This design comes from an exercise in tuning for small area and a short achievable clock period on the open sky130 flow, not from production work. At most, simulation tests tie the RTL to the original design; equivalence was not proved. Not every run is shown, and edits may drop behaviour that the tests do not exercise. For runs 2 to 7 and 11, only the layout was checked, not whether the RTL still works.

**Run 1: finished layout with every layer on**

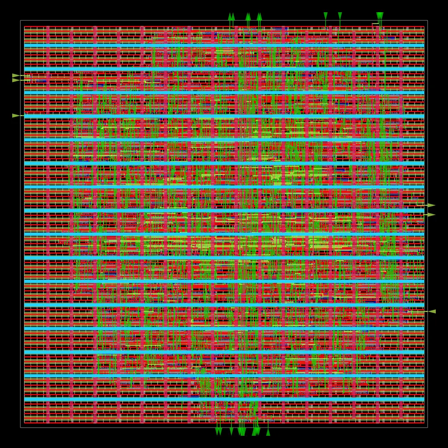
**Run 1: nets reached from selected ports**

(1.5 px per micron)
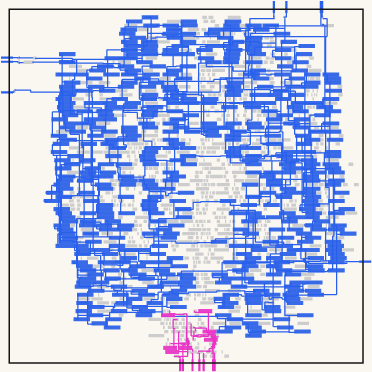
**Run 1: routed metal, one colour a layer**

(2 px per micron)
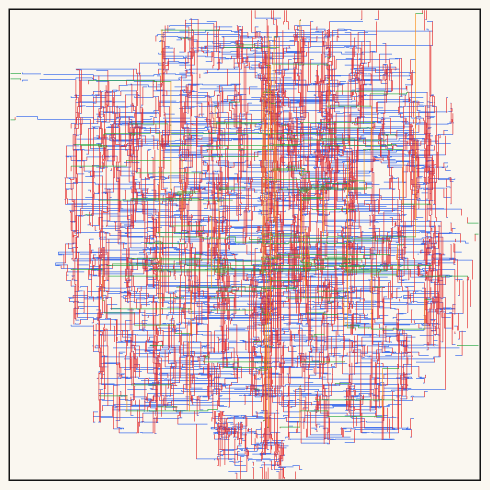
**Run 1: local utilization**

(1.5 px per micron) The die is cut into 23 by 23 equal tiles; dark blue is low, red is high, 0 to 100% covered.
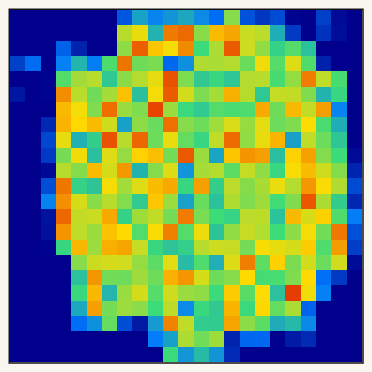
**design/flow/run.sh**
```bash
#!/bin/bash
# synth_recipe.tcl (not shown) runs the flow's synth.tcl, then flattens the netlist and writes it again
# the make line also repeats each setting of config.mk as NAME=value (left out here)
make -C /OpenROAD-flow-scripts/flow DESIGN_CONFIG=/design/flow/config.mk WORK_HOME=/design/flow/orfs CLKGATE_MAP_FILE= SYNTH_SCRIPT=/design/flow/synth_recipe.tcl finish
```
**design/flow/config.mk**
```make
export PLATFORM = sky130hd
export DESIGN_NAME = fifo
export DESIGN_NICKNAME = fifo
export VERILOG_FILES = /design/flow/design.v
export SDC_FILE = /design/flow/constraint.sdc
export NUM_CORES = 4
export LEC_CHECK = 0
export CAP_MARGIN = 20
export CORE_MARGIN = 2
export CORE_UTILIZATION = 40
export SLEW_MARGIN = 20
```
**design/flow/constraint.sdc**
```tcl
create_clock -name core_clock -period 3.3 [get_ports {clk}]
set_input_delay 0.6600 -clock core_clock [delete_from_list [all_inputs] [get_ports {clk}]]
set_output_delay 0.6600 -clock core_clock [all_outputs]
set_load 0.01 [all_outputs]
```
**design/flow/design.v**
```verilog
module fifo(
  input clk,rst,wr_en,rd_en,
  input [7:0] buf_in, 
  output reg [7:0]buf_out,
  output reg buf_empty,buf_full,
  output reg [6:0] fifo_counter
);
  reg [5:0] wr_ptr,rd_ptr;
  reg [7:0] buf_mem[63:0];
  always@(fifo_counter)begin
    buf_empty=(fifo_counter==0);
    buf_full=(fifo_counter==64);
  end
  always@(posedge clk or posedge rst)begin
    if(rst) 
      fifo_counter<=0; 
    else if(!buf_full && wr_en && !buf_empty && rd_en)
      fifo_counter<=fifo_counter;
      else if(!buf_full && wr_en)
        fifo_counter<= fifo_counter +1;
      else if(!buf_empty && rd_en)
        fifo_counter<= fifo_counter -1;
      else 
        fifo_counter<=fifo_counter;
    end
  always@(posedge clk or posedge rst)begin
    if(rst)begin
      buf_out<=0;
    end
    else if(!buf_empty && rd_en)begin
      buf_out<=buf_mem[rd_ptr];
    end
    else begin
      buf_out<=buf_out;
    end
  end
  always@(posedge clk)begin
    if(!buf_full && wr_en)begin
      buf_mem[wr_ptr]<=buf_in;
    end
    else begin
      buf_mem[wr_ptr]<= buf_mem[wr_ptr];
    end
  end
  always@(posedge clk or posedge rst) begin
    if(rst)begin
      wr_ptr<=0;
      rd_ptr<=0;
    end
    else begin
      if(!buf_full && wr_en)begin
        wr_ptr<= wr_ptr +1;
      end
        else begin
          wr_ptr<= wr_ptr;
        end
      if(!buf_empty && rd_en) begin
        rd_ptr <= rd_ptr +1;
      end
      else begin
        rd_ptr<= rd_ptr;
      end
  end
  end
    endmodule
```
==> results.yml, run 1 <==
layout:
  area_growth_pct: 16.6
  multiInputGateArea_sq_um: 4900
  final-seq-area_sq_um: 16100
  finalNonFillerCells: 2009
  drive_above_1_share: 0.231
  fillers: 4359
clocking:
  cts_buffers: 53
  clock-root-buffer: "clkbuf_16"
  cts.repair.resized: 0
  post-cts-setup-buffers: 0
  clkTransAtPathRegs_ps: 60
  tritoncts: "done"
  ctsHoldBuffers: 0
worst_setup_path:
  regToRegStartpoint: "rd_ptr[2]"
  startpoint_type: "register"
  cp_max_fo: 6
  endpoint_kind: "primary output"
  worstPathArrival_ps: 2340
  rr_worst_depth: 7
  rrSetupSlack_ps: 410
  cp.required_ps: 2640
synth:
  yosys-top-cells-count: "edfxtp_1 (512), mux2i_1 (104), nor2_1 (84)"
  synth.most_common_cell: "edfxtp_1"
  syn-cell-area_sq_um: 21300
  synthFlopType: "edfxtp_1"
  postSynth.asyncResetShare: 0.0501
  syn-num-nets: 1150
  synth.largest_area_cell: "edfxtp_1"
  ys_warn_count: 1
  synth_top_area_share: 0.722
  synth.avg_cell_area_sq_um: 18.9
  synth_area_leaders: "edfxtp_1 (72%), mux4_2 (8.1%), mux2i_1 (4.9%)"
  synth_edf_count: 512
die:
  pin_count: 29
  die_area_sq_um: 55100
worst_hold_path:
  hp-class: "input pin to register"
  hold_end: "buf_mem[58][6]"
  min_path_cells: 1
  min_from: "buf_in[6]"
status:
  status: "finished clean"
timing:
  grt_setup_unrepaired: "false"
  hold_slack_ps: 451
  fin_crit_sh: 0.910
  fmax_mhz: 333
  hold_viol: 0
  setup_violations: 0
drt:
  viasPerCell: 5.57
  vias: 11200
  drcViolationCount: 0
  drt-initial-drc-count: 1094
  wl_per_cell_microns: 24.5
place:
  dpl.hpwl_mm: 32.2
  pre_cts_ws_ps: 331
  place_congestion: 0.893
  numPortBuffers: 28
global_route:
  antenna_found_initial: 0
  gr-usage-all-layers: 0.179
  grt_pass1_wl_mm: 73.5
  grt_pass1_vias: 11300
  grt_max_degree: 65
run:
  max_cap_violations: 0
Back to the opening pictures, 'finished layout with every layer on':
Die W: 235 microns
drt total wl: 49.2 mm
Rows: 84
Die H: 235 microns

Back to the opening pictures, 'nets reached from selected ports':
magenta -> `fifo_counter`  # bits 7, direction output, edge south, end cells 7, buffers 7, wire 353 microns
blue -> `buf_in`  # bits 8, direction input, edge 4 north, 3 west, 1 east, end cells 512, buffers 19, wire 8,480 microns

Back to the opening pictures, 'routed metal, one colour a layer':
green -> met3  # wire length 3,030 microns
blue -> met1  # wire length 21.4 mm
orange -> met4  # wire length 1,560 microns
red -> met2  # wire length 23.2 mm

Back to the opening pictures, 'local utilization':
nearly empty tiles = 23%
fullest tile = 93%
emptiest ninth of the die = south-west
mean over tiles = 44%
core area: 52,700 sq um
Initial Utilization: 0.405
final core occ: 0.472

[run 1: layout make-up]
type	instances	share of cell area
flip-flops and latches	539	0.647
repair buffers	160	0.0531
inverters	6	0.000907
clock buffers	74	0.0574
clock inverters	23	0.0102
multi-input cells	519	0.197
well taps	688	0.0347
[run 1: how the worst max path moves through the flow]
| stage | endpoint | slack, ps |
|---|---|---|
| after floorplan | fifo_counter[6] | 500 |
| after global placement | fifo_counter[6] | 310 |
| after detailed placement | fifo_counter[6] | 330 |
| after CTS | buf_empty | 250 |
| after global routing | buf_empty | 200 |
| final | buf_empty | 300 |
[run 1: registers in the layout, summed over array words and instances (netlist names)]
| name | flops |
|---|---|
| fifo_counter | 7 |
| wr_ptr | 6 |
| rd_ptr | 6 |
| buf_out | 8 |
| buf_mem | 512 |
[run 1: kinds of logic after synthesis]
logic type | after synthesis | synth area share
buf+inv | 71 | 0.0167
mux | 191 | 0.136
flops | 539 | 0.754
simple gates | 162 | 0.0347
compound gates | 142 | 0.0472
fa+ha+maj | 9 | 0.00564
xor+xnor | 15 | 0.00652
[run 1: metal layers]
layer | global-route usage | up-vias | routed length (microns)
li1 | - | 4876 | -
met5 | 0 | - | 0
met2 | 0.280 | 377 | 23200
met1 | 0.257 | 5845 | 21400
met4 | 0.0646 | 0 | 1560
met3 | 0.0250 | 86 | 3030
[run 1: through the flow]
stage / instance area, sq um / util
finish: 24800 / 0.472
global route: 24800 / 0.472
CTS: 24800 / 0.472
detailed placement: 23200 / 0.440
global placement: 23200 / 0.440
floorplan: 21300 / -
[run 1: critical path, stage by stage, from the launching register on]
cell             delay [ps]
dfrtp_1                 440
or4_4                   580
nor4_1                  170
clkdlybuf4s50_1         580
[run 1: cells in the final DEF (no fill, tap or decap), drive strengths merged, types with 16 or more instances in the layout]
cell           count
nand2             24
edfxtp           512
a21oi             37
nor2              84
clkdlybuf4s50     20
dfrtp             27
mux4              77
clkbuf            74
a22oi             22
o221ai            16
clkinv            17
buf              140
mux2i            104
**Run 1: selected gate families**

(2 px per micron)
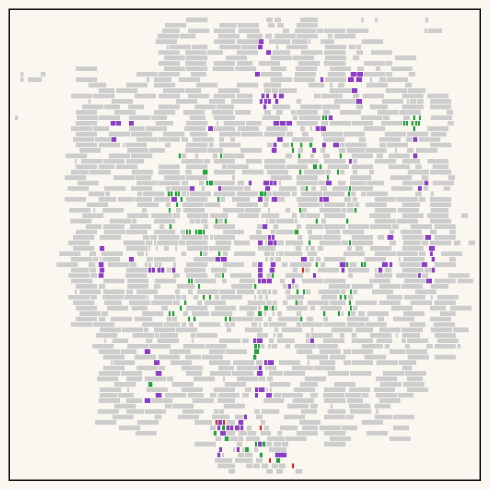

==> run 1 -> run 2 <==
==> design/flow/design.v (replaced) <==
module fifo(
  input clk,rst,wr_en,rd_en,
  input [7:0] buf_in,
  output reg [7:0]buf_out,
  output reg buf_empty,buf_full,
  output reg [6:0] fifo_counter
);
  reg [7:0] buf_mem[63:0];
  wire wr_acc = wr_en & ~buf_full;
  wire rd_acc = rd_en & ~buf_empty;
  integer i;
  always @(posedge clk) begin
    if (wr_acc) begin
      buf_mem[0] <= buf_in;
      for (i = 1; i < 64; i = i + 1)
        buf_mem[i] <= buf_mem[i-1];
    end
  end
  wire [7:0] sel_lo, sel_hi;
  wire [63:0] sel;
  reg  [7:0] rd_data;
  genvar k;
  generate
    for (k = 0; k < 8; k = k + 1) begin : g_pre
      assign sel_lo[k] = (fifo_counter[2:0] == k);
      assign sel_hi[k] = (fifo_counter[5:3] == k);
    end
    for (k = 0; k < 64; k = k + 1) begin : g_sel
      assign sel[(k + 63) % 64] = sel_hi[k / 8] & sel_lo[k % 8];
    end
  endgenerate
  integer j;
  always @* begin
    rd_data = 8'd0;
    for (j = 0; j < 64; j = j + 1)
      rd_data = rd_data | (buf_mem[j] & {8{sel[j]}});
  end
  always @(posedge clk or posedge rst) begin
    if (rst)
      buf_out <= 8'd0;
    else if (rd_acc)
      buf_out <= rd_data;
  end
  always @(posedge clk or posedge rst) begin
    if (rst) begin
      fifo_counter <= 7'd0;
      buf_empty <= 1'b1;
      buf_full <= 1'b0;
    end else begin
      if (wr_acc & ~rd_acc)
        fifo_counter <= fifo_counter + 7'd1;
      else if (rd_acc & ~wr_acc)
        fifo_counter <= fifo_counter - 7'd1;
      buf_full  <= buf_full ? ~rd_en : (fifo_counter == 7'd63) & wr_en & ~rd_en;
      buf_empty <= buf_empty ? ~wr_en : (fifo_counter == 7'd1) & rd_en & ~wr_en;
    end
  end
endmodule
**Run 2: selected gate families**

(2 px per micron)
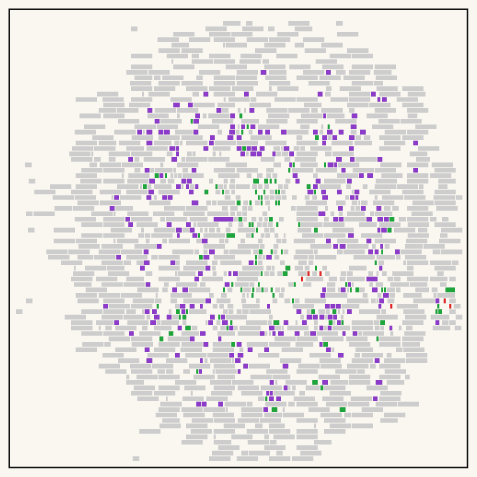
purple -> inverting AOI/OAI gates  # cells 242, most used a22oi_1
red -> inverters  # cells 6, most used inv_1, where east
green -> NOR gates  # cells 104, most used nor2_1
Finished Layout Cells: 2,022
multi-input gate share of total cell area: 0.172

**Run 2: local utilization**

(1.5 px per micron) The die is cut into 23 by 23 equal tiles; dark blue is low, red is high, 0 to 100% covered.
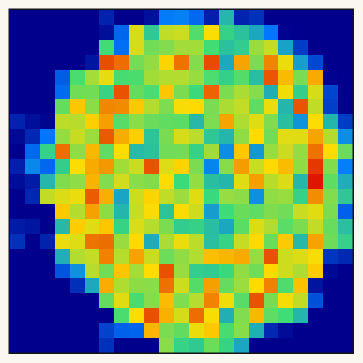
emptiest ninth of the die = south-west
tiles over 75% full = 15%
nearly empty tiles = 23%
mean over tiles = 44%
fullest tile = 98%

==> run 2 against run 1 <==
Effect of this change:
- still clean on timing, DRC and antenna
- fmax fell by 1.1%
- worst setup slack got worse by 33 ps
- non-clock buffer count fell by 21
- core utilization rose by 0.36 points
- die area fell by 5.4%
- flip-flop and latch count fell by 10
- synthesized cell count rose by 3.4%
- highest routed layer is now met5
==> results.yml, run 2 <==
status:
  status: "finished clean"
layout:
  final_common_cell: "edfxtp_1"
  area_growth_pct: 18.0
  mostFrequentLayoutCells: "edfxtp_1 (512), a22oi_1 (125), buf_4 (100)"
  drive_above_1_share: 0.165
  fillers: 4232
  post-route-util: 0.475
  top_register: "buf_mem"
  reg.largest.list: "buf_mem: 512 flops, buf_out: 8 flops, fifo_counter: 7 flops"
  largest_reg_flops: 512
  finalNetCount: 1324
worst_hold_path:
  hold_end: "buf_mem[12][3]"
  hp-class: "register to register"
  min_from: "buf_mem[11][3]"
  min_path_cells: 0
worst_setup_path:
  regToRegStartpoint: "fifo_counter[0]"
  startpoint_type: "register"
  crit_slowest_cell: "nor2_1"
  crit_buf_inv: 4
  path_delay_family: "simple AND/OR/NAND/NOR gates"
  crit_top_cell: "buf_4"
  cpPeakStageDelay_ps: 700
  cp.required_ps: 3830
  cp_cell_sequence: "inv_1 -> ha_1 -> buf_4 -> nand3b_1 -> buf_4 -> nor2_1 -> buf_4 -> a22oi_1 -> nand4_1 -> nor4_1 -> a31oi_1"
  worstPathArrival_ps: 3560
  rrSetupSlack_ps: 260
  rr_worst_depth: 11
  cp_max_fo: 11
  endpoint_kind: "register"
  rr_endpoint: "buf_out[4]"
  critical_path_class: "register to register"
  crit_cells: 11
synth:
  synth.most_common_cell: "edfxtp_1"
  yosysUniqueCellTypes: 64
  synth.avg_cell_area_sq_um: 17.3
  ys_warn_count: 2
  yosys-top-cells-count: "edfxtp_1 (512), a22oi_1 (125), nor2_1 (66)"
  synthFlopType: "edfxtp_1"
  syn-cell-area_sq_um: 20100
  synthCells: 1167
  synth.largest_area_cell: "edfxtp_1"
  synth_top_area_share: 0.764
  synth_edf_count: 512
  synth_seq_cells: 529
  synth_area_leaders: "edfxtp_1 (76%), a22oi_1 (4.7%), dfrtp_1 (2.0%)"
  syn-num-nets: 1187
  postSynth.asyncResetShare: 0.0321
global_route:
  grt_pass1_wl_mm: 95.6
  grt_pass1_vias: 12600
  antenna_found_initial: 2
  grt_max_degree: 90
  globalRouteOverflowTotal: 0
clocking:
  ctsHoldBuffers: 0
  cts_sinks: 529
  clkTransAtPathRegs_ps: 60
  clock_latency_ps: 620
  post-cts-setup-buffers: 0
  cts_buffers: 54
  clock-root-buffer: "clkbuf_16"
  cts_buffer_depth: 3
  tritoncts: "done"
  cts.repair.resized: 0
  cts_max_level: 2
place:
  dpl.hpwl_mm: 47.7
  place_congestion: 1.00
  pre_cts_ws_ps: 352
  dp.cells: 1919
timing:
  slew_headroom: 0.193
  fin_crit_sh: 0.920
  fmax_mhz: 329
  grt_setup_unrepaired: "false"
  worst_slew_pin_slew_ps: 1210
  hold_slack_ps: 436
  fin_ws_ps: 264
  setup-tns-final_ps: 0
  hold_viol: 0
  finalMaxSlewViolations: 0
  period_needed_ps: 3040
  clock_skew_ps: 31.2
  setup_violations: 0
drt:
  viasPerCell: 6.51
  drcViolationCount: 0
  ant_nets: 0
  first_pass_iters: 8
  drt-initial-drc-count: 2328
die:
  start_util: 0.403
  coreArea_sq_um: 50000
  chipWidth_microns: 228
  die_h_microns: 228
  placementRows: 82
  die_area_sq_um: 52200
run:
  max_cap_violations: 0
**Run 2: nets reached from selected ports**

(1.5 px per micron)
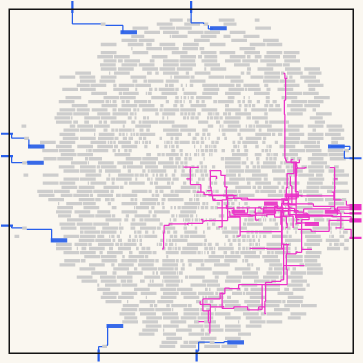
I/O pins: 29
port bufs: 28

**Run 2: routed metal, one colour a layer**

(2 px per micron)
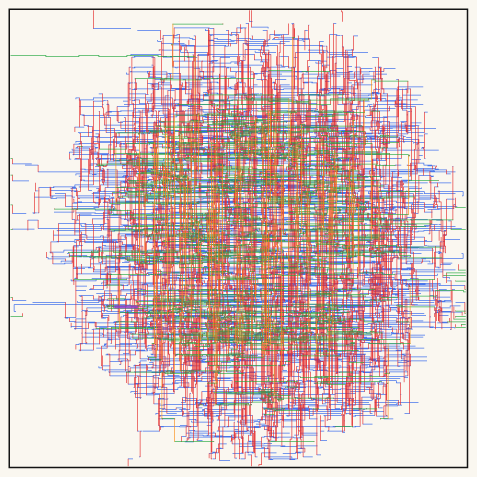
drt total wl: 68.8 mm
Tot GR Track Use: 0.260
drt wl/cell: 34.0 microns
DR vias: 13,200

## run 2: cell types whose count changed after synthesis, sizes merged, moves of 16 or more
| cell | previous run | this run |
|---|---|---|
| a22o | 1 | 25 |
| buf | 50 | 25 |
| a21oi | 37 | 12 |
| mux2i | 104 | 18 |
| o221ai | 16 | 0 |
| a22oi | 22 | 125 |
| nand4 | 3 | 27 |
| clkbuf | 15 | 33 |
| mux4 | 77 | 2 |
| a32oi | 0 | 36 |
| nor2 | 84 | 66 |
## run 2: worst max path at each step
stage / slack, ps / end / start
floorplan: -6490 / fifo_counter[5] / wr_en
global placement: 410 / fifo_counter[5] / rd_en
detailed placement: 350 / buf_out[7] / fifo_counter[0]
CTS: 320 / buf_out[7] / fifo_counter[0]
global route: 180 / buf_out[4] / fifo_counter[0]
finish: 260 / buf_out[4] / fifo_counter[0]
## run 2: cells by family (layout without fill, tap and decap cells)
logic type / Yosys count / in the layout / synth area share
AO/OA/AOI/OAI: 290 / 290 / 0.112
other: 0 / 1 / 0
XOR/XNOR: 6 / 6 / 0.00261
flip-flops: 529 / 529 / 0.785
multiplexers: 32 / 32 / 0.0179
buffers and inverters: 64 / 246 / 0.0141
AND/OR/NAND/NOR: 238 / 238 / 0.0636
adder cells (fa/ha/maj): 8 / 8 / 0.00497
## run 2: layout make-up
cell class	instances	area (sq um)	area share
multi-input cells	574	4080	0.172
flip-flops and latches	529	15800	0.665
well taps	672	841	0.0354
clock buffers	79	1560	0.0655
repair buffers	139	1230	0.0519
diodes	1	2.50	0.000105
clock inverters	22	214	0.00901
inverters	6	22.5	0.000948
## run 2: layer usage
metal  routed length (microns)  vias up  track usage
met5                        10        -            0
met4                      4390        2        0.141
met3                     10300      284       0.0901
met2                     28700     1236        0.365
met1                     25400     6500        0.353
li1                          -     5142            -
## run 2: through the flow
stage	instance area (sq um)
after detailed placement	22000
after CTS	23700
final	23800
after global routing	23800
after global placement	22000
after floorplan	20200
**Run 2: finished layout with every layer on**

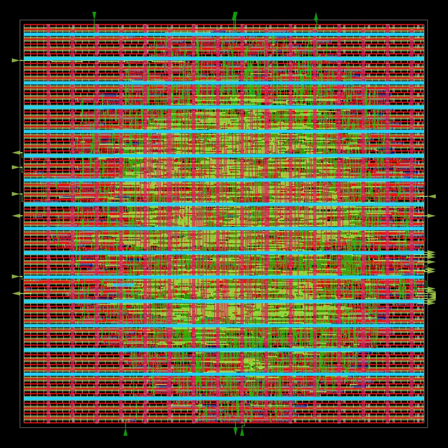

==> run 2 -> run 3 <==
==> design/flow/design.v (replaced) <==
module fifo(
  input clk,rst,wr_en,rd_en,
  input [7:0] buf_in,
  output reg [7:0]buf_out,
  output reg buf_empty,buf_full,
  output reg [6:0] fifo_counter
);
  reg [7:0] buf_mem[63:0];
  reg [7:0] rsel_lo, rsel_hi;    
  wire wr_acc = wr_en & ~buf_full;
  wire rd_acc = rd_en & ~buf_empty;
  wire inc = wr_acc & ~rd_acc;
  wire dec = rd_acc & ~wr_acc;
  integer i;
  always @(posedge clk) begin
    if (wr_acc) begin
      buf_mem[0] <= buf_in;
      for (i = 1; i < 64; i = i + 1)
        buf_mem[i] <= buf_mem[i-1];
    end
  end
  reg [7:0] rd_data;
  integer j;
  always @* begin
    rd_data = 8'd0;
    for (j = 0; j < 64; j = j + 1)
      rd_data = rd_data | (buf_mem[j] & {8{rsel_hi[j/8] & rsel_lo[j%8]}});
  end
  always @(posedge clk or posedge rst) begin
    if (rst)
      buf_out <= 8'd0;
    else if (rd_acc)
      buf_out <= rd_data;
  end
  always @(posedge clk or posedge rst) begin
    if (rst) begin
      fifo_counter <= 7'd0;
      rsel_lo <= 8'h80;
      rsel_hi <= 8'h80;
      buf_empty <= 1'b1;
      buf_full <= 1'b0;
    end else begin
      if (inc) begin
        fifo_counter <= fifo_counter + 7'd1;
        rsel_lo <= {rsel_lo[6:0], rsel_lo[7]};
        if (rsel_lo[7]) rsel_hi <= {rsel_hi[6:0], rsel_hi[7]};
      end else if (dec) begin
        fifo_counter <= fifo_counter - 7'd1;
        rsel_lo <= {rsel_lo[0], rsel_lo[7:1]};
        if (rsel_lo[0]) rsel_hi <= {rsel_hi[0], rsel_hi[7:1]};
      end
      buf_full  <= buf_full ? ~rd_en : (fifo_counter == 7'd63) & wr_en & ~rd_en;
      buf_empty <= buf_empty ? ~wr_en : (fifo_counter == 7'd1) & rd_en & ~wr_en;
    end
  end
endmodule
--- a/design/flow/config.mk
+++ b/design/flow/config.mk
@@ -8,4 +8,5 @@
 export CAP_MARGIN = 20
 export CORE_MARGIN = 2
 export CORE_UTILIZATION = 40
+export SETUP_SLACK_MARGIN = 1.4
 export SLEW_MARGIN = 20
**Run 3: finished layout with every layer on**

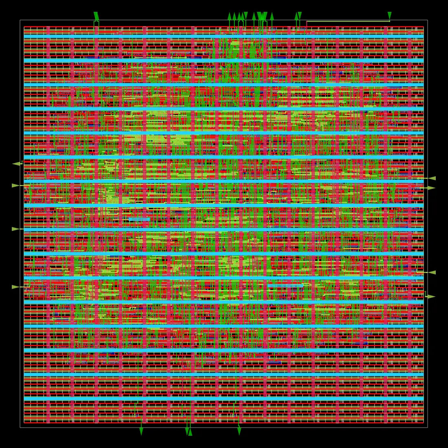
Die H: 230 microns
drt total wl: 57.1 mm
Rows: 82
Finished Layout Cells: 2,048
Die ar.: 52,700 sq um

**Run 3: routed metal, one colour a layer**

(2 px per micron)
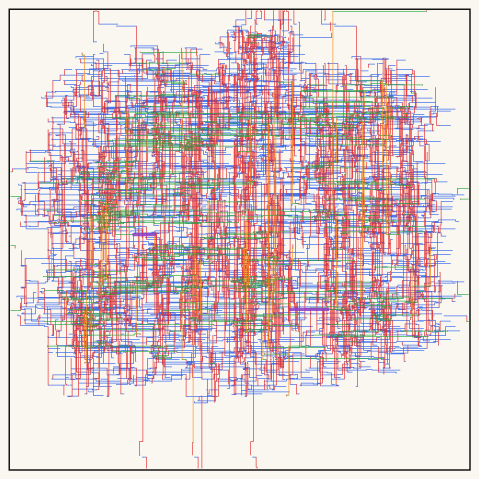
orange -> met4  # wire length 2,150 microns
green -> met3  # wire length 6,210 microns
purple -> met5  # wire length 28.5 microns
red -> met2  # wire length 25.7 mm
blue -> met1  # wire length 23.1 mm

**Run 3: local utilization**

(1.5 px per micron) The die is cut into 23 by 23 equal tiles; dark blue is low, red is high, 0 to 100% covered.
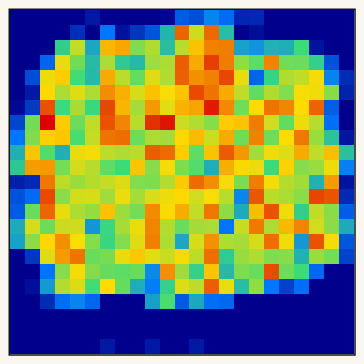
densest ninth of the die = centre
mean over tiles = 45%
nearly empty tiles = 24%
emptiest ninth of the die = south-east
core area: 50,200 sq um
Initial Utilization: 0.406
final core occ: 0.491

**Run 3: selected gate families**

(2 px per micron)
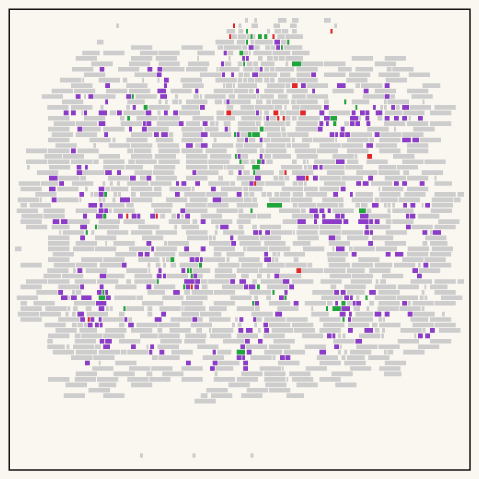
multi-input gate share of total cell area: 0.159
leading cell type in the layout, fill and taps excluded: edfxtp_1

==> run 3 against run 2 <==
Effect of this change:
- cell count rose by 1.3%
- critical endpoint is now buf_out[2]
- non-clock buffer count grew 34
- sequential share of layout area fell by 0.54 points
==> results.yml, run 3 <==
synth:
  synthCells: 1191
  yosys-top-cells-count: "edfxtp_1 (512), a22oi_1 (149), nand3_1 (69)"
  synth.avg_cell_area_sq_um: 17.1
  syn-num-nets: 1207
  synth_edf_count: 512
  synth_area_leaders: "edfxtp_1 (76%), a22oi_1 (5.5%), dfrtp_1 (3.7%)"
  synth_top_area_share: 0.755
  syn-cell-area_sq_um: 20400
  ys_warn_count: 2
  postSynth.asyncResetShare: 0.0606
  synth.most_common_cell: "edfxtp_1"
  synth.largest_area_cell: "edfxtp_1"
  synthFlopType: "edfxtp_1"
  yosysUniqueCellTypes: 51
  synth_seq_cells: 545
timing:
  period_needed_ps: 2060
  fin_crit_sh: 0.624
  slew_headroom: 0.365
  setup_violations: 0
  finalMaxSlewViolations: 0
  setup-tns-final_ps: 0
  hold_viol: 0
  fmax_mhz: 486
  grt_setup_unrepaired: "true"
  clock_skew_ps: 23.7
  worst_slew_pin_slew_ps: 951
  fin_ws_ps: 1240
clocking:
  clock-root-buffer: "clkbuf_16"
  cts_max_level: 2
  clock_latency_ps: 590
  clkTransAtPathRegs_ps: 70
  cts_sinks: 545
  tritoncts: "done"
  cts_buffers: 52
  cts_buffer_depth: 3
place:
  numPortBuffers: 28
  dpl.hpwl_mm: 31.3
  pre_cts_ws_ps: 506
  dp.cells: 1860
  place_congestion: 0.821
drt:
  drcViolationCount: 0
  first_pass_iters: 9
  ant_nets: 0
  vias: 12500
  wl_per_cell_microns: 27.9
  viasPerCell: 6.12
  drt-initial-drc-count: 2066
layout:
  mostFrequentLayoutCells: "edfxtp_1 (512), a22oi_1 (137), buf_4 (94)"
  final-seq-area_sq_um: 16200
  n_antenna_cell: 0
  top_register: "buf_mem"
  largest_reg_flops: 512
  finalNetCount: 1349
  area_growth_pct: 21.0
  fillers: 4034
  drive_above_1_share: 0.219
  multiInputGateArea_sq_um: 3900
global_route:
  gr-usage-all-layers: 0.209
  grt_pass1_wl_mm: 81.1
  grt_max_degree: 146
  grt_pass1_vias: 12100
  antenna_found_initial: 2
  globalRouteOverflowTotal: 0
worst_setup_path:
  endpoint_kind: "register"
  rrSetupSlack_ps: 1240
  critical_path_class: "register to register"
  cpPeakStageDelay_ps: 520
  crit_path_end: "buf_out[2]"
  crit_slowest_cell: "dfrtp_4"
  rr_worst_depth: 7
  cp.required_ps: 3770
  cp_cell_sequence: "buf_6 -> buf_12 -> a222oi_1 -> nor2_1 -> nor3_2 -> o2111ai_2 -> o32a_1"
  crit_path_start: "rsel_hi[1]"
  cp_max_fo: 6
  startpoint_type: "register"
  worstPathArrival_ps: 2530
  rr_endpoint: "buf_out[2]"
  regToRegStartpoint: "rsel_hi[1]"
die:
  pin_count: 29
run:
  max_cap_violations: 0
worst_hold_path:
  hp-class: "input pin to register"
status:
  status: "finished clean"
[run 3: worst min path at each step]
stage                         from        endpoint  slack (ps)  cells past startpoint
global route                 rd_en        buf_full         330                      2
CTS                 buf_mem[21][4]  buf_mem[22][4]         450                      0
global placement    buf_mem[57][3]  buf_mem[58][3]         430                      0
floorplan           buf_mem[14][7]  buf_mem[15][7]         420                      0
detailed placement  buf_mem[51][2]  buf_mem[52][2]         430                      0
finish                       rd_en        buf_full         310                      2
[run 3: stage by stage]
step / hold slack (ps) / area, sq um
floorplan: 419 / 20400
global placement: 429 / 21600
detailed placement: 434 / 21600
CTS: 447 / 24000
global route: 333 / 24600
finish: 309 / 24600
[run 3: timing repair]
| action | CTS | global route |
|---|---|---|
| buffers inserted | 57 | 25 |
| cloned | 1 | 8 |
| gates resized for setup | 113 | 59 |
| setup endpoints to repair | 511 | 528 |
| pin swaps | 23 | 31 |
[run 3: per-layer routing]
layer / up-vias / global-route usage / wire [microns]
met5: - / 0 / 28
met2: 824 / 0.311 / 25700
met1: 6372 / 0.294 / 23100
met4: 4 / 0.0828 / 2140
met3: 140 / 0.0535 / 6210
li1: 5203 / - / -
[run 3: worst max-delay path, delay by kind of cell (launching register included)]
kind | cells | cell delay [ps]
compound gates | 3 | 860
flops | 1 | 520
simple gates | 2 | 300
buf+inv | 2 | 270
[run 3: cells by family (layout without fill, tap and decap cells)]
group / Yosys count / after routing / share of synthesized area
xor+xnor: 7 / 7 / 0.00301
simple gates: 170 / 170 / 0.0415
fa+ha+maj: 4 / 4 / 0.00246
compound gates: 344 / 344 / 0.124
flops: 545 / 545 / 0.796
mux: 17 / 17 / 0.00836
buf+inv: 104 / 289 / 0.0240
[run 3: cell type report]
cell class                      instances  share of cell area
Timing Repair Buffer                  173              0.0774
Inverter                               19             0.00396
Sequential cell                       545               0.660
Clock inverter                         29             0.00894
Clock buffer                           68              0.0570
Tap cell                              672              0.0342
Multi-Input combinational cell        542               0.159
**Run 3: nets reached from selected ports**

(1.5 px per micron)
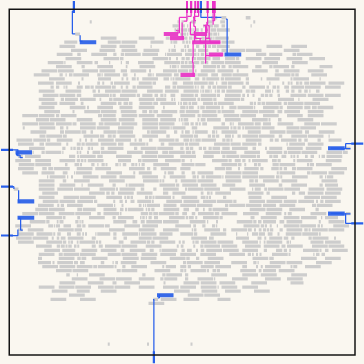

==> run 3 -> run 4 <==
--- a/design/flow/config.mk
+++ b/design/flow/config.mk
@@ -8,5 +8,4 @@
 export CAP_MARGIN = 20
 export CORE_MARGIN = 2
 export CORE_UTILIZATION = 40
-export SETUP_SLACK_MARGIN = 1.4
 export SLEW_MARGIN = 20
**Run 4: nets reached from selected ports**

(1.5 px per micron)
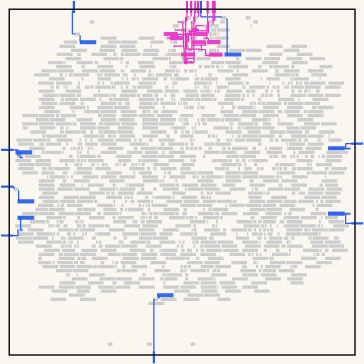

**Run 4: finished layout with every layer on**

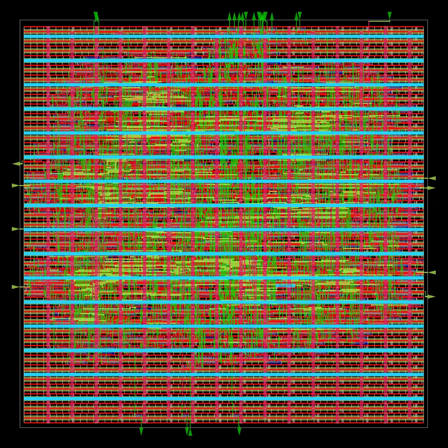
Finished Layout Cells: 1,958
Die W: 230 microns
Design Area, Final: 23,200 sq um
final core occ: 0.463
drt total wl: 52.9 mm

==> run 4 against run 3 <==
Effect of this change:
- critical endpoint is now buf_out[1]
- first-iteration DRC count fell by 8.7%
- core utilization fell by 2.8 points
- non-clock buffer count down 91
- hold slack better by 140 ps
==> results.yml, run 4 <==
worst_setup_path:
  path_delay_family: "flip-flops"
  rr_worst_depth: 5
  cp_cell_sequence: "buf_4 -> a222oi_1 -> nor2_1 -> nor4_1 -> a31oi_1"
  crit_buf_inv: 1
  endpoint_kind: "register"
  regToRegStartpoint: "rsel_hi[3]"
  cp.required_ps: 3740
  critical_path_class: "register to register"
  cpPeakStageDelay_ps: 720
timing:
  fmax_mhz: 408
  hold_slack_ps: 446
  setup_violations: 0
  period_needed_ps: 2450
  grt_setup_unrepaired: "false"
  slew_headroom: 0.351
die:
  placementRows: 82
  pin_count: 29
  die_area_sq_um: 52700
  coreArea_sq_um: 50200
worst_hold_path:
  min_from: "buf_mem[21][4]"
  hp-class: "register to register"
  min_path_cells: 0
clocking:
  clock_latency_ps: 590
  cts_max_level: 2
  cts.repair.resized: 0
  cts_buffer_depth: 3
  cts_sinks: 545
  ctsHoldBuffers: 0
global_route:
  grt_pass1_wl_mm: 77.3
  use_met3: 0.0469
  grt_pass1_vias: 11600
  globalRouteOverflowTotal: 0
  met2_usage: 0.297
  antenna_found_initial: 1
  grt_max_degree: 146
  met1_usage: 0.285
synth:
  synth_top_family_by_area: "compound AO/OA/AOI/OAI gates"
  synth_xor_area_frac: 0.00301
  synth_area_leaders: "edfxtp_1 (76%), a22oi_1 (5.5%), dfrtp_1 (3.7%)"
  syn-num-nets: 1207
  synth.largest_area_cell: "edfxtp_1"
  ys_warn_count: 2
  synth-compound-area-share: 0.124
  synth_edf_count: 512
  yosys-top-cells-count: "edfxtp_1 (512), a22oi_1 (149), nand3_1 (69)"
  synthAdderAreaFrac: 0.00246
layout:
  drive_above_1_share: 0.112
  top_register: "buf_mem"
  final_common_cell: "edfxtp_1"
  fillers: 4209
drt:
  viasPerCell: 6.05
  ant_nets: 0
  first_pass_iters: 7
  drcViolationCount: 0
run:
  max_cap_violations: 0
status:
  status: "finished clean"
place:
  place_congestion: 0.821
**Run 4: routed metal, one colour a layer**

(2 px per micron)
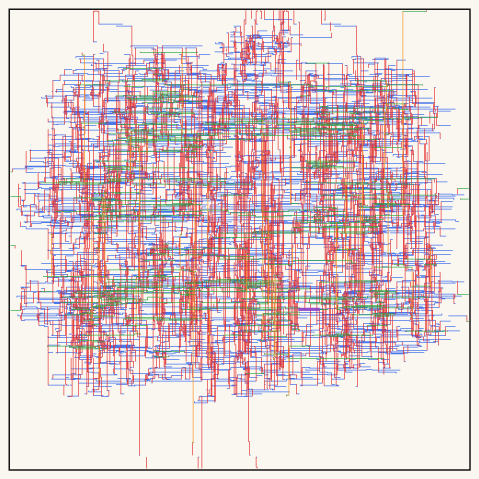
drt wl/cell: 27.0 microns
DR vias: 11,800
Tot GR Track Use: 0.198

**Run 4: selected gate families**

(2 px per micron)
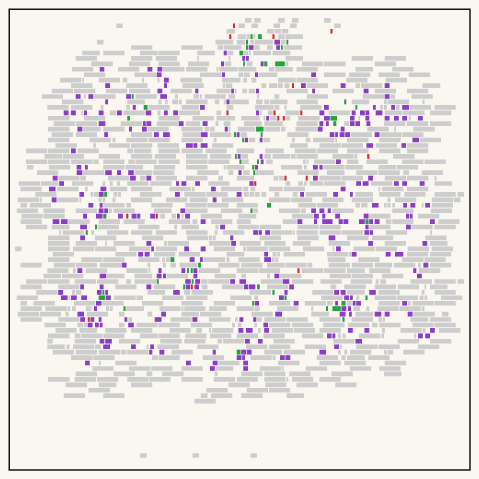
red -> inverters  # cells 19, most used inv_1
purple -> inverting AOI/OAI gates  # cells 313, most used a22oi_1
green -> NOR gates  # cells 53, most used nor2_1

-- run 4: worst reg2reg max path: stages, from the launching register on --
cell,delay [ps]
dfrtp_1,720
buf_4,340
a222oi_1,470
nor2_1,100
nor4_1,510
a31oi_1,160
-- run 4: final cells by class --
class                   instances  area, sq um  area share
well taps                     672          841      0.0362
clock inverters                29          220     0.00949
flip-flops and latches        545        16200       0.698
diodes                          1         2.50    0.000108
multi-input cells             542         3690       0.159
repair buffers                 82          773      0.0333
inverters                      19         71.3     0.00307
clock buffers                  68         1400      0.0605
-- run 4: kinds of logic after synthesis --
group | after synthesis
and+or+nand+nor | 170
adders and majority gates | 4
xor gates and xnor gates | 7
muxes | 17
AOI/OAI and AO/OA | 344
buffers and inverters | 104
DFF | 545
-- run 4: per-layer routing --
metal | wire length [microns] | up-vias
li1 | - | 5016
met1 | 21800 | 6044
met2 | 24000 | 688
met3 | 5540 | 98
met4 | 1480 | 2
met5 | 9 | -
-- run 4: how the worst max path moves through the flow --
stage	startpoint	to	cells after the start
floorplan	wr_en	rsel_hi[5]	8
detailed placement	rd_en	fifo_counter[5]	9
global placement	rd_en	fifo_counter[5]	9
global route	rsel_hi[5]	buf_out[5]	6
CTS	rsel_hi[3]	buf_out[2]	6
finish	rsel_hi[3]	buf_out[1]	5
-- run 4: stage by stage --
step	std cells	instance area (sq um)	util
5_1_grt	1957	23200	0.463
6_report	1958	23200	0.463
2_1_floorplan	1191	20400	-
3_5_place_dp	1860	21600	0.430
4_1_cts	1957	23200	0.463
3_3_place_gp	1860	21600	0.430
**Run 4: local utilization**

(1.5 px per micron) The die is cut into 23 by 23 equal tiles; dark blue is low, red is high, 0 to 100% covered.
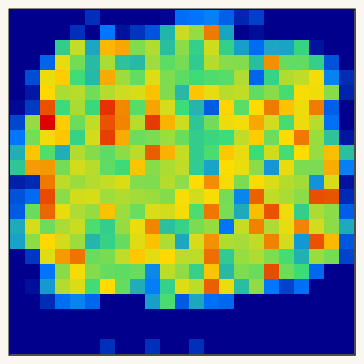

==> run 4 -> run 5 <==
==> design/flow/flow/run.sh (new file) <==
#!/bin/bash
# Standard ORFS layout, with plain buffers on the ports and resizing not
# limited to each cell's footprint.
set -euo pipefail
bash standard.sh MATCH_CELL_FOOTPRINT=0 \
  "BUFFER_PORTS_ARGS=-buffer_cell sky130_fd_sc_hd__buf_4" \
  finish > flow.log 2>&1
==> design/flow/standard.sh (new file) <==
#!/bin/bash
# synth_recipe.tcl (not shown) runs the flow's synth.tcl, then flattens the netlist and writes it again
# the make line also repeats each setting of config.mk as NAME=value (left out here)
make -C /OpenROAD-flow-scripts/flow DESIGN_CONFIG=/design/flow/config.mk WORK_HOME=/design/flow/orfs CLKGATE_MAP_FILE= SYNTH_SCRIPT=/design/flow/synth_recipe.tcl "${@:-finish}"
--- a/design/flow/config.mk
+++ b/design/flow/config.mk
@@ -8,4 +8,5 @@
 export CAP_MARGIN = 20
 export CORE_MARGIN = 2
 export CORE_UTILIZATION = 40
+export SETUP_SLACK_MARGIN = 1.4
 export SLEW_MARGIN = 20
removed: design/flow/run.sh
**Run 5: local utilization**

(1.5 px per micron) The die is cut into 23 by 23 equal tiles; dark blue is low, red is high, 0 to 100% covered.
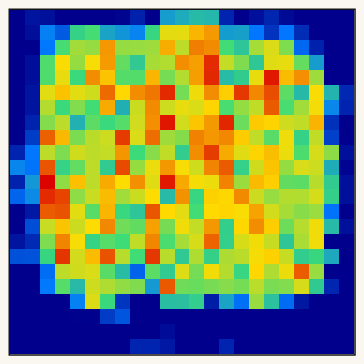
nearly empty tiles = 22%
tiles over 75% full = 20%
densest ninth of the die = centre
mean over tiles = 45%
fullest tile = 100%

**Run 5: finished layout with every layer on**

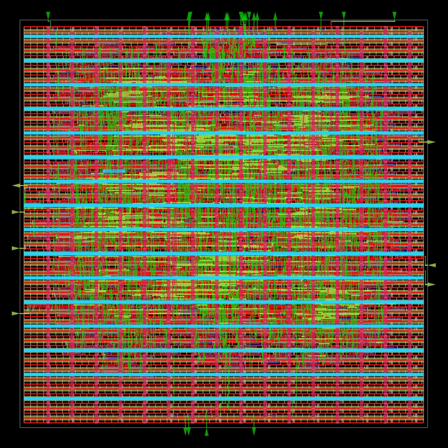
Design Area, Final: 24,700 sq um
drt total wl: 57.1 mm
Finished Layout Cells: 2,049

**Run 5: nets reached from selected ports**

(1.5 px per micron)
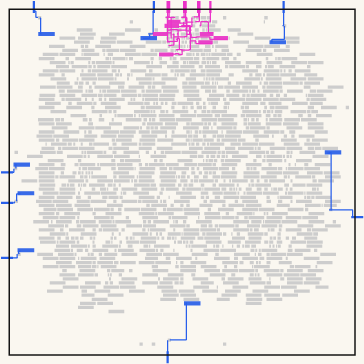
magenta -> `fifo_counter`  # bits 7, direction output, edge north, end cells 7, buffers 7, wire 314 microns
blue -> `buf_in`  # bits 8, direction input, edge 3 west, 3 north, 1 south, 1 east, end cells 8, buffers 8, wire 210 microns

**Run 5: selected gate families**

(2 px per micron)
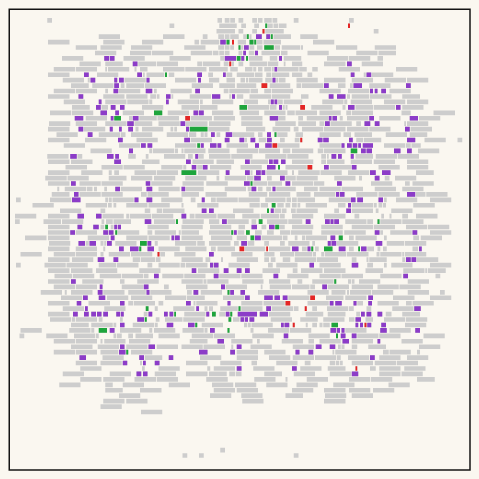
green -> NOR gates  # cells 53, most used nor2_1
purple -> inverting AOI/OAI gates  # cells 313, most used a22oi_1
red -> inverters  # cells 19, most used inv_1
multi-input gate share of total cell area: 0.159

==> run 5 against run 4 <==
Effect of this change:
- sequential share of layout area is 4.0 points lower
- critical path type unchanged
- cell count increased by 4.6%
- clock-buffer cell count up 1
- highest routed layer unchanged
- wire length is 8.1% higher
- clock skew down 15 ps
- critical endpoint is now buf_out[2]
- still clean on timing, DRC and antenna
- global-route usage rose by 1.4 points
==> results.yml, run 5 <==
global_route:
  antenna_found_initial: 1
  gr-usage-all-layers: 0.212
  globalRouteOverflowTotal: 0
  grt_pass1_vias: 12200
  grt_max_degree: 171
  grt_pass1_wl_mm: 82.0
worst_setup_path:
  crit_buf_inv: 1
  cp_max_fo: 4
  startpoint_type: "register"
  path_delay_family: "compound AO/OA/AOI/OAI gates"
  endpoint_kind: "register"
  critical_path_class: "register to register"
  cp.required_ps: 3780
  cp_cell_sequence: "buf_4 -> a222oi_1 -> o22ai_1 -> nor3_2 -> o2111ai_1 -> o32a_1"
  cpPeakStageDelay_ps: 510
  worstPathArrival_ps: 2580
  crit_slowest_cell: "dfrtp_4"
timing:
  hold_slack_ps: 189
  slew_headroom: 0.352
  worst_slew_pin_slew_ps: 971
  fmax_mhz: 476
  period_needed_ps: 2100
  grt_setup_unrepaired: "true"
  fin_crit_sh: 0.637
  clock_skew_ps: 11.0
  finalMaxSlewViolations: 0
  hold_viol: 0
  setup_violations: 0
clocking:
  cts_max_level: 2
  clock_latency_ps: 600
  clock-root-buffer: "clkbuf_16"
  cts_buffers: 55
  cts_buffer_depth: 3
  clkTransAtPathRegs_ps: 60
  cts_sinks: 545
  tritoncts: "done"
layout:
  drive_above_1_share: 0.241
  multiInputGateArea_sq_um: 3920
  area_growth_pct: 21.3
  fillers: 4094
  top_register: "buf_mem"
  final-seq-area_sq_um: 16300
  finalNetCount: 1349
  mostFrequentLayoutCells: "edfxtp_1 (512), a22oi_1 (138), buf_4 (116)"
  final_common_cell: "edfxtp_1"
  largest_reg_flops: 512
die:
  pin_count: 29
  start_util: 0.406
  die_h_microns: 230
  placementRows: 82
  die_area_sq_um: 52700
  coreArea_sq_um: 50200
  chipWidth_microns: 230
place:
  dpl.hpwl_mm: 31.0
  dp.cells: 1853
  numPortBuffers: 28
  place_congestion: 0.822
drt:
  ant_nets: 0
  wl_per_cell_microns: 27.9
  vias: 12500
  viasPerCell: 6.11
  drcViolationCount: 0
  drt-initial-drc-count: 1882
  first_pass_iters: 8
synth:
  yosysUniqueCellTypes: 51
  synthCells: 1191
  synth.most_common_cell: "edfxtp_1"
  syn-cell-area_sq_um: 20400
  syn-num-nets: 1207
  synthFlopType: "edfxtp_1"
  postSynth.asyncResetShare: 0.0606
  ys_warn_count: 2
  ys_seq_area_frac: 0.796
  synth_edf_count: 512
  yosys-top-cells-count: "edfxtp_1 (512), a22oi_1 (149), nand3_1 (69)"
  synth.largest_area_cell: "edfxtp_1"
  synth_area_leaders: "edfxtp_1 (76%), a22oi_1 (5.5%), dfrtp_1 (3.7%)"
  synth_top_area_share: 0.755
  synth_seq_cells: 545
  synth.avg_cell_area_sq_um: 17.1
worst_hold_path:
  hp-class: "input pin to register"
run:
  max_cap_violations: 0
status:
  status: "finished clean"
run 5: kinds of logic (layout without fill, tap and decap cells):
family	after synthesis	in the layout	share of synthesized area
compound gates	344	344	0.124
simple gates	170	170	0.0415
other cells	0	1	0
fa+ha+maj	4	4	0.00246
mux	17	17	0.00836
xor+xnor	7	7	0.00301
flops	545	545	0.796
buf+inv	104	289	0.0240
run 5: timing repair:
item / in CTS / in global routing
setup buffers: 59 / 32
hold buffers: 0 / 0
pin swaps: 31 / 34
cloned: 2 / 2
resized for setup: 87 / 49
endpoints found under the setup margin: 204 / 280
run 5: final cells by class:
class | instances | area share
Inverter | 19 | 0.00416
Tap cell | 672 | 0.0341
Clock inverter | 31 | 0.0125
Timing Repair Buffer | 170 | 0.0708
Clock buffer | 69 | 0.0608
Antenna cell | 1 | 0.000101
Multi-Input combinational cell | 542 | 0.159
Sequential cell | 545 | 0.659
run 5: through the flow:
step	setup TNS, ps	util	instance area, sq um	setup WS, ps
after global routing	0	0.492	24700	1180
after CTS	0	0.482	24200	1230
after global placement	0	0.428	21400	729
after detailed placement	0	0.428	21400	700
final	0	0.492	24700	1200
after floorplan	-2940510	-	20400	-6540
run 5: routing by layer:
metal  vias up  wire length [microns]  share of wire  track usage
met4         2                   2120          0.037       0.0852
met5         -                     11        0.00019            0
met2       755                  25700           0.45        0.317
li1       5212                      -              -            -
met1      6404                  23100           0.40        0.297
met3       137                   6140           0.11       0.0550
run 5: path summary, 6_finish.rpt:
| path | from | slack, ps | cells past startpoint | end |
|---|---|---|---|---|
| min in group asynchronous | rst | 290 | 2 | buf_out[6] |
| max reg2reg | rsel_hi[4] | 1200 | 6 | buf_out[2] |
| max in group asynchronous | rst | 2280 | 2 | rsel_hi[1] |
| max | rsel_hi[4] | 1200 | 6 | buf_out[2] |
| min | wr_en | 190 | 2 | buf_empty |
| min reg2reg | buf_mem[22][5] | 440 | 0 | buf_mem[23][5] |
**Run 5: routed metal, one colour a layer**

(2 px per micron)
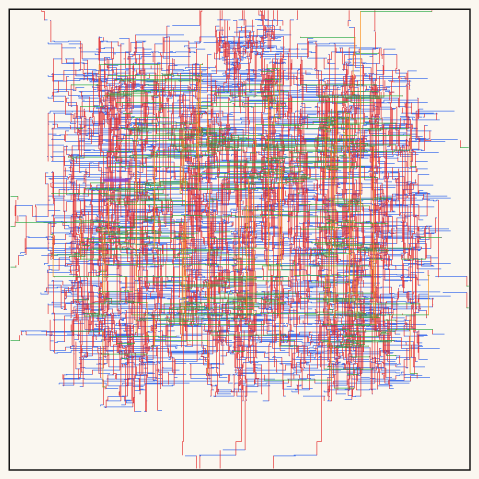

==> run 5 -> run 6 <==
--- a/design/flow/config.mk
+++ b/design/flow/config.mk
@@ -8,5 +8,6 @@
 export CAP_MARGIN = 20
 export CORE_MARGIN = 2
 export CORE_UTILIZATION = 40
+export CTS_BUF_LIST = sky130_fd_sc_hd__clkbuf_4 sky130_fd_sc_hd__clkbuf_8
 export SETUP_SLACK_MARGIN = 1.4
 export SLEW_MARGIN = 20
**Run 6: routed metal, one colour a layer**

(2 px per micron)
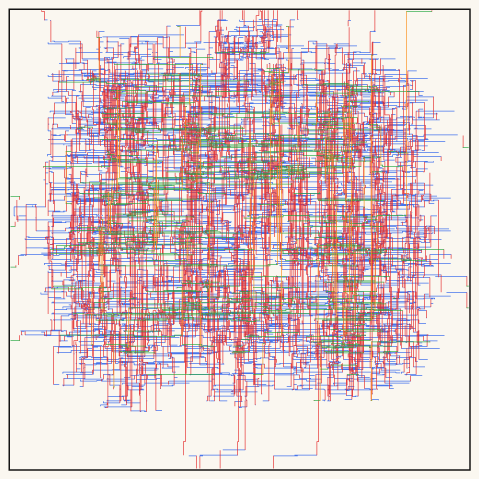
green -> met3  # wire length 6,230 microns
red -> met2  # wire length 26.0 mm
blue -> met1  # wire length 23.2 mm
orange -> met4  # wire length 2,280 microns
DR vias: 12,600
drt wl/cell: 27.5 microns
Tot GR Track Use: 0.213

**Run 6: finished layout with every layer on**

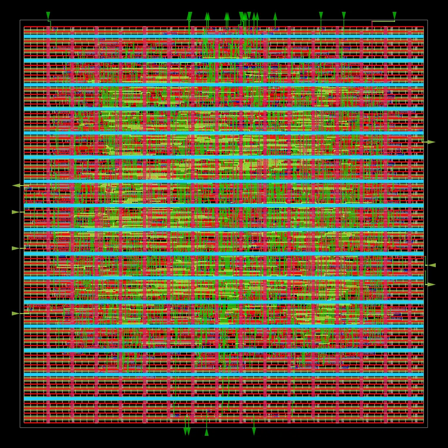
drt total wl: 57.7 mm
final core occ: 0.490
Finished Layout Cells: 2,101
Design Area, Final: 24,600 sq um

**Run 6: selected gate families**

(2 px per micron)
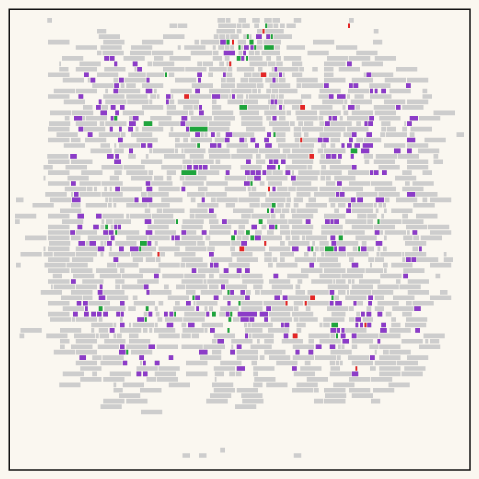
green -> NOR gates  # cells 53, most used nor2_1
purple -> inverting AOI/OAI gates  # cells 313, most used a22oi_1
red -> inverters  # cells 19, most used inv_1

**Run 6: local utilization**

(1.5 px per micron) The die is cut into 23 by 23 equal tiles; dark blue is low, red is high, 0 to 100% covered.
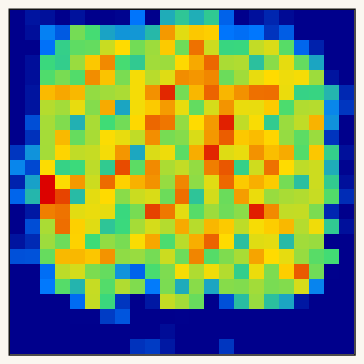
tiles over 75% full = 20%
fullest tile = 100%
mean over tiles = 45%

==> run 6 against run 5 <==
Effect of this change:
- still clean on timing, DRC and antenna
- highest routed layer is now met4
- flip-flop and latch count is the same
- critical endpoint unchanged
- hold slack lost 64 ps
- synthesized cell count is the same
==> results.yml, run 6 <==
status:
  status: "finished clean"
global_route:
  grt.busiest_layer: "met2"
  use_met3: 0.0571
  met1_usage: 0.297
  antenna_found_initial: 0
  grt_max_degree: 171
  globalRouteOverflowTotal: 0
  met2_usage: 0.315
  grt_pass1_vias: 12400
  grt_pass1_wl_mm: 82.1
layout:
  mostFrequentLayoutCells: "edfxtp_1 (512), a22oi_1 (137), buf_4 (99)"
  drive_above_1_share: 0.270
  top_register: "buf_mem"
  n_antenna_cell: 0
  area_growth_pct: 20.8
  multiInputGateArea_sq_um: 3910
  fillers: 4130
  final-seq-area_sq_um: 16300
  finalNetCount: 1379
  final_common_cell: "edfxtp_1"
  largest_reg_flops: 512
drt:
  drt-initial-drc-count: 2044
  drcViolationCount: 0
  viasPerCell: 5.99
  ant_nets: 0
  first_pass_iters: 6
timing:
  hold_viol: 0
  finalMaxSlewViolations: 0
  hold_slack_ps: 125
  fin_crit_sh: 0.630
  worst_slew_pin_slew_ps: 975
  fmax_mhz: 481
  setup_violations: 0
  fin_ws_ps: 1220
  setup-tns-final_ps: 0
  period_needed_ps: 2080
  slew_headroom: 0.349
  clock_skew_ps: 21.1
  grt_setup_unrepaired: "true"
clocking:
  cts_sinks: 545
  ctsHoldBuffers: 0
  tritoncts: "done"
  clkTransAtPathRegs_ps: 60
  cts_buffer_depth: 3
  clock-root-buffer: "clkbuf_8"
  clock_latency_ps: 670
  cts_max_level: 3
  cts_buffers: 85
die:
  coreArea_sq_um: 50200
  pin_count: 29
  chipWidth_microns: 230
  die_area_sq_um: 52700
  die_h_microns: 230
  start_util: 0.406
  placementRows: 82
worst_setup_path:
  crit_slowest_cell: "dfrtp_4"
  endpoint_kind: "register"
  critical_path_class: "register to register"
  cp_max_fo: 4
  cp_cell_sequence: "buf_4 -> a222oi_1 -> o22ai_1 -> nor3_2 -> o2111ai_1 -> o32a_1"
  worstPathArrival_ps: 2630
  startpoint_type: "register"
  cpPeakStageDelay_ps: 500
  cp.required_ps: 3850
synth:
  synthFlopType: "edfxtp_1"
  synth.most_common_cell: "edfxtp_1"
  ys_warn_count: 2
  syn-num-nets: 1207
  ys_seq_area_frac: 0.796
  postSynth.asyncResetShare: 0.0606
  yosysUniqueCellTypes: 51
  synthCells: 1191
  synth_area_leaders: "edfxtp_1 (76%), a22oi_1 (5.5%), dfrtp_1 (3.7%)"
  yosys-top-cells-count: "edfxtp_1 (512), a22oi_1 (149), nand3_1 (69)"
  synth_top_area_share: 0.755
  synth.largest_area_cell: "edfxtp_1"
  syn-cell-area_sq_um: 20400
  synth_seq_cells: 545
  synth_edf_count: 512
  synth.avg_cell_area_sq_um: 17.1
run:
  max_cap_violations: 0
place:
  dpl.hpwl_mm: 31.0
  place_congestion: 0.822
  pre_cts_ws_ps: 700
  numPortBuffers: 28
  dp.cells: 1853
worst_hold_path:
  hp-class: "input pin to register"
## run 6: worst max-delay path: cells and delay by family (launching register included)
| kind | cells | cell delay [ps] |
|---|---|---|
| AOI/OAI and AO/OA | 4 | 1130 |
| DFF | 1 | 500 |
| buffers and inverters | 1 | 190 |
| and+or+nand+nor | 1 | 140 |
## run 6: cell families (layout without fill, tap and decap cells)
logic type | Yosys count | in the layout | synth area share
muxes | 17 | 17 | 0.00836
DFF | 545 | 545 | 0.796
xor gates and xnor gates | 7 | 7 | 0.00301
adders and majority gates | 4 | 4 | 0.00246
and+or+nand+nor | 170 | 170 | 0.0415
AOI/OAI and AO/OA | 344 | 344 | 0.124
buffers and inverters | 104 | 342 | 0.0240
## run 6: metal layers
layer	up-vias	part of all wire	wire length, microns
met5	-	0	0
met3	148	0.11	6230
met1	6331	0.40	23200
li1	5287	-	-
met4	0	0.040	2280
met2	817	0.45	26000
## run 6: final timing paths
path / from / endpoint / slack (ps) / depth (start not counted)
worst max register to register: rsel_hi[4] / buf_out[2] / 1220 / 6
min in group asynchronous: rst / buf_out[4] / 230 / 2
worst max-delay path: rsel_hi[4] / buf_out[2] / 1220 / 6
worst min register to register: buf_mem[34][2] / buf_mem[35][2] / 440 / 0
worst min-delay path: wr_en / buf_empty / 130 / 2
max in group asynchronous: rst / rsel_hi[2] / 2340 / 2
## run 6: area by class of cell
type,count,area share
inverter,19,0.00402
sequential,545,0.661
tap,672,0.0342
clock inverter,25,0.00488
clock buffer,128,0.0620
timing repair buffer,170,0.0748
multi-input combinational,542,0.159
## run 6: through the flow
step	util	instance area, sq um
3_3_place_gp	0.428	21400
2_1_floorplan	-	20400
3_5_place_dp	0.428	21400
5_1_grt	0.490	24600
6_report	0.490	24600
4_1_cts	0.479	24000
## run 6: repair_timing
| item | 4_1_cts | 5_1_grt |
|---|---|---|
| endpoints found under the hold margin | 0 | 0 |
| pin swaps | 21 | 34 |
| cloned | 0 | 6 |
| resized for setup | 103 | 43 |
| setup endpoints to repair | 215 | 360 |
| buffers inserted | 63 | 26 |
**Run 6: nets reached from selected ports**

(1.5 px per micron)
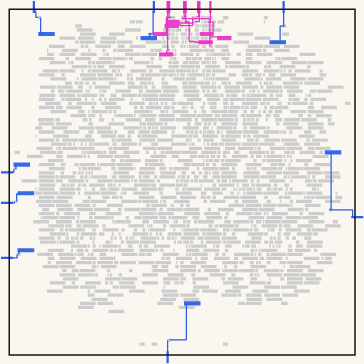

==> run 6 -> run 7 <==
--- a/design/flow/design.v
+++ b/design/flow/design.v
@@ -19,18 +19,18 @@
         buf_mem[i] <= buf_mem[i-1];
     end
   end
-  reg [7:0] rd_data;
+  reg [7:0] rd_next;
   integer j;
   always @* begin
-    rd_data = 8'd0;
+    rd_next = buf_out & {8{~rd_acc}};
     for (j = 0; j < 64; j = j + 1)
-      rd_data = rd_data | (buf_mem[j] & {8{rsel_hi[j/8] & rsel_lo[j%8]}});
+      rd_next = rd_next | (buf_mem[j] & {8{rsel_hi[j/8] & rsel_lo[j%8] & rd_acc}});
   end
   always @(posedge clk or posedge rst) begin
     if (rst)
       buf_out <= 8'd0;
-    else if (rd_acc)
-      buf_out <= rd_data;
+    else
+      buf_out <= rd_next;
   end
   always @(posedge clk or posedge rst) begin
     if (rst) begin
--- a/design/flow/config.mk
+++ b/design/flow/config.mk
@@ -8,6 +8,5 @@
 export CAP_MARGIN = 20
 export CORE_MARGIN = 2
 export CORE_UTILIZATION = 40
-export CTS_BUF_LIST = sky130_fd_sc_hd__clkbuf_4 sky130_fd_sc_hd__clkbuf_8
 export SETUP_SLACK_MARGIN = 1.4
 export SLEW_MARGIN = 20
**Run 7: nets reached from selected ports**

(1.5 px per micron)
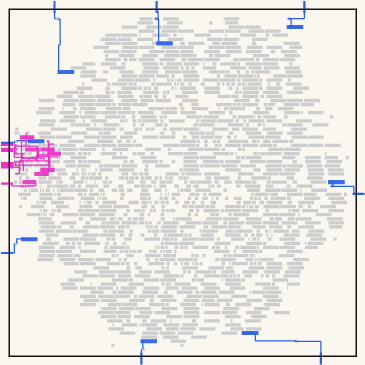
magenta -> `fifo_counter`  # bits 7, direction output, edge west, end cells 7, buffers 7, wire 336 microns
blue -> `buf_in`  # bits 8, direction input, edge 3 north, 2 south, 2 west, 1 east, end cells 8, buffers 8, wire 226 microns

**Run 7: selected gate families**

(2 px per micron)
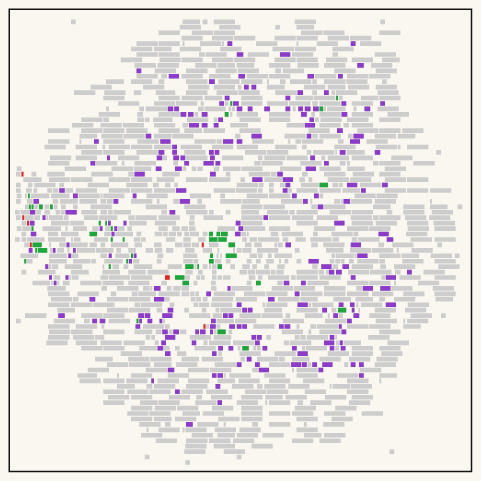
green -> NOR gates  # cells 43, most used nor2_1
purple -> inverting AOI/OAI gates  # cells 225, most used a22oi_1
red -> inverters  # cells 7, most used inv_1
multi-input gate share of total cell area: 0.174
Finished Layout Cells: 1,981

==> run 7 against run 6 <==
Effect of this change:
- register-to-register slack worse by 420 ps
- worst setup slack worse by 420 ps
- clock-buffer cell count down 53
- sequential share of layout area down 0.22 points
- wire length up 21%
- global-route usage up 4.7 points
- clock skew up 1.2 ps
- hold slack better by 93 ps
- cell count down 5.7%
- critical path type unchanged
- critical endpoint is now buf_out[6]
- largest cell class unchanged
==> results.yml, run 7 <==
clocking:
  clock_latency_ps: 610
  cts_max_level: 2
  cts_buffers: 55
  tritoncts: "done"
  cts_sinks: 545
  cts_buffer_depth: 3
worst_setup_path:
  crit_cells: 5
  crit_buf_inv: 1
  rr_worst_depth: 5
  worstPathArrival_ps: 3040
  cp.required_ps: 3840
  path_delay_family: "simple AND/OR/NAND/NOR gates"
  startpoint_type: "register"
  cpPeakStageDelay_ps: 1010
  cp_max_fo: 13
place:
  dpl.hpwl_mm: 46.0
  place_congestion: 0.983
  placed_area_sq_um: 22000
  pre_cts_ws_ps: 335
synth:
  synthFlopType: "edfxtp_1"
  synth_top_area_share: 0.750
  yosys-top-cells-count: "edfxtp_1 (512), a22oi_1 (92), a22o_1 (67)"
  postSynth.asyncResetShare: 0.0606
  ys_warn_count: 2
  synth_edf_count: 512
  synth_seq_cells: 545
  synth.avg_cell_area_sq_um: 17.9
  synth.largest_area_cell: "edfxtp_1"
  synthCells: 1144
layout:
  area_growth_pct: 20.1
  post-route-util: 0.488
  final_common_cell: "edfxtp_1"
  mostFrequentLayoutCells: "edfxtp_1 (512), buf_4 (114), a22oi_1 (92)"
  top_register: "buf_mem"
  fillers: 4152
  drive_above_1_share: 0.259
drt:
  viasPerCell: 6.59
  vias: 13100
  drt-initial-drc-count: 2493
  ant_nets: 0
  drcViolationCount: 0
timing:
  hold_slack_ps: 219
  finalMaxSlewViolations: 0
  slew_headroom: 0.209
  grt_setup_unrepaired: "true"
  fin_crit_sh: 0.759
  worst_slew_pin_slew_ps: 1180
  period_needed_ps: 2500
die:
  pin_count: 29
  die_h_microns: 230
  die_area_sq_um: 53000
  start_util: 0.407
  placementRows: 82
global_route:
  gr-usage-all-layers: 0.259
  met1_usage: 0.369
  grt_max_degree: 91
  use_met3: 0.0805
  antenna_found_initial: 1
  grt.busiest_layer: "met1"
  grt_pass1_vias: 12200
worst_hold_path:
  hp-class: "input pin to register"
  min_path_cells: 2
run:
  max_cap_violations: 0
status:
  status: "finished clean"
**Run 7: routed metal, one colour a layer**

(2 px per micron)
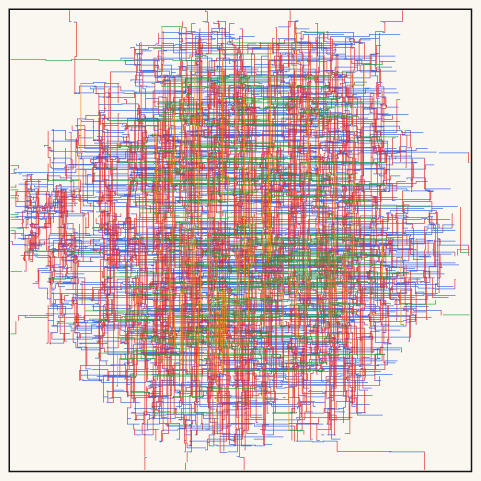
orange -> met4  # wire length 3,520 microns
green -> met3  # wire length 9,270 microns
blue -> met1  # wire length 27.7 mm
red -> met2  # wire length 29.5 mm
drt total wl: 70.0 mm
drt wl/cell: 35.3 microns

**Run 7: local utilization**

(1.5 px per micron) The die is cut into 23 by 23 equal tiles; dark blue is low, red is high, 0 to 100% covered.
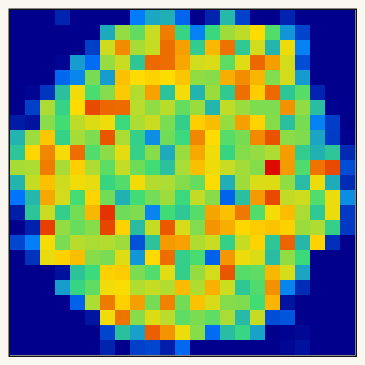
tiles over 75% full = 18%
emptiest ninth of the die = south-east
nearly empty tiles = 22%
fullest tile = 99%
mean over tiles = 45%

==> run 7: changes by cell type in the layout (fill, tap and decap cells not counted), sizes merged, moves of 39 or more <==
cell,before,now
a221oi,3,61
a22oi,150,92
nand3,69,15
clkbuf,135,82
a22o,24,67
a21oi,54,15
==> run 7: logic make-up (layout without fill, tap and decap cells) <==
| family | count (synthesis) | in the layout | share of synthesized area |
|---|---|---|---|
| xor+xnor | 7 | 7 | 0.00299 |
| other cells | 0 | 2 | 0 |
| fa+ha+maj | 4 | 4 | 0.00244 |
| compound gates | 298 | 298 | 0.118 |
| buf+inv | 90 | 253 | 0.0214 |
| mux | 17 | 17 | 0.00830 |
| flops | 545 | 545 | 0.791 |
| simple gates | 183 | 183 | 0.0558 |
==> run 7: area by class of cell <==
cell class	count	area (sq um)	share of cell area
well taps	672	841	0.0342
clock buffers	75	1520	0.0619
flip-flops and latches	545	16200	0.659
clock inverters	27	260	0.0106
diodes	2	5.00	0.000203
inverters	7	30.0	0.00122
repair buffers	144	1450	0.0587
multi-input cells	509	4290	0.174
==> run 7: worst paths after layout <==
check                                     from         endpoint  slack, ps
max in group asynchronous                  rst       rsel_hi[0]       2310
worst min register to register  buf_mem[15][5]   buf_mem[16][5]        450
min in group asynchronous                  rst  fifo_counter[5]        290
worst max register to register      rsel_lo[4]       buf_out[6]        800
worst min-delay path                     wr_en        buf_empty        220
worst max-delay path                rsel_lo[4]       buf_out[6]        800
==> run 7: repair_timing <==
item / in CTS / in global routing
gates resized for setup: 86 / 42
pin swaps: 12 / 9
gates cloned: 3 / 4
setup endpoints to repair: 101 / 284
setup buffers: 24 / 10
==> run 7: routing by layer <==
layer | vias to the layer above | part of all wire
met3 | 243 | 0.13
li1 | 5088 | -
met2 | 1160 | 0.42
met5 | - | 0
met4 | 0 | 0.050
met1 | 6566 | 0.40
**Run 7: finished layout with every layer on**

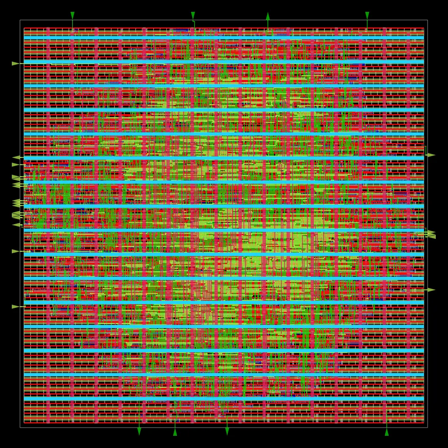

==> run 7 -> run 8 <==
--- a/design/flow/design.v
+++ b/design/flow/design.v
@@ -19,18 +19,24 @@
         buf_mem[i] <= buf_mem[i-1];
     end
   end
-  reg [7:0] rd_next;
-  integer j;
+  reg [7:0] grp [7:0];
+  reg [7:0] rd_data;
+  integer g, j;
   always @* begin
-    rd_next = buf_out & {8{~rd_acc}};
-    for (j = 0; j < 64; j = j + 1)
-      rd_next = rd_next | (buf_mem[j] & {8{rsel_hi[j/8] & rsel_lo[j%8] & rd_acc}});
+    for (g = 0; g < 8; g = g + 1) begin
+      grp[g] = 8'd0;
+      for (j = 0; j < 8; j = j + 1)
+        grp[g] = grp[g] | (buf_mem[8*g+j] & {8{rsel_lo[j]}});
+    end
+    rd_data = 8'd0;
+    for (g = 0; g < 8; g = g + 1)
+      rd_data = rd_data | (grp[g] & {8{rsel_hi[g]}});
   end
   always @(posedge clk or posedge rst) begin
     if (rst)
       buf_out <= 8'd0;
-    else
-      buf_out <= rd_next;
+    else if (rd_acc)
+      buf_out <= rd_data;
   end
   always @(posedge clk or posedge rst) begin
     if (rst) begin
**Run 8: finished layout with every layer on**

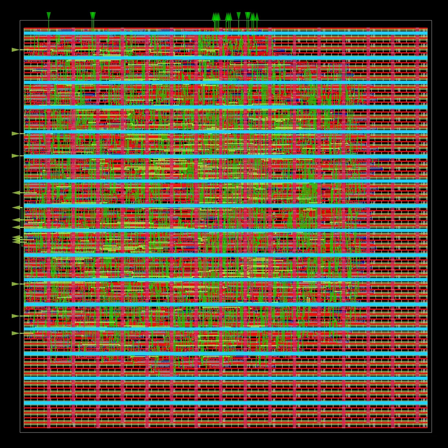
Die W: 227 microns
Finished Layout Cells: 1,892
Die ar.: 51,700 sq um

**Run 8: local utilization**

(1.5 px per micron) The die is cut into 23 by 23 equal tiles; dark blue is low, red is high, 0 to 100% covered.
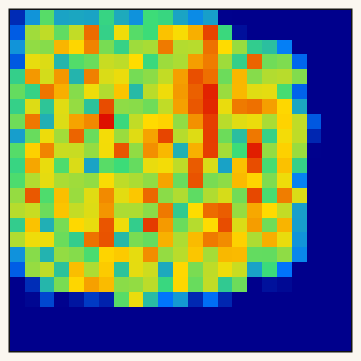
nearly empty tiles = 28%
fullest tile = 98%
mean over tiles = 45%
tiles over 75% full = 21%
core area: 49,100 sq um
Initial Utilization: 0.407
final core occ: 0.491

==> run 8 against run 7 <==
Effect of this change:
- cell area down 2.1%
- critical path depth up 1
- register-to-register slack better by 490 ps
- still clean on timing, DRC and antenna
- largest cell class unchanged
==> results.yml, run 8 <==
status:
  status: "finished clean"
worst_setup_path:
  cp.required_ps: 3760
  crit_top_cell: "a41oi_2"
  rrSetupSlack_ps: 1290
  endpoint_kind: "register"
  worstPathArrival_ps: 2470
  startpoint_type: "register"
  cp_max_fo: 7
  cpPeakStageDelay_ps: 590
  crit_buf_inv: 2
  cp_cell_sequence: "buf_12 -> buf_4 -> a22oi_2 -> a41oi_2 -> a2111oi_4 -> a41oi_2"
  crit_slowest_cell: "dfrtp_4"
  path_delay_family: "compound AO/OA/AOI/OAI gates"
  critical_path_class: "register to register"
global_route:
  grt_max_degree: 168
  met1_usage: 0.273
  grt_pass1_wl_mm: 72.1
  met2_usage: 0.281
  globalRouteOverflowTotal: 0
  grt_pass1_vias: 11000
  use_met3: 0.0465
  grt.busiest_layer: "met2"
  gr-usage-all-layers: 0.190
  antenna_found_initial: 0
timing:
  fmax_mhz: 497
  grt_setup_unrepaired: "true"
  clock_skew_ps: 22.2
  setup_violations: 0
  slew_headroom: 0.128
  worst_slew_pin_slew_ps: 1310
  hold_slack_ps: 196
  hold_viol: 0
  fin_crit_sh: 0.609
  period_needed_ps: 2010
  finalMaxSlewViolations: 0
layout:
  drive_above_1_share: 0.248
  final-seq-area_sq_um: 16200
  fillers: 4032
  n_antenna_cell: 0
  final_common_cell: "edfxtp_1"
  top_register: "buf_mem"
  largest_reg_flops: 512
  multiInputGateArea_sq_um: 3840
  finalNetCount: 1198
  area_growth_pct: 20.7
  mostFrequentLayoutCells: "edfxtp_1 (512), a22oi_1 (223), buf_4 (74)"
synth:
  synth.avg_cell_area_sq_um: 18.7
  syn-num-nets: 1086
  synth_area_leaders: "edfxtp_1 (77%), a22oi_1 (9.8%), dfrtp_1 (3.8%)"
  synth.most_common_cell: "edfxtp_1"
  synthFlopType: "edfxtp_1"
  synth_top_area_share: 0.770
  syn-cell-area_sq_um: 20000
  yosys-top-cells-count: "edfxtp_1 (512), a22oi_1 (261), buf_2 (45)"
  yosysUniqueCellTypes: 32
  ys_warn_count: 3
  synth.largest_area_cell: "edfxtp_1"
  synth_seq_cells: 545
  synthCells: 1070
  ys_seq_area_frac: 0.812
  postSynth.asyncResetShare: 0.0606
  synth_edf_count: 512
drt:
  first_pass_iters: 6
  wl_per_cell_microns: 26.1
  routed_wl_mm: 49.3
  drcViolationCount: 0
  viasPerCell: 5.91
  drt-initial-drc-count: 1306
  vias: 11200
  ant_nets: 0
clocking:
  cts_max_level: 2
  clock-root-buffer: "clkbuf_16"
  cts_buffer_depth: 3
  cts_sinks: 545
  tritoncts: "done"
  cts_buffers: 54
  clkTransAtPathRegs_ps: 60
  clock_latency_ps: 610
place:
  numPortBuffers: 28
  place_congestion: 0.759
  dpl.hpwl_mm: 22.9
run:
  max_cap_violations: 0
worst_hold_path:
  hp-class: "input pin to async pin"
die:
  placementRows: 81
  pin_count: 29
**Run 8: selected gate families**

(2 px per micron)
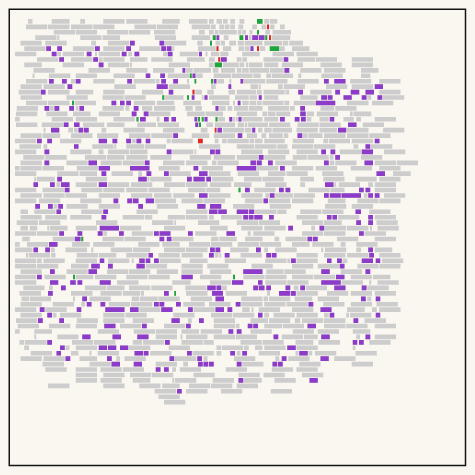
green -> NOR gates  # cells 24, most used nor2_1
red -> inverters  # cells 8, most used inv_1, where north
purple -> inverting AOI/OAI gates  # cells 335, most used a22oi_1

**Run 8: nets reached from selected ports**

(1.5 px per micron)
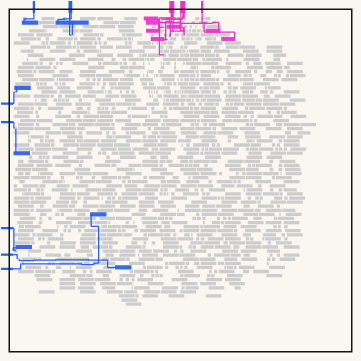

run 8: cell count changes after synthesis, sizes merged, moves of 8 or more:
cell,previous run,this run
a41oi,1,34
nand4,33,41
buf,30,54
and4b,26,0
a32oi,12,0
and3,21,2
a22o,67,0
a221oi,61,0
clkbuf,53,17
nand3,15,2
a222oi,13,0
a22oi,92,272
nand2,31,9
run 8: cell type report:
cell class	count	area share
Inverter	8	0.00140
Timing Repair Buffer	127	0.0613
Multi-Input combinational cell	446	0.159
Clock buffer	75	0.0619
Tap cell	664	0.0345
Clock inverter	27	0.00712
Sequential cell	545	0.674
run 8: path summary, 6_finish.rpt:
path                                startpoint        endpoint  depth (start not counted)
worst max-delay path                rsel_lo[2]      buf_out[0]                          6
worst min-delay path                       rst      rsel_lo[2]                          2
worst max register to register      rsel_lo[2]      buf_out[0]                          6
worst min register to register  buf_mem[41][3]  buf_mem[42][3]                          0
max in group asynchronous                  rst      buf_out[2]                          3
min in group core_clock                  wr_en       buf_empty                          2
run 8: logic make-up after synthesis:
family | synth area share
compound gates | 0.130
xor+xnor | 0.00307
fa+ha+maj | 0.00251
buf+inv | 0.0211
flops | 0.812
mux | 0.00903
simple gates | 0.0223
run 8: metal layers:
layer / wire length [microns] / part of all wire
met3: 3780 / 0.077
met2: 22400 / 0.45
met1: 21400 / 0.43
met4: 1740 / 0.035
met5: 0 / 0
run 8: stage by stage:
step                 util  setup slack [ps]  cells  TNS [ps]  area, sq um
CTS                 0.482              1340   1882         0        23700
detailed placement  0.427               855   1720         0        20900
floorplan               -             -6560   1070  -2941370        20000
global placement    0.427               802   1720         0        20900
finish              0.491              1290   1892         0        24100
global route        0.491              1280   1892         0        24100
run 8: repair_timing:
| action | CTS | global route |
|---|---|---|
| endpoints found under the setup margin | 37 | 352 |
| hold buffers | 0 | 0 |
| pin swaps | 22 | 36 |
| cloned | 5 | 1 |
| buffers inserted | 55 | 9 |
| gates resized for setup | 65 | 57 |
**Run 8: routed metal, one colour a layer**

(2 px per micron)
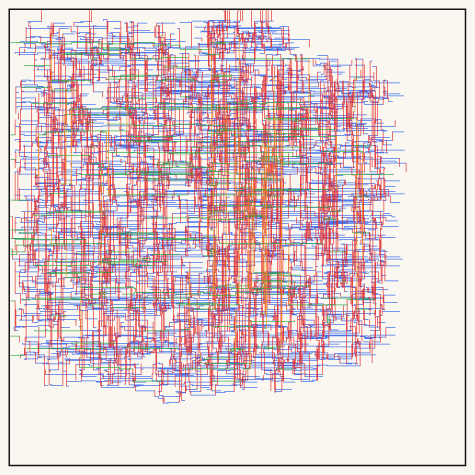

==> run 8 -> run 9 <==
==> design/flow/flow/run.sh (replaced) <==
#!/bin/bash
# Standard ORFS layout, with plain buffers on the ports, resizing not limited
# to each cell's footprint, and larger clock-tree sink clusters.
set -euo pipefail
bash standard.sh MATCH_CELL_FOOTPRINT=0 \
  "BUFFER_PORTS_ARGS=-buffer_cell sky130_fd_sc_hd__buf_4" \
  "CTS_ARGS=-sink_clustering_enable -repair_clock_nets -dont_use_dummy_load -sink_clustering_size 30 -sink_clustering_max_diameter 100" \
  finish > flow.log 2>&1
--- a/design/flow/config.mk
+++ b/design/flow/config.mk
@@ -5,6 +5,7 @@
 export SDC_FILE = /design/flow/constraint.sdc
 export NUM_CORES = 4
 export LEC_CHECK = 0
+export ABC_AREA = 1
 export CAP_MARGIN = 20
 export CORE_MARGIN = 2
 export CORE_UTILIZATION = 40
**Run 9: routed metal, one colour a layer**

(2 px per micron)
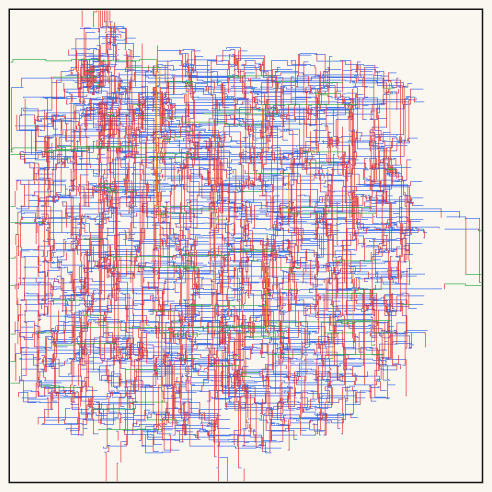
red -> met2  # wire length 21.4 mm
orange -> met4  # wire length 588 microns
blue -> met1  # wire length 21.7 mm
green -> met3  # wire length 1,870 microns
DR vias: 12,500
drt wl/cell: 17.7 microns
Tot GR Track Use: 0.159
drt total wl: 45.6 mm

**Run 9: finished layout with every layer on**

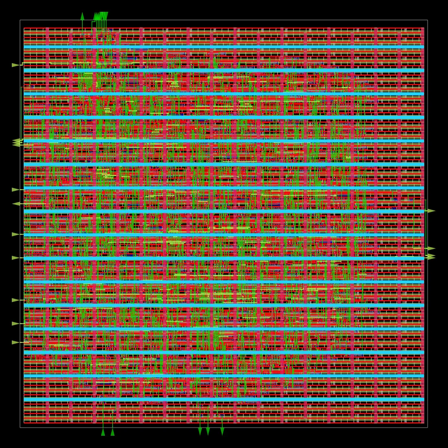
Design Area, Final: 23,400 sq um
Die ar.: 55,600 sq um
Die H: 236 microns
Rows: 84
Die W: 236 microns

==> run 9 against run 8 <==
Effect of this change:
- flip-flop and latch count stayed put
- sequential share of layout area grew 2.1 points
- highest routed layer unchanged
- clock-buffer cell count fell by 53
- first-iteration DRC count down 12%
- largest cell class unchanged
- critical path type unchanged
- register-to-register slack is essentially flat
- clock skew is 23 ps higher
==> results.yml, run 9 <==
status:
  status: "finished clean"
synth:
  synth_area_leaders: "edfxtp_1 (71%), nand2_1 (17%), dfrtp_1 (3.5%)"
  synth_xor_area_frac: 0.00285
  synthMuxAreaShare: 0
  synth_seq_cells: 545
  synth_top_family_by_area: "simple AND/OR/NAND/NOR gates"
  synth.largest_area_cell: "edfxtp_1"
  synth-simple-area-share: 0.203
  synth.avg_cell_area_sq_um: 11.7
  synth.most_common_cell: "nand2_1"
  synthFlopType: "edfxtp_1"
  syn-cell-area_sq_um: 21500
  yosysUniqueCellTypes: 23
  synth_top_area_share: 0.715
  synthAdderAreaFrac: 0.00233
  ys_warn_count: 3
  postSynth.asyncResetShare: 0.0606
  synth-compound-area-share: 0.0101
  synthCells: 1844
die:
  pin_count: 29
worst_setup_path:
  rrSetupSlack_ps: 1300
  crit_buf_inv: 2
  rr_worst_depth: 3
  endpoint_kind: "register"
  worstPathArrival_ps: 2180
  path_delay_family: "buffers and inverters"
  regToRegStartpoint: "buf_full"
  startpoint_type: "register"
  cp_cell_sequence: "nor2_4 -> buf_4 -> buf_16"
  critical_path_class: "register to register"
  cpPeakStageDelay_ps: 530
  crit_slowest_cell: "buf_16"
drt:
  drcViolationCount: 0
  ant_nets: 0
  drt-initial-drc-count: 1150
  viasPerCell: 4.86
timing:
  grt_setup_unrepaired: "true"
  hold_viol: 0
  fin_ws_ps: 1300
  finalMaxSlewViolations: 0
  fmax_mhz: 499
  fin_crit_sh: 0.607
  slew_headroom: 0.376
  setup_violations: 0
global_route:
  antenna_found_initial: 0
  globalRouteOverflowTotal: 0
  grt_max_degree: 165
clocking:
  cts_sinks: 545
  clkTransAtPathRegs_ps: 110
  cts_buffers: 22
  tritoncts: "done"
  clock_latency_ps: 590
  cts_max_level: 1
  cts_buffer_depth: 3
layout:
  drive_above_1_share: 0.0723
  final_common_cell: "nand2_1"
  fillers: 4754
  finalNonFillerCells: 2568
  largest_reg_flops: 512
  finalNetCount: 1898
  mostFrequentLayoutCells: "nand2_1 (986), edfxtp_1 (512), nor2_1 (160)"
place:
  dp.cells: 2512
  numPortBuffers: 28
  dpl.hpwl_mm: 24.7
  pre_cts_ws_ps: 734
run:
  max_cap_violations: 0
**Run 9: nets reached from selected ports**

(1.5 px per micron)
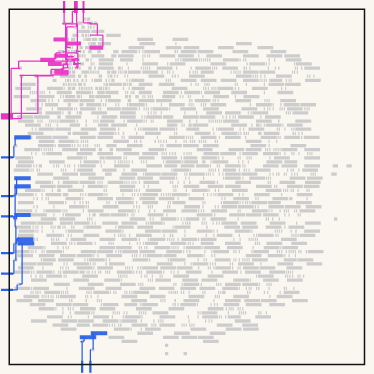
blue -> `buf_in`  # bits 8, direction input, edge 6 west, 2 south, end cells 8, buffers 8, wire 191 microns
magenta -> `fifo_counter`  # bits 7, direction output, edge 4 north, 3 west, end cells 7, buffers 7, wire 477 microns

**Run 9: local utilization**

(1.5 px per micron) The die is cut into 24 by 24 equal tiles; dark blue is low, red is high, 0 to 100% covered.
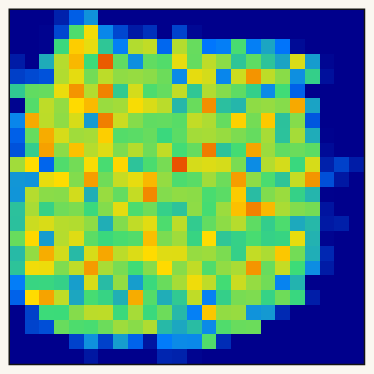
fullest tile = 91%
mean over tiles = 40%
nearly empty tiles = 23%
final core occ: 0.442
Initial Utilization: 0.407
core area: 52,900 sq um

run 9: layer usage:
metal / GRT usage / share of wire / vias to the layer above
li1: - / - / 6107
met1: 0.235 / 0.48 / 6085
met2: 0.259 / 0.47 / 262
met3: 0.0131 / 0.041 / 36
met4: 0.0295 / 0.013 / 0
met5: 0 / 0 / -
run 9: cells by family (layout without fill, tap and decap cells):
group | Yosys count | in the layout
AO/OA/AOI/OAI | 38 | 38
XOR/XNOR | 7 | 7
adder cells (fa/ha/maj) | 4 | 4
buffers and inverters | 93 | 129
flip-flops | 545 | 545
AND/OR/NAND/NOR | 1157 | 1157
run 9: final cells by class:
cell class	instances	area, sq um	share of cell area
Timing Repair inverter	1	5.00	0.000214
Multi-Input combinational cell	1206	4720	0.202
Timing Repair Buffer	84	882	0.0378
Inverter	22	96.3	0.00412
Sequential cell	545	16200	0.695
Clock buffer	22	551	0.0236
Tap cell	688	861	0.0368
run 9: worst reg2reg max path: stages, from the launching register on:
cell and delay (ps):
dfrtp_1 430, nor2_4 130, buf_4 300, buf_16 540
run 9: worst min path at each step:
stage | end | depth (start not counted) | slack [ps] | startpoint
2_1_floorplan | buf_mem[10][0] | 0 | 430 | buf_mem[9][0]
3_3_place_gp | buf_mem[10][0] | 0 | 430 | buf_mem[9][0]
3_5_place_dp | buf_mem[16][4] | 0 | 430 | buf_mem[15][4]
4_1_cts | buf_mem[0][6] | 1 | 230 | buf_in[6]
5_1_grt | buf_mem[0][6] | 1 | 230 | buf_in[6]
6_report | buf_mem[0][6] | 1 | 240 | buf_in[6]
run 9: repair_timing:
action,4_1_cts,5_1_grt
hold buffers,0,0
cloned,2,0
pin swaps,2,0
endpoints found under the setup margin,288,416
gates resized for setup,22,15
setup buffers,10,22
run 9: per-stage QoR:
step	instance area, sq um
3_5_place_dp	22400
2_1_floorplan	21600
5_1_grt	23400
6_report	23400
3_3_place_gp	22400
4_1_cts	23100
**Run 9: selected gate families**

(2 px per micron)
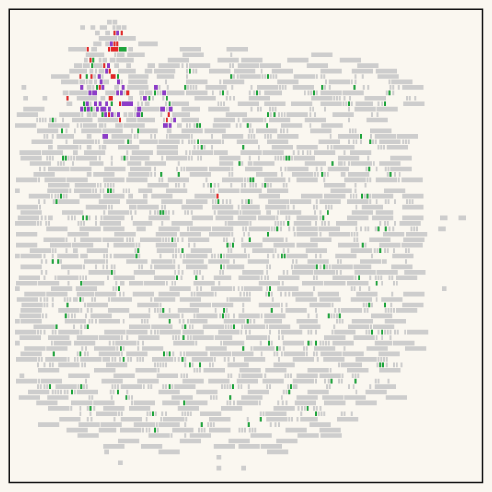

==> run 9 -> run 10 <==
--- a/design/flow/config.mk
+++ b/design/flow/config.mk
@@ -5,7 +5,6 @@
 export SDC_FILE = /design/flow/constraint.sdc
 export NUM_CORES = 4
 export LEC_CHECK = 0
-export ABC_AREA = 1
 export CAP_MARGIN = 20
 export CORE_MARGIN = 2
 export CORE_UTILIZATION = 40
**Run 10: selected gate families**

(2 px per micron)
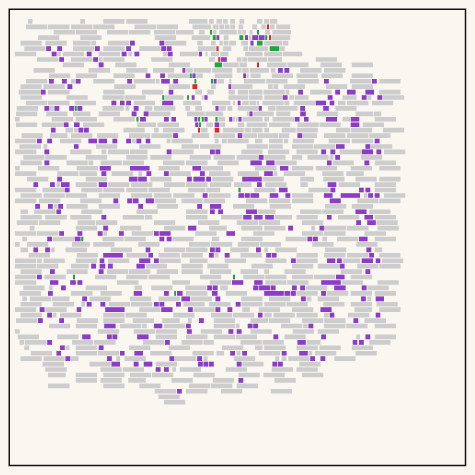
Finished Layout Cells: 1,792
multi-input gate share of total cell area: 0.167

**Run 10: finished layout with every layer on**

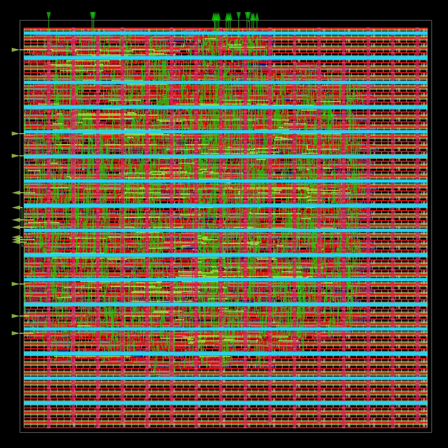
Design Area, Final: 22,800 sq um
final core occ: 0.464

**Run 10: routed metal, one colour a layer**

(2 px per micron)
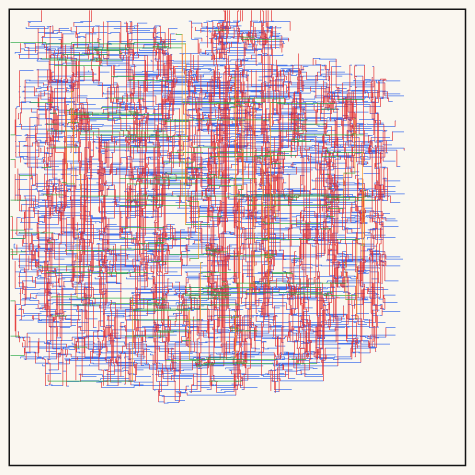
drt wl/cell: 25.9 microns
Tot GR Track Use: 0.180
DR vias: 10,700
drt total wl: 46.4 mm

**Run 10: nets reached from selected ports**

(1.5 px per micron)
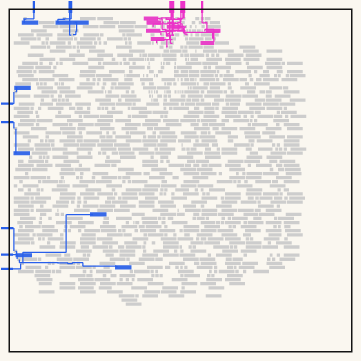
blue -> `buf_in`  # bits 8, direction input, edge 5 west, 3 north, end cells 8, buffers 8, wire 288 microns
magenta -> `fifo_counter`  # bits 7, direction output, edge north, end cells 7, buffers 7, wire 317 microns

==> run 10 against run 9 <==
Effect of this change:
- highest routed layer unchanged
- clock-buffer cell count stayed put
- wire length grew 2.0%
- first-iteration DRC count rose by 22%
- global-route usage rose by 2.1 points
- worst setup slack gained 25 ps
- fmax grew 1.2%
- non-clock buffer count rose by 23
- critical path type unchanged
- die area shrank 7.1%
- sequential share of layout area is 1.8 points higher
- via count fell by 14%
==> results.yml, run 10 <==
synth:
  synth.avg_cell_area_sq_um: 18.7
  synth_top_area_share: 0.770
  synthFlopType: "edfxtp_1"
  synth_seq_cells: 545
  yosysUniqueCellTypes: 32
  syn-num-nets: 1086
  synth.largest_area_cell: "edfxtp_1"
  ys_seq_area_frac: 0.812
  synth.most_common_cell: "edfxtp_1"
place:
  numPortBuffers: 28
  place_congestion: 0.759
  placed_area_sq_um: 20900
global_route:
  antenna_found_initial: 0
  grt_max_degree: 168
  grt_pass1_wl_mm: 68.9
clocking:
  tritoncts: "done"
  ctsHoldBuffers: 0
  clock_latency_ps: 580
  cts_buffer_depth: 3
  cts_sinks: 545
die:
  coreArea_sq_um: 49100
  pin_count: 29
  chipWidth_microns: 227
  placementRows: 81
timing:
  slew_headroom: 0.378
  fin_crit_sh: 0.600
  finalMaxSlewViolations: 0
  clock_skew_ps: 102
  setup_violations: 0
  hold_viol: 0
  fmax_mhz: 505
  worst_slew_pin_slew_ps: 933
status:
  status: "finished clean"
layout:
  multiInputGateArea_sq_um: 3810
  final_common_cell: "edfxtp_1"
  mostFrequentLayoutCells: "edfxtp_1 (512), a22oi_1 (227), buf_4 (55)"
  largest_reg_flops: 512
  final-seq-area_sq_um: 16200
  drive_above_1_share: 0.202
  n_antenna_cell: 0
worst_setup_path:
  cpPeakStageDelay_ps: 610
  cp.required_ps: 3740
  worstPathArrival_ps: 2420
  endpoint_kind: "register"
worst_hold_path:
  hp-class: "input pin to async pin"
drt:
  first_pass_iters: 5
run:
  max_cap_violations: 0
==> run 10: area by class of cell <==
| class | count | share of cell area |
|---|---|---|
| timing repair buffer | 107 | 0.0565 |
| inverter | 8 | 0.00165 |
| tap | 664 | 0.0365 |
| multi-input combinational | 446 | 0.167 |
| sequential | 545 | 0.714 |
| clock buffer | 22 | 0.0242 |
==> run 10: final timing paths <==
check                               from             to  slack, ps  cells past startpoint
max in group asynchronous            rst     rsel_hi[7]       2280                      3
min in group core_clock            wr_en      buf_empty        200                      2
hold / removal                       rst       buf_full        180                      2
hold reg to reg            buf_mem[7][6]  buf_mem[8][6]        400                      0
setup reg to reg              rsel_lo[3]     buf_out[7]       1320                      5
setup / recovery              rsel_lo[3]     buf_out[7]       1320                      5
==> run 10: cell families after synthesis <==
logic type	after synthesis	share of synthesized area
flip-flops	545	0.812
AO/OA/AOI/OAI	335	0.130
AND/OR/NAND/NOR	82	0.0223
buffers and inverters	79	0.0211
multiplexers	18	0.00903
XOR/XNOR	7	0.00307
adder cells (fa/ha/maj)	4	0.00251
==> run 10: timing repair <==
item / CTS / global route
pin swaps: 26 / 18
setup endpoints to repair: 37 / 373
buffers inserted: 43 / 5
resized for setup: 86 / 37
gates cloned: 2 / 0
==> run 10: critical path, delay by kind of cell, from the launching register on <==
family | cells | cell delay [ps]
AOI/OAI and AO/OA | 3 | 830
DFF | 1 | 610
and+or+nand+nor | 1 | 180
buffers and inverters | 1 | 200
==> run 10: layer usage <==
metal	share of wire	routed length (microns)	GRT usage	vias to the layer above
met1	0.44	20600	0.266	5634
met2	0.47	21700	0.281	405
li1	-	-	-	4588
met4	0.022	1040	0.0443	0
met5	0	0	0	-
met3	0.066	3050	0.0265	67
==> run 10: stage by stage <==
stage,setup WS (ps),hold WS [ps],TNS (ps)
after floorplan,-6560,427,-2941370
after global placement,802,429,0
after detailed placement,855,433,0
after CTS,1360,197,0
after global routing,1260,198,0
final,1320,180,0
**Run 10: local utilization**

(1.5 px per micron) The die is cut into 23 by 23 equal tiles; dark blue is low, red is high, 0 to 100% covered.
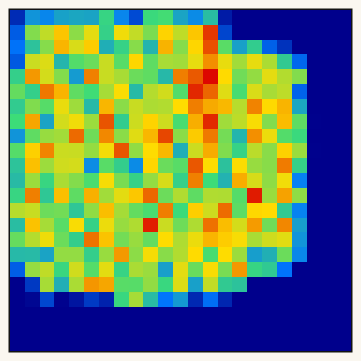

==> run 10 -> run 11 <==
--- a/design/flow/design.v
+++ b/design/flow/design.v
@@ -19,18 +19,12 @@
         buf_mem[i] <= buf_mem[i-1];
     end
   end
-  reg [7:0] grp [7:0];
   reg [7:0] rd_data;
-  integer g, j;
+  integer j;
   always @* begin
-    for (g = 0; g < 8; g = g + 1) begin
-      grp[g] = 8'd0;
-      for (j = 0; j < 8; j = j + 1)
-        grp[g] = grp[g] | (buf_mem[8*g+j] & {8{rsel_lo[j]}});
-    end
     rd_data = 8'd0;
-    for (g = 0; g < 8; g = g + 1)
-      rd_data = rd_data | (grp[g] & {8{rsel_hi[g]}});
+    for (j = 0; j < 64; j = j + 1)
+      rd_data = rd_data | (buf_mem[j] & {8{rsel_hi[j/8] & rsel_lo[j%8]}});
   end
   always @(posedge clk or posedge rst) begin
     if (rst)
**Run 11: local utilization**

(1.5 px per micron) The die is cut into 23 by 23 equal tiles; dark blue is low, red is high, 0 to 100% covered.
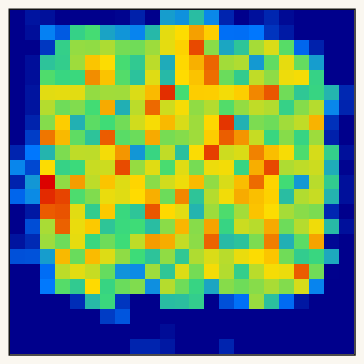
mean over tiles = 42%
nearly empty tiles = 23%
fullest tile = 100%
densest ninth of the die = centre
final core occ: 0.462
Initial Utilization: 0.406

**Run 11: routed metal, one colour a layer**

(2 px per micron)
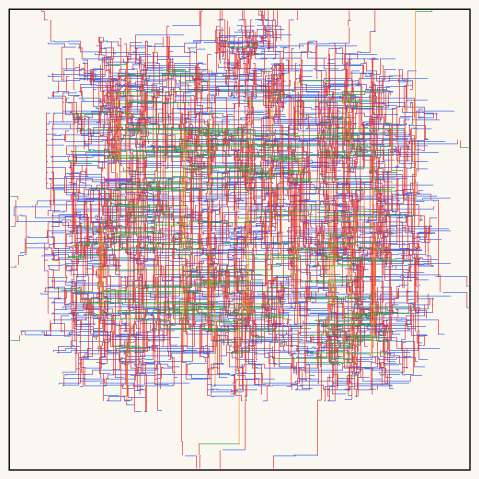
red -> met2  # wire length 25.0 mm
orange -> met4  # wire length 2,060 microns
green -> met3  # wire length 5,540 microns
purple -> met5  # wire length 12.0 microns
blue -> met1  # wire length 22.3 mm

**Run 11: selected gate families**

(2 px per micron)
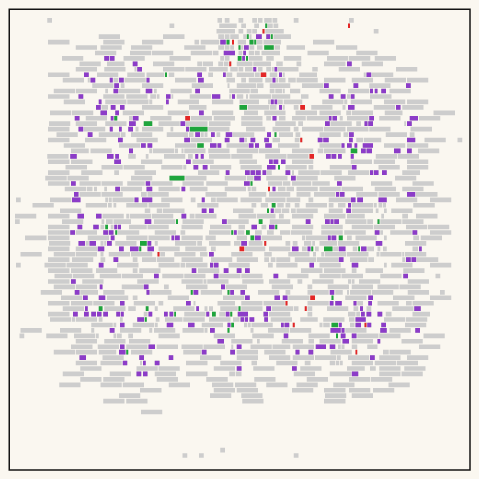
red -> inverters  # cells 19, most used inv_1
green -> NOR gates  # cells 53, most used nor2_1
purple -> inverting AOI/OAI gates  # cells 313, most used a22oi_1
Finished Layout Cells: 1,952
multi-input gate share of total cell area: 0.168

**Run 11: finished layout with every layer on**

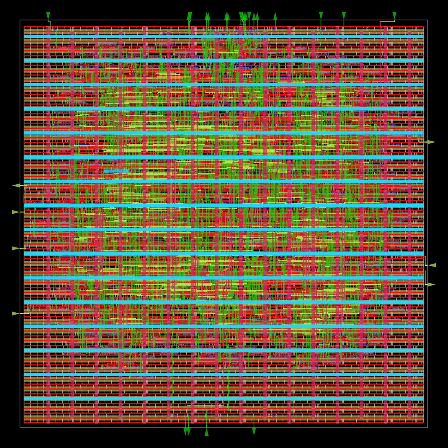
Die ar.: 52,700 sq um
Design Area, Final: 23,200 sq um
Die H: 230 microns
drt total wl: 54.9 mm
Die W: 230 microns

==> run 11 against run 10 <==
Effect of this change:
- global-route usage is 2.2 points higher
- first-iteration DRC count is 39% higher
- core utilization is 0.18 points lower
- synthesized cell count is 11% higher
- clock-buffer cell count stayed put
- sequential share of layout area is 1.3 points lower
- register-to-register slack worse by 140 ps
- die area is 1.9% higher
- hold slack better by 31 ps
- critical path type unchanged
==> results.yml, run 11 <==
drt:
  drt-initial-drc-count: 1951
  viasPerCell: 6.19
  vias: 12100
  drcViolationCount: 0
  wl_per_cell_microns: 28.1
  first_pass_iters: 8
  ant_nets: 0
synth:
  ys_warn_count: 2
  yosys-top-cells-count: "edfxtp_1 (512), a22oi_1 (149), nand3_1 (69)"
  synth.most_common_cell: "edfxtp_1"
  syn-num-nets: 1207
  synth_edf_count: 512
  synth_top_area_share: 0.755
  ys_seq_area_frac: 0.796
  synth_seq_cells: 545
  synthFlopType: "edfxtp_1"
  postSynth.asyncResetShare: 0.0606
  syn-cell-area_sq_um: 20400
  synthCells: 1191
  synth.largest_area_cell: "edfxtp_1"
  synth.avg_cell_area_sq_um: 17.1
  yosysUniqueCellTypes: 51
  synth_area_leaders: "edfxtp_1 (76%), a22oi_1 (5.5%), dfrtp_1 (3.7%)"
layout:
  area_growth_pct: 13.9
  drive_above_1_share: 0.191
  mostFrequentLayoutCells: "edfxtp_1 (512), a22oi_1 (143), buf_4 (106)"
  top_register: "buf_mem"
  fillers: 4222
  largest_reg_flops: 512
  final-seq-area_sq_um: 16300
  finalNetCount: 1298
  n_antenna_cell: 0
  multiInputGateArea_sq_um: 3880
  final_common_cell: "edfxtp_1"
timing:
  hold_viol: 0
  setup_violations: 0
  fin_crit_sh: 0.643
  worst_slew_pin_slew_ps: 977
  fmax_mhz: 471
  slew_headroom: 0.348
  period_needed_ps: 2120
  clock_skew_ps: 60.6
  finalMaxSlewViolations: 0
  grt_setup_unrepaired: "true"
global_route:
  grt_pass1_wl_mm: 78.7
  globalRouteOverflowTotal: 0
  grt_pass1_vias: 11700
  antenna_found_initial: 1
  grt_max_degree: 171
  gr-usage-all-layers: 0.202
clocking:
  clock_latency_ps: 570
  ctsHoldBuffers: 0
  tritoncts: "done"
  clock-root-buffer: "clkbuf_16"
  clkTransAtPathRegs_ps: 110
  cts_buffer_depth: 3
  cts_buffers: 22
  cts_max_level: 1
  cts_sinks: 545
worst_setup_path:
  cp_max_fo: 6
  cp.required_ps: 3750
  worstPathArrival_ps: 2580
  critical_path_class: "register to register"
  startpoint_type: "register"
  endpoint_kind: "register"
place:
  dpl.hpwl_mm: 31.0
  placed_area_sq_um: 21400
  place_congestion: 0.822
  numPortBuffers: 28
status:
  status: "finished clean"
worst_hold_path:
  hp-class: "input pin to register"
die:
  placementRows: 82
  pin_count: 29
  coreArea_sq_um: 50200
run:
  max_cap_violations: 0
-- run 11: cells by family after synthesis --
family | share of synthesized area
DFF | 0.796
xor gates and xnor gates | 0.00301
adders and majority gates | 0.00246
AOI/OAI and AO/OA | 0.124
buffers and inverters | 0.0240
and+or+nand+nor | 0.0415
muxes | 0.00836
-- run 11: layout make-up --
class	instances	share of cell area
tap	672	0.0363
clock buffer	22	0.0237
sequential	545	0.701
timing repair buffer	152	0.0673
multi-input combinational	542	0.168
inverter	19	0.00410
-- run 11: through the flow --
stage                     hold slack [ps]   util  TNS (ps)  worst slack, ps  instances
after floorplan                       419      -  -2940510            -6540       1191
after global placement                428  0.428         0              729       1853
after detailed placement              434  0.428         0              700       1853
final                                 211  0.462         0             1180       1952
after CTS                             203  0.455         0             1220       1926
after global routing                  210  0.462         0             1160       1952
-- run 11: path summary, 6_finish.rpt --
kind                       cells past startpoint              to      startpoint  slack, ps
max in group asynchronous                      2      rsel_hi[1]             rst       2270
setup reg to reg                               8      buf_out[7]      rsel_lo[3]       1180
hold / removal                                 2       buf_empty           wr_en        210
hold reg to reg                                0  buf_mem[33][1]  buf_mem[32][1]        390
setup / recovery                               8      buf_out[7]      rsel_lo[3]       1180
min in group asynchronous                      2      buf_out[6]             rst        310
-- run 11: critical path, cell delays in order, from the launching register on --
cell	delay (ps)
dfrtp_4	590
buf_12	160
buf_8	120
buf_4	150
a22oi_1	190
a21oi_2	100
nor3_2	200
nor4bb_4	370
a31oi_1	130
-- run 11: what timing repair did --
action                     in CTS  in global routing
gates cloned                    0                  4
setup endpoints to repair     203                234
setup buffers                  51                 22
pin swaps                      22                 21
resized for setup              74                 34
-- run 11: layer usage --
layer,vias to the layer above,wire length (microns),GRT usage
met1,6155,22300,0.291
met3,116,5540,0.0417
li1,5061,-,-
met5,-,11,0
met2,742,25000,0.307
met4,2,2060,0.0645
**Run 11: nets reached from selected ports**

(1.5 px per micron)
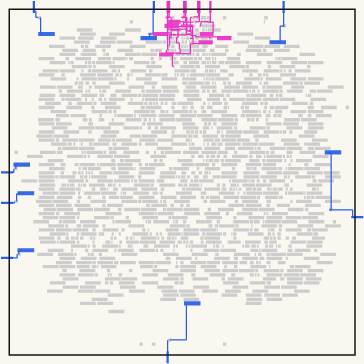

==> run 11 -> run 12 <==
==> design/flow/design.v (replaced) <==
module fifo(
  input clk,rst,wr_en,rd_en,
  input [7:0] buf_in,
  output reg [7:0]buf_out,
  output buf_empty,
  output reg buf_full,
  output reg [6:0] fifo_counter
);
  reg [7:0] buf_mem[63:0];
  reg [7:0] rsel_lo0, rsel_lo1, rsel_lo2, rsel_lo3;   
  reg [7:0] rsel_hi;                                  
  reg not_empty;
  assign buf_empty = ~not_empty;
  wire wr_acc = wr_en & ~buf_full;
  wire rd_acc = rd_en & not_empty;
  wire inc = wr_acc & ~rd_acc;
  wire dec = rd_acc & ~wr_acc;
  integer i;
  always @(posedge clk) begin
    if (wr_acc) begin
      buf_mem[0] <= buf_in;
      for (i = 1; i < 64; i = i + 1)
        buf_mem[i] <= buf_mem[i-1];
    end
  end
  reg [7:0] grp [7:0];
  reg [7:0] lo;
  reg [7:0] rd_data;
  integer g, j;
  always @* begin
    for (g = 0; g < 8; g = g + 1) begin
      case (g / 2)
        0: lo = rsel_lo0;
        1: lo = rsel_lo1;
        2: lo = rsel_lo2;
        default: lo = rsel_lo3;
      endcase
      grp[g] = 8'd0;
      for (j = 0; j < 8; j = j + 1)
        grp[g] = grp[g] | (buf_mem[8*g+j] & {8{lo[j]}});
    end
    rd_data = 8'd0;
    for (g = 0; g < 8; g = g + 1)
      rd_data = rd_data | (grp[g] & {8{rsel_hi[g]}});
  end
  always @(posedge clk or posedge rst) begin
    if (rst)
      buf_out <= 8'd0;
    else if (rd_acc)
      buf_out <= rd_data;
  end
  wire [6:0] cnt_up = fifo_counter + 7'd1;
  wire [6:0] cnt_dn = fifo_counter - 7'd1;
  always @(posedge clk or posedge rst) begin
    if (rst) begin
      fifo_counter <= 7'd0;
      rsel_lo0 <= 8'h80;
      rsel_lo1 <= 8'h80;
      rsel_lo2 <= 8'h80;
      rsel_lo3 <= 8'h80;
      rsel_hi <= 8'h80;
      not_empty <= 1'b0;
      buf_full <= 1'b0;
    end else begin
      if (inc) begin
        fifo_counter <= cnt_up;
        rsel_lo0 <= {rsel_lo0[6:0], rsel_lo0[7]};
        rsel_lo1 <= {rsel_lo1[6:0], rsel_lo1[7]};
        rsel_lo2 <= {rsel_lo2[6:0], rsel_lo2[7]};
        rsel_lo3 <= {rsel_lo3[6:0], rsel_lo3[7]};
        if (rsel_lo0[7]) rsel_hi <= {rsel_hi[6:0], rsel_hi[7]};
      end else if (dec) begin
        fifo_counter <= cnt_dn;
        rsel_lo0 <= {rsel_lo0[0], rsel_lo0[7:1]};
        rsel_lo1 <= {rsel_lo1[0], rsel_lo1[7:1]};
        rsel_lo2 <= {rsel_lo2[0], rsel_lo2[7:1]};
        rsel_lo3 <= {rsel_lo3[0], rsel_lo3[7:1]};
        if (rsel_lo0[0]) rsel_hi <= {rsel_hi[0], rsel_hi[7:1]};
      end
      buf_full  <= buf_full ? ~rd_en : (fifo_counter == 7'd63) & wr_en & ~rd_en;
      not_empty <= not_empty ? ~((fifo_counter == 7'd1) & rd_en & ~wr_en) : wr_en;
    end
  end
endmodule
**Run 12: nets reached from selected ports**

(1.5 px per micron)
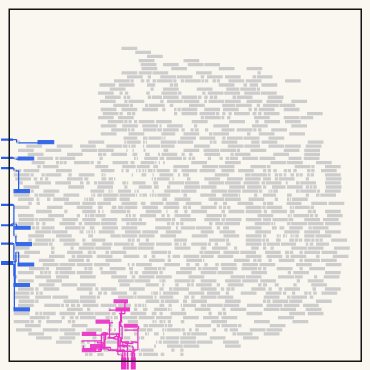
magenta -> `fifo_counter`  # bits 7, direction output, edge south, end cells 7, buffers 7, wire 384 microns
blue -> `buf_in`  # bits 8, direction input, edge west, end cells 8, buffers 8, wire 164 microns

**Run 12: routed metal, one colour a layer**

(2 px per micron)
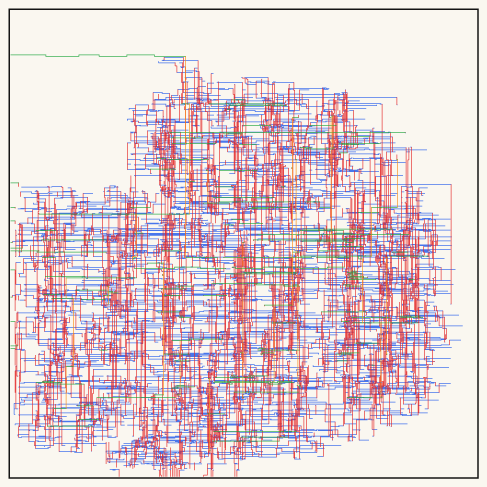
Tot GR Track Use: 0.163
drt total wl: 45.7 mm

**Run 12: finished layout with every layer on**

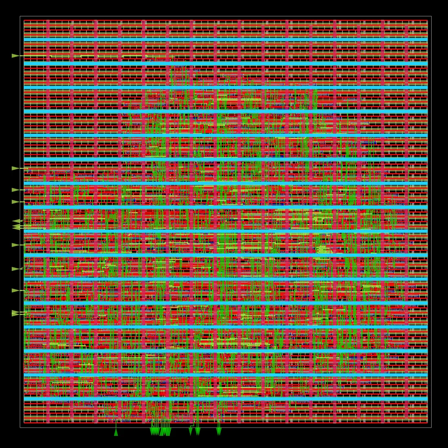
Die ar.: 54,600 sq um
final core occ: 0.442

**Run 12: selected gate families**

(2 px per micron)
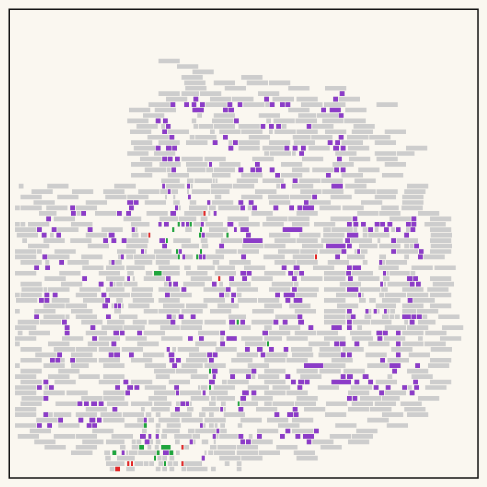
green -> NOR gates  # cells 25, most used nor2_1
purple -> inverting AOI/OAI gates  # cells 367, most used a22oi_1
red -> inverters  # cells 9, most used inv_1
Finished Layout Cells: 1,894
multi-input gate share of total cell area: 0.170

==> run 12 against run 11 <==
Effect of this change:
- wire length decreased by 17%
- cell area decreased by 0.21%
- critical path depth decreased by 2
- critical endpoint is now buf_out[1]
- highest routed layer is now met4
- sequential share of layout area increased by 2.9 points
- clock-buffer cell count increased by 1
- register-to-register slack improved by 180 ps
- die area increased by 3.6%
==> results.yml, run 12 <==
worst_setup_path:
  regToRegStartpoint: "rsel_lo2[5]"
  critical_path_class: "register to register"
  path_delay_family: "compound AO/OA/AOI/OAI gates"
  crit_path_start: "rsel_lo2[5]"
  cp.required_ps: 3750
  cp_cell_sequence: "buf_2 -> buf_4 -> a22oi_2 -> nand4_1 -> a2111oi_2 -> a41oi_1"
  crit_slowest_cell: "dfrtp_2"
  crit_buf_inv: 2
  cpPeakStageDelay_ps: 500
layout:
  finalNetCount: 1224
  final_common_cell: "edfxtp_1"
  mostFrequentLayoutCells: "edfxtp_1 (512), a22oi_1 (260), buf_4 (66)"
  n_antenna_cell: 0
  top_register: "buf_mem"
  largest_reg_flops: 512
  area_growth_pct: 9.73
  drive_above_1_share: 0.145
drt:
  drcViolationCount: 0
  wl_per_cell_microns: 24.1
  ant_nets: 0
  first_pass_iters: 5
  viasPerCell: 5.85
  vias: 11100
timing:
  fmax_mhz: 515
  period_needed_ps: 1940
  slew_headroom: 0.428
  worst_slew_pin_slew_ps: 858
  fin_crit_sh: 0.589
  hold_slack_ps: 204
  clock_skew_ps: 38.6
  hold_viol: 0
synth:
  synth-compound-area-share: 0.128
  synthFlopType: "edfxtp_1"
  synth.avg_cell_area_sq_um: 17.8
  ys_seq_area_frac: 0.797
  syn-cell-area_sq_um: 21100
  synth_xor_area_frac: 0.00291
  synth_seq_cells: 569
  synth_top_area_share: 0.729
  synth-simple-area-share: 0.0230
  synthAdderAreaFrac: 0.00237
  synth.most_common_cell: "edfxtp_1"
  synthCells: 1183
  synth.largest_area_cell: "edfxtp_1"
  postSynth.asyncResetShare: 0.100
  synth_area_leaders: "edfxtp_1 (73%), a22oi_1 (9.4%), dfrtp_1 (6.2%)"
  synth_edf_count: 512
clocking:
  cts_buffer_depth: 3
  cts_max_level: 1
  ctsHoldBuffers: 0
  clock-root-buffer: "clkbuf_16"
  clkTransAtPathRegs_ps: 120
place:
  dp.cells: 1839
  place_congestion: 0.789
  dpl.hpwl_mm: 27.0
global_route:
  globalRouteOverflowTotal: 0
  antenna_found_initial: 0
  grt_max_degree: 95
  grt_pass1_vias: 10600
  grt_pass1_wl_mm: 68.2
status:
  status: "finished clean"
die:
  chipWidth_microns: 234
  start_util: 0.403
  coreArea_sq_um: 52300
  die_h_microns: 234
worst_hold_path:
  hp-class: "input pin to async pin"
run:
  max_cap_violations: 0
==> run 12: layout make-up <==
class | instances | area (sq um)
fillers | 4526 | 29200
flip-flops and latches | 569 | 16900
multi-input cells | 520 | 3940
well taps | 688 | 861
repair buffers | 85 | 841
clock buffers | 23 | 576
inverters | 9 | 37.5
==> run 12: repair_timing <==
item,in CTS,in global routing
gates resized for setup,46,35
pin swaps,2,8
gates cloned,2,2
setup endpoints to repair,310,294
setup buffers,1,27
==> run 12: cell families after synthesis <==
group,Yosys count
xor gates and xnor gates,7
adders and majority gates,4
muxes,42
DFF,569
buffers and inverters,94
AOI/OAI and AO/OA,368
and+or+nand+nor,99
==> run 12: final timing paths <==
kind                            endpoint  slack (ps)  cells after the start
min in group core_clock         buf_full         250                      2
min                             buf_full         200                      2
max reg2reg                   buf_out[1]        1360                      6
min reg2reg                buf_mem[7][2]         420                      0
max                           buf_out[1]        1360                      6
max in group asynchronous    rsel_lo3[7]        2400                      3
==> run 12: layer usage <==
layer | track usage | wire, microns | vias up
li1 | - | - | 4909
met1 | 0.251 | 21400 | 5780
met2 | 0.248 | 21000 | 348
met3 | 0.0198 | 2410 | 51
met4 | 0.0362 | 959 | 0
met5 | 0 | 0 | -
==> run 12: metrics by stage <==
stage	instance area, sq um	worst slack (ps)	setup TNS, ps	utilization
detailed placement	21900	825	0	0.419
CTS	22700	1320	0	0.434
floorplan	21200	-6560	-3097810	-
global placement	21900	866	0	0.419
global route	23100	1290	0	0.442
finish	23100	1360	0	0.442

afterwards: timing with drivers on the ports:
In the flow no input, the clock included, has a driving cell. The finished layouts below were timed again as built, in two steps. Step 1, drivers: a clkbuf_16 drives clk and a buf_2 each remaining input, both assumed. Step 2 times the ports against the registers' clock, not the clock port: input delays grow and output delays shrink by t, the midpoint of the rising clock arrivals with the driver on. Three values: ideal, step 1, step 2; two values: the first two.
| run | t, ns | setup slack, ns | worst hold slack (ns) | cell pins on the clock port's net |
|---|---|---|---|---|
| run 1 | 0.637 | 0.296 / 0.239 / 0.339 | 0.451 / 0.413 / 0.502 | 1 |
| run 2 | 0.663 | 0.264 / 0.264 / 0.264 | 0.436 / 0.436 / 0.436 | 1 |
| run 3 | 0.629 | 1.242 / 1.242 / 0.739 | 0.309 / 0.276 / 0.447 | 1 |
| run 4 | 0.634 | 0.850 / 0.850 / 0.492 | 0.446 / 0.446 / 0.446 | 1 |
| run 5 | 0.655 | 1.199 / 1.199 / 0.909 | 0.189 / 0.160 / 0.444 | 1 |
| run 6 | 0.718 | 1.220 / 1.170 / 0.984 | 0.125 / 0.097 / 0.438 | 1 |
| run 7 | 0.649 | 0.796 / 0.796 / 0.423 | 0.219 / 0.191 / 0.446 | 1 |
| run 8 | 0.656 | 1.289 / 1.289 / 0.988 | 0.196 / 0.162 / 0.436 | 1 |
| run 9 | 0.617 | 1.297 / 1.297 / 0.901 | 0.243 / 0.216 / 0.430 | 1 |
| run 10 | 0.586 | 1.321 / 1.308 / 1.056 | 0.180 / 0.147 / 0.396 | 1 |
| run 11 | 0.601 | 1.177 / 1.177 / 0.991 | 0.211 / 0.180 / 0.390 | 1 |
| run 12 | 0.613 | 1.356 / 1.356 / 1.121 | 0.204 / 0.173 / 0.422 | 1 |
After both steps setup and hold are still met in every run listed. For run 3, which loses most, drivers alone change the setup slack by 0.000 ns; drivers and shift together by -0.503 ns.
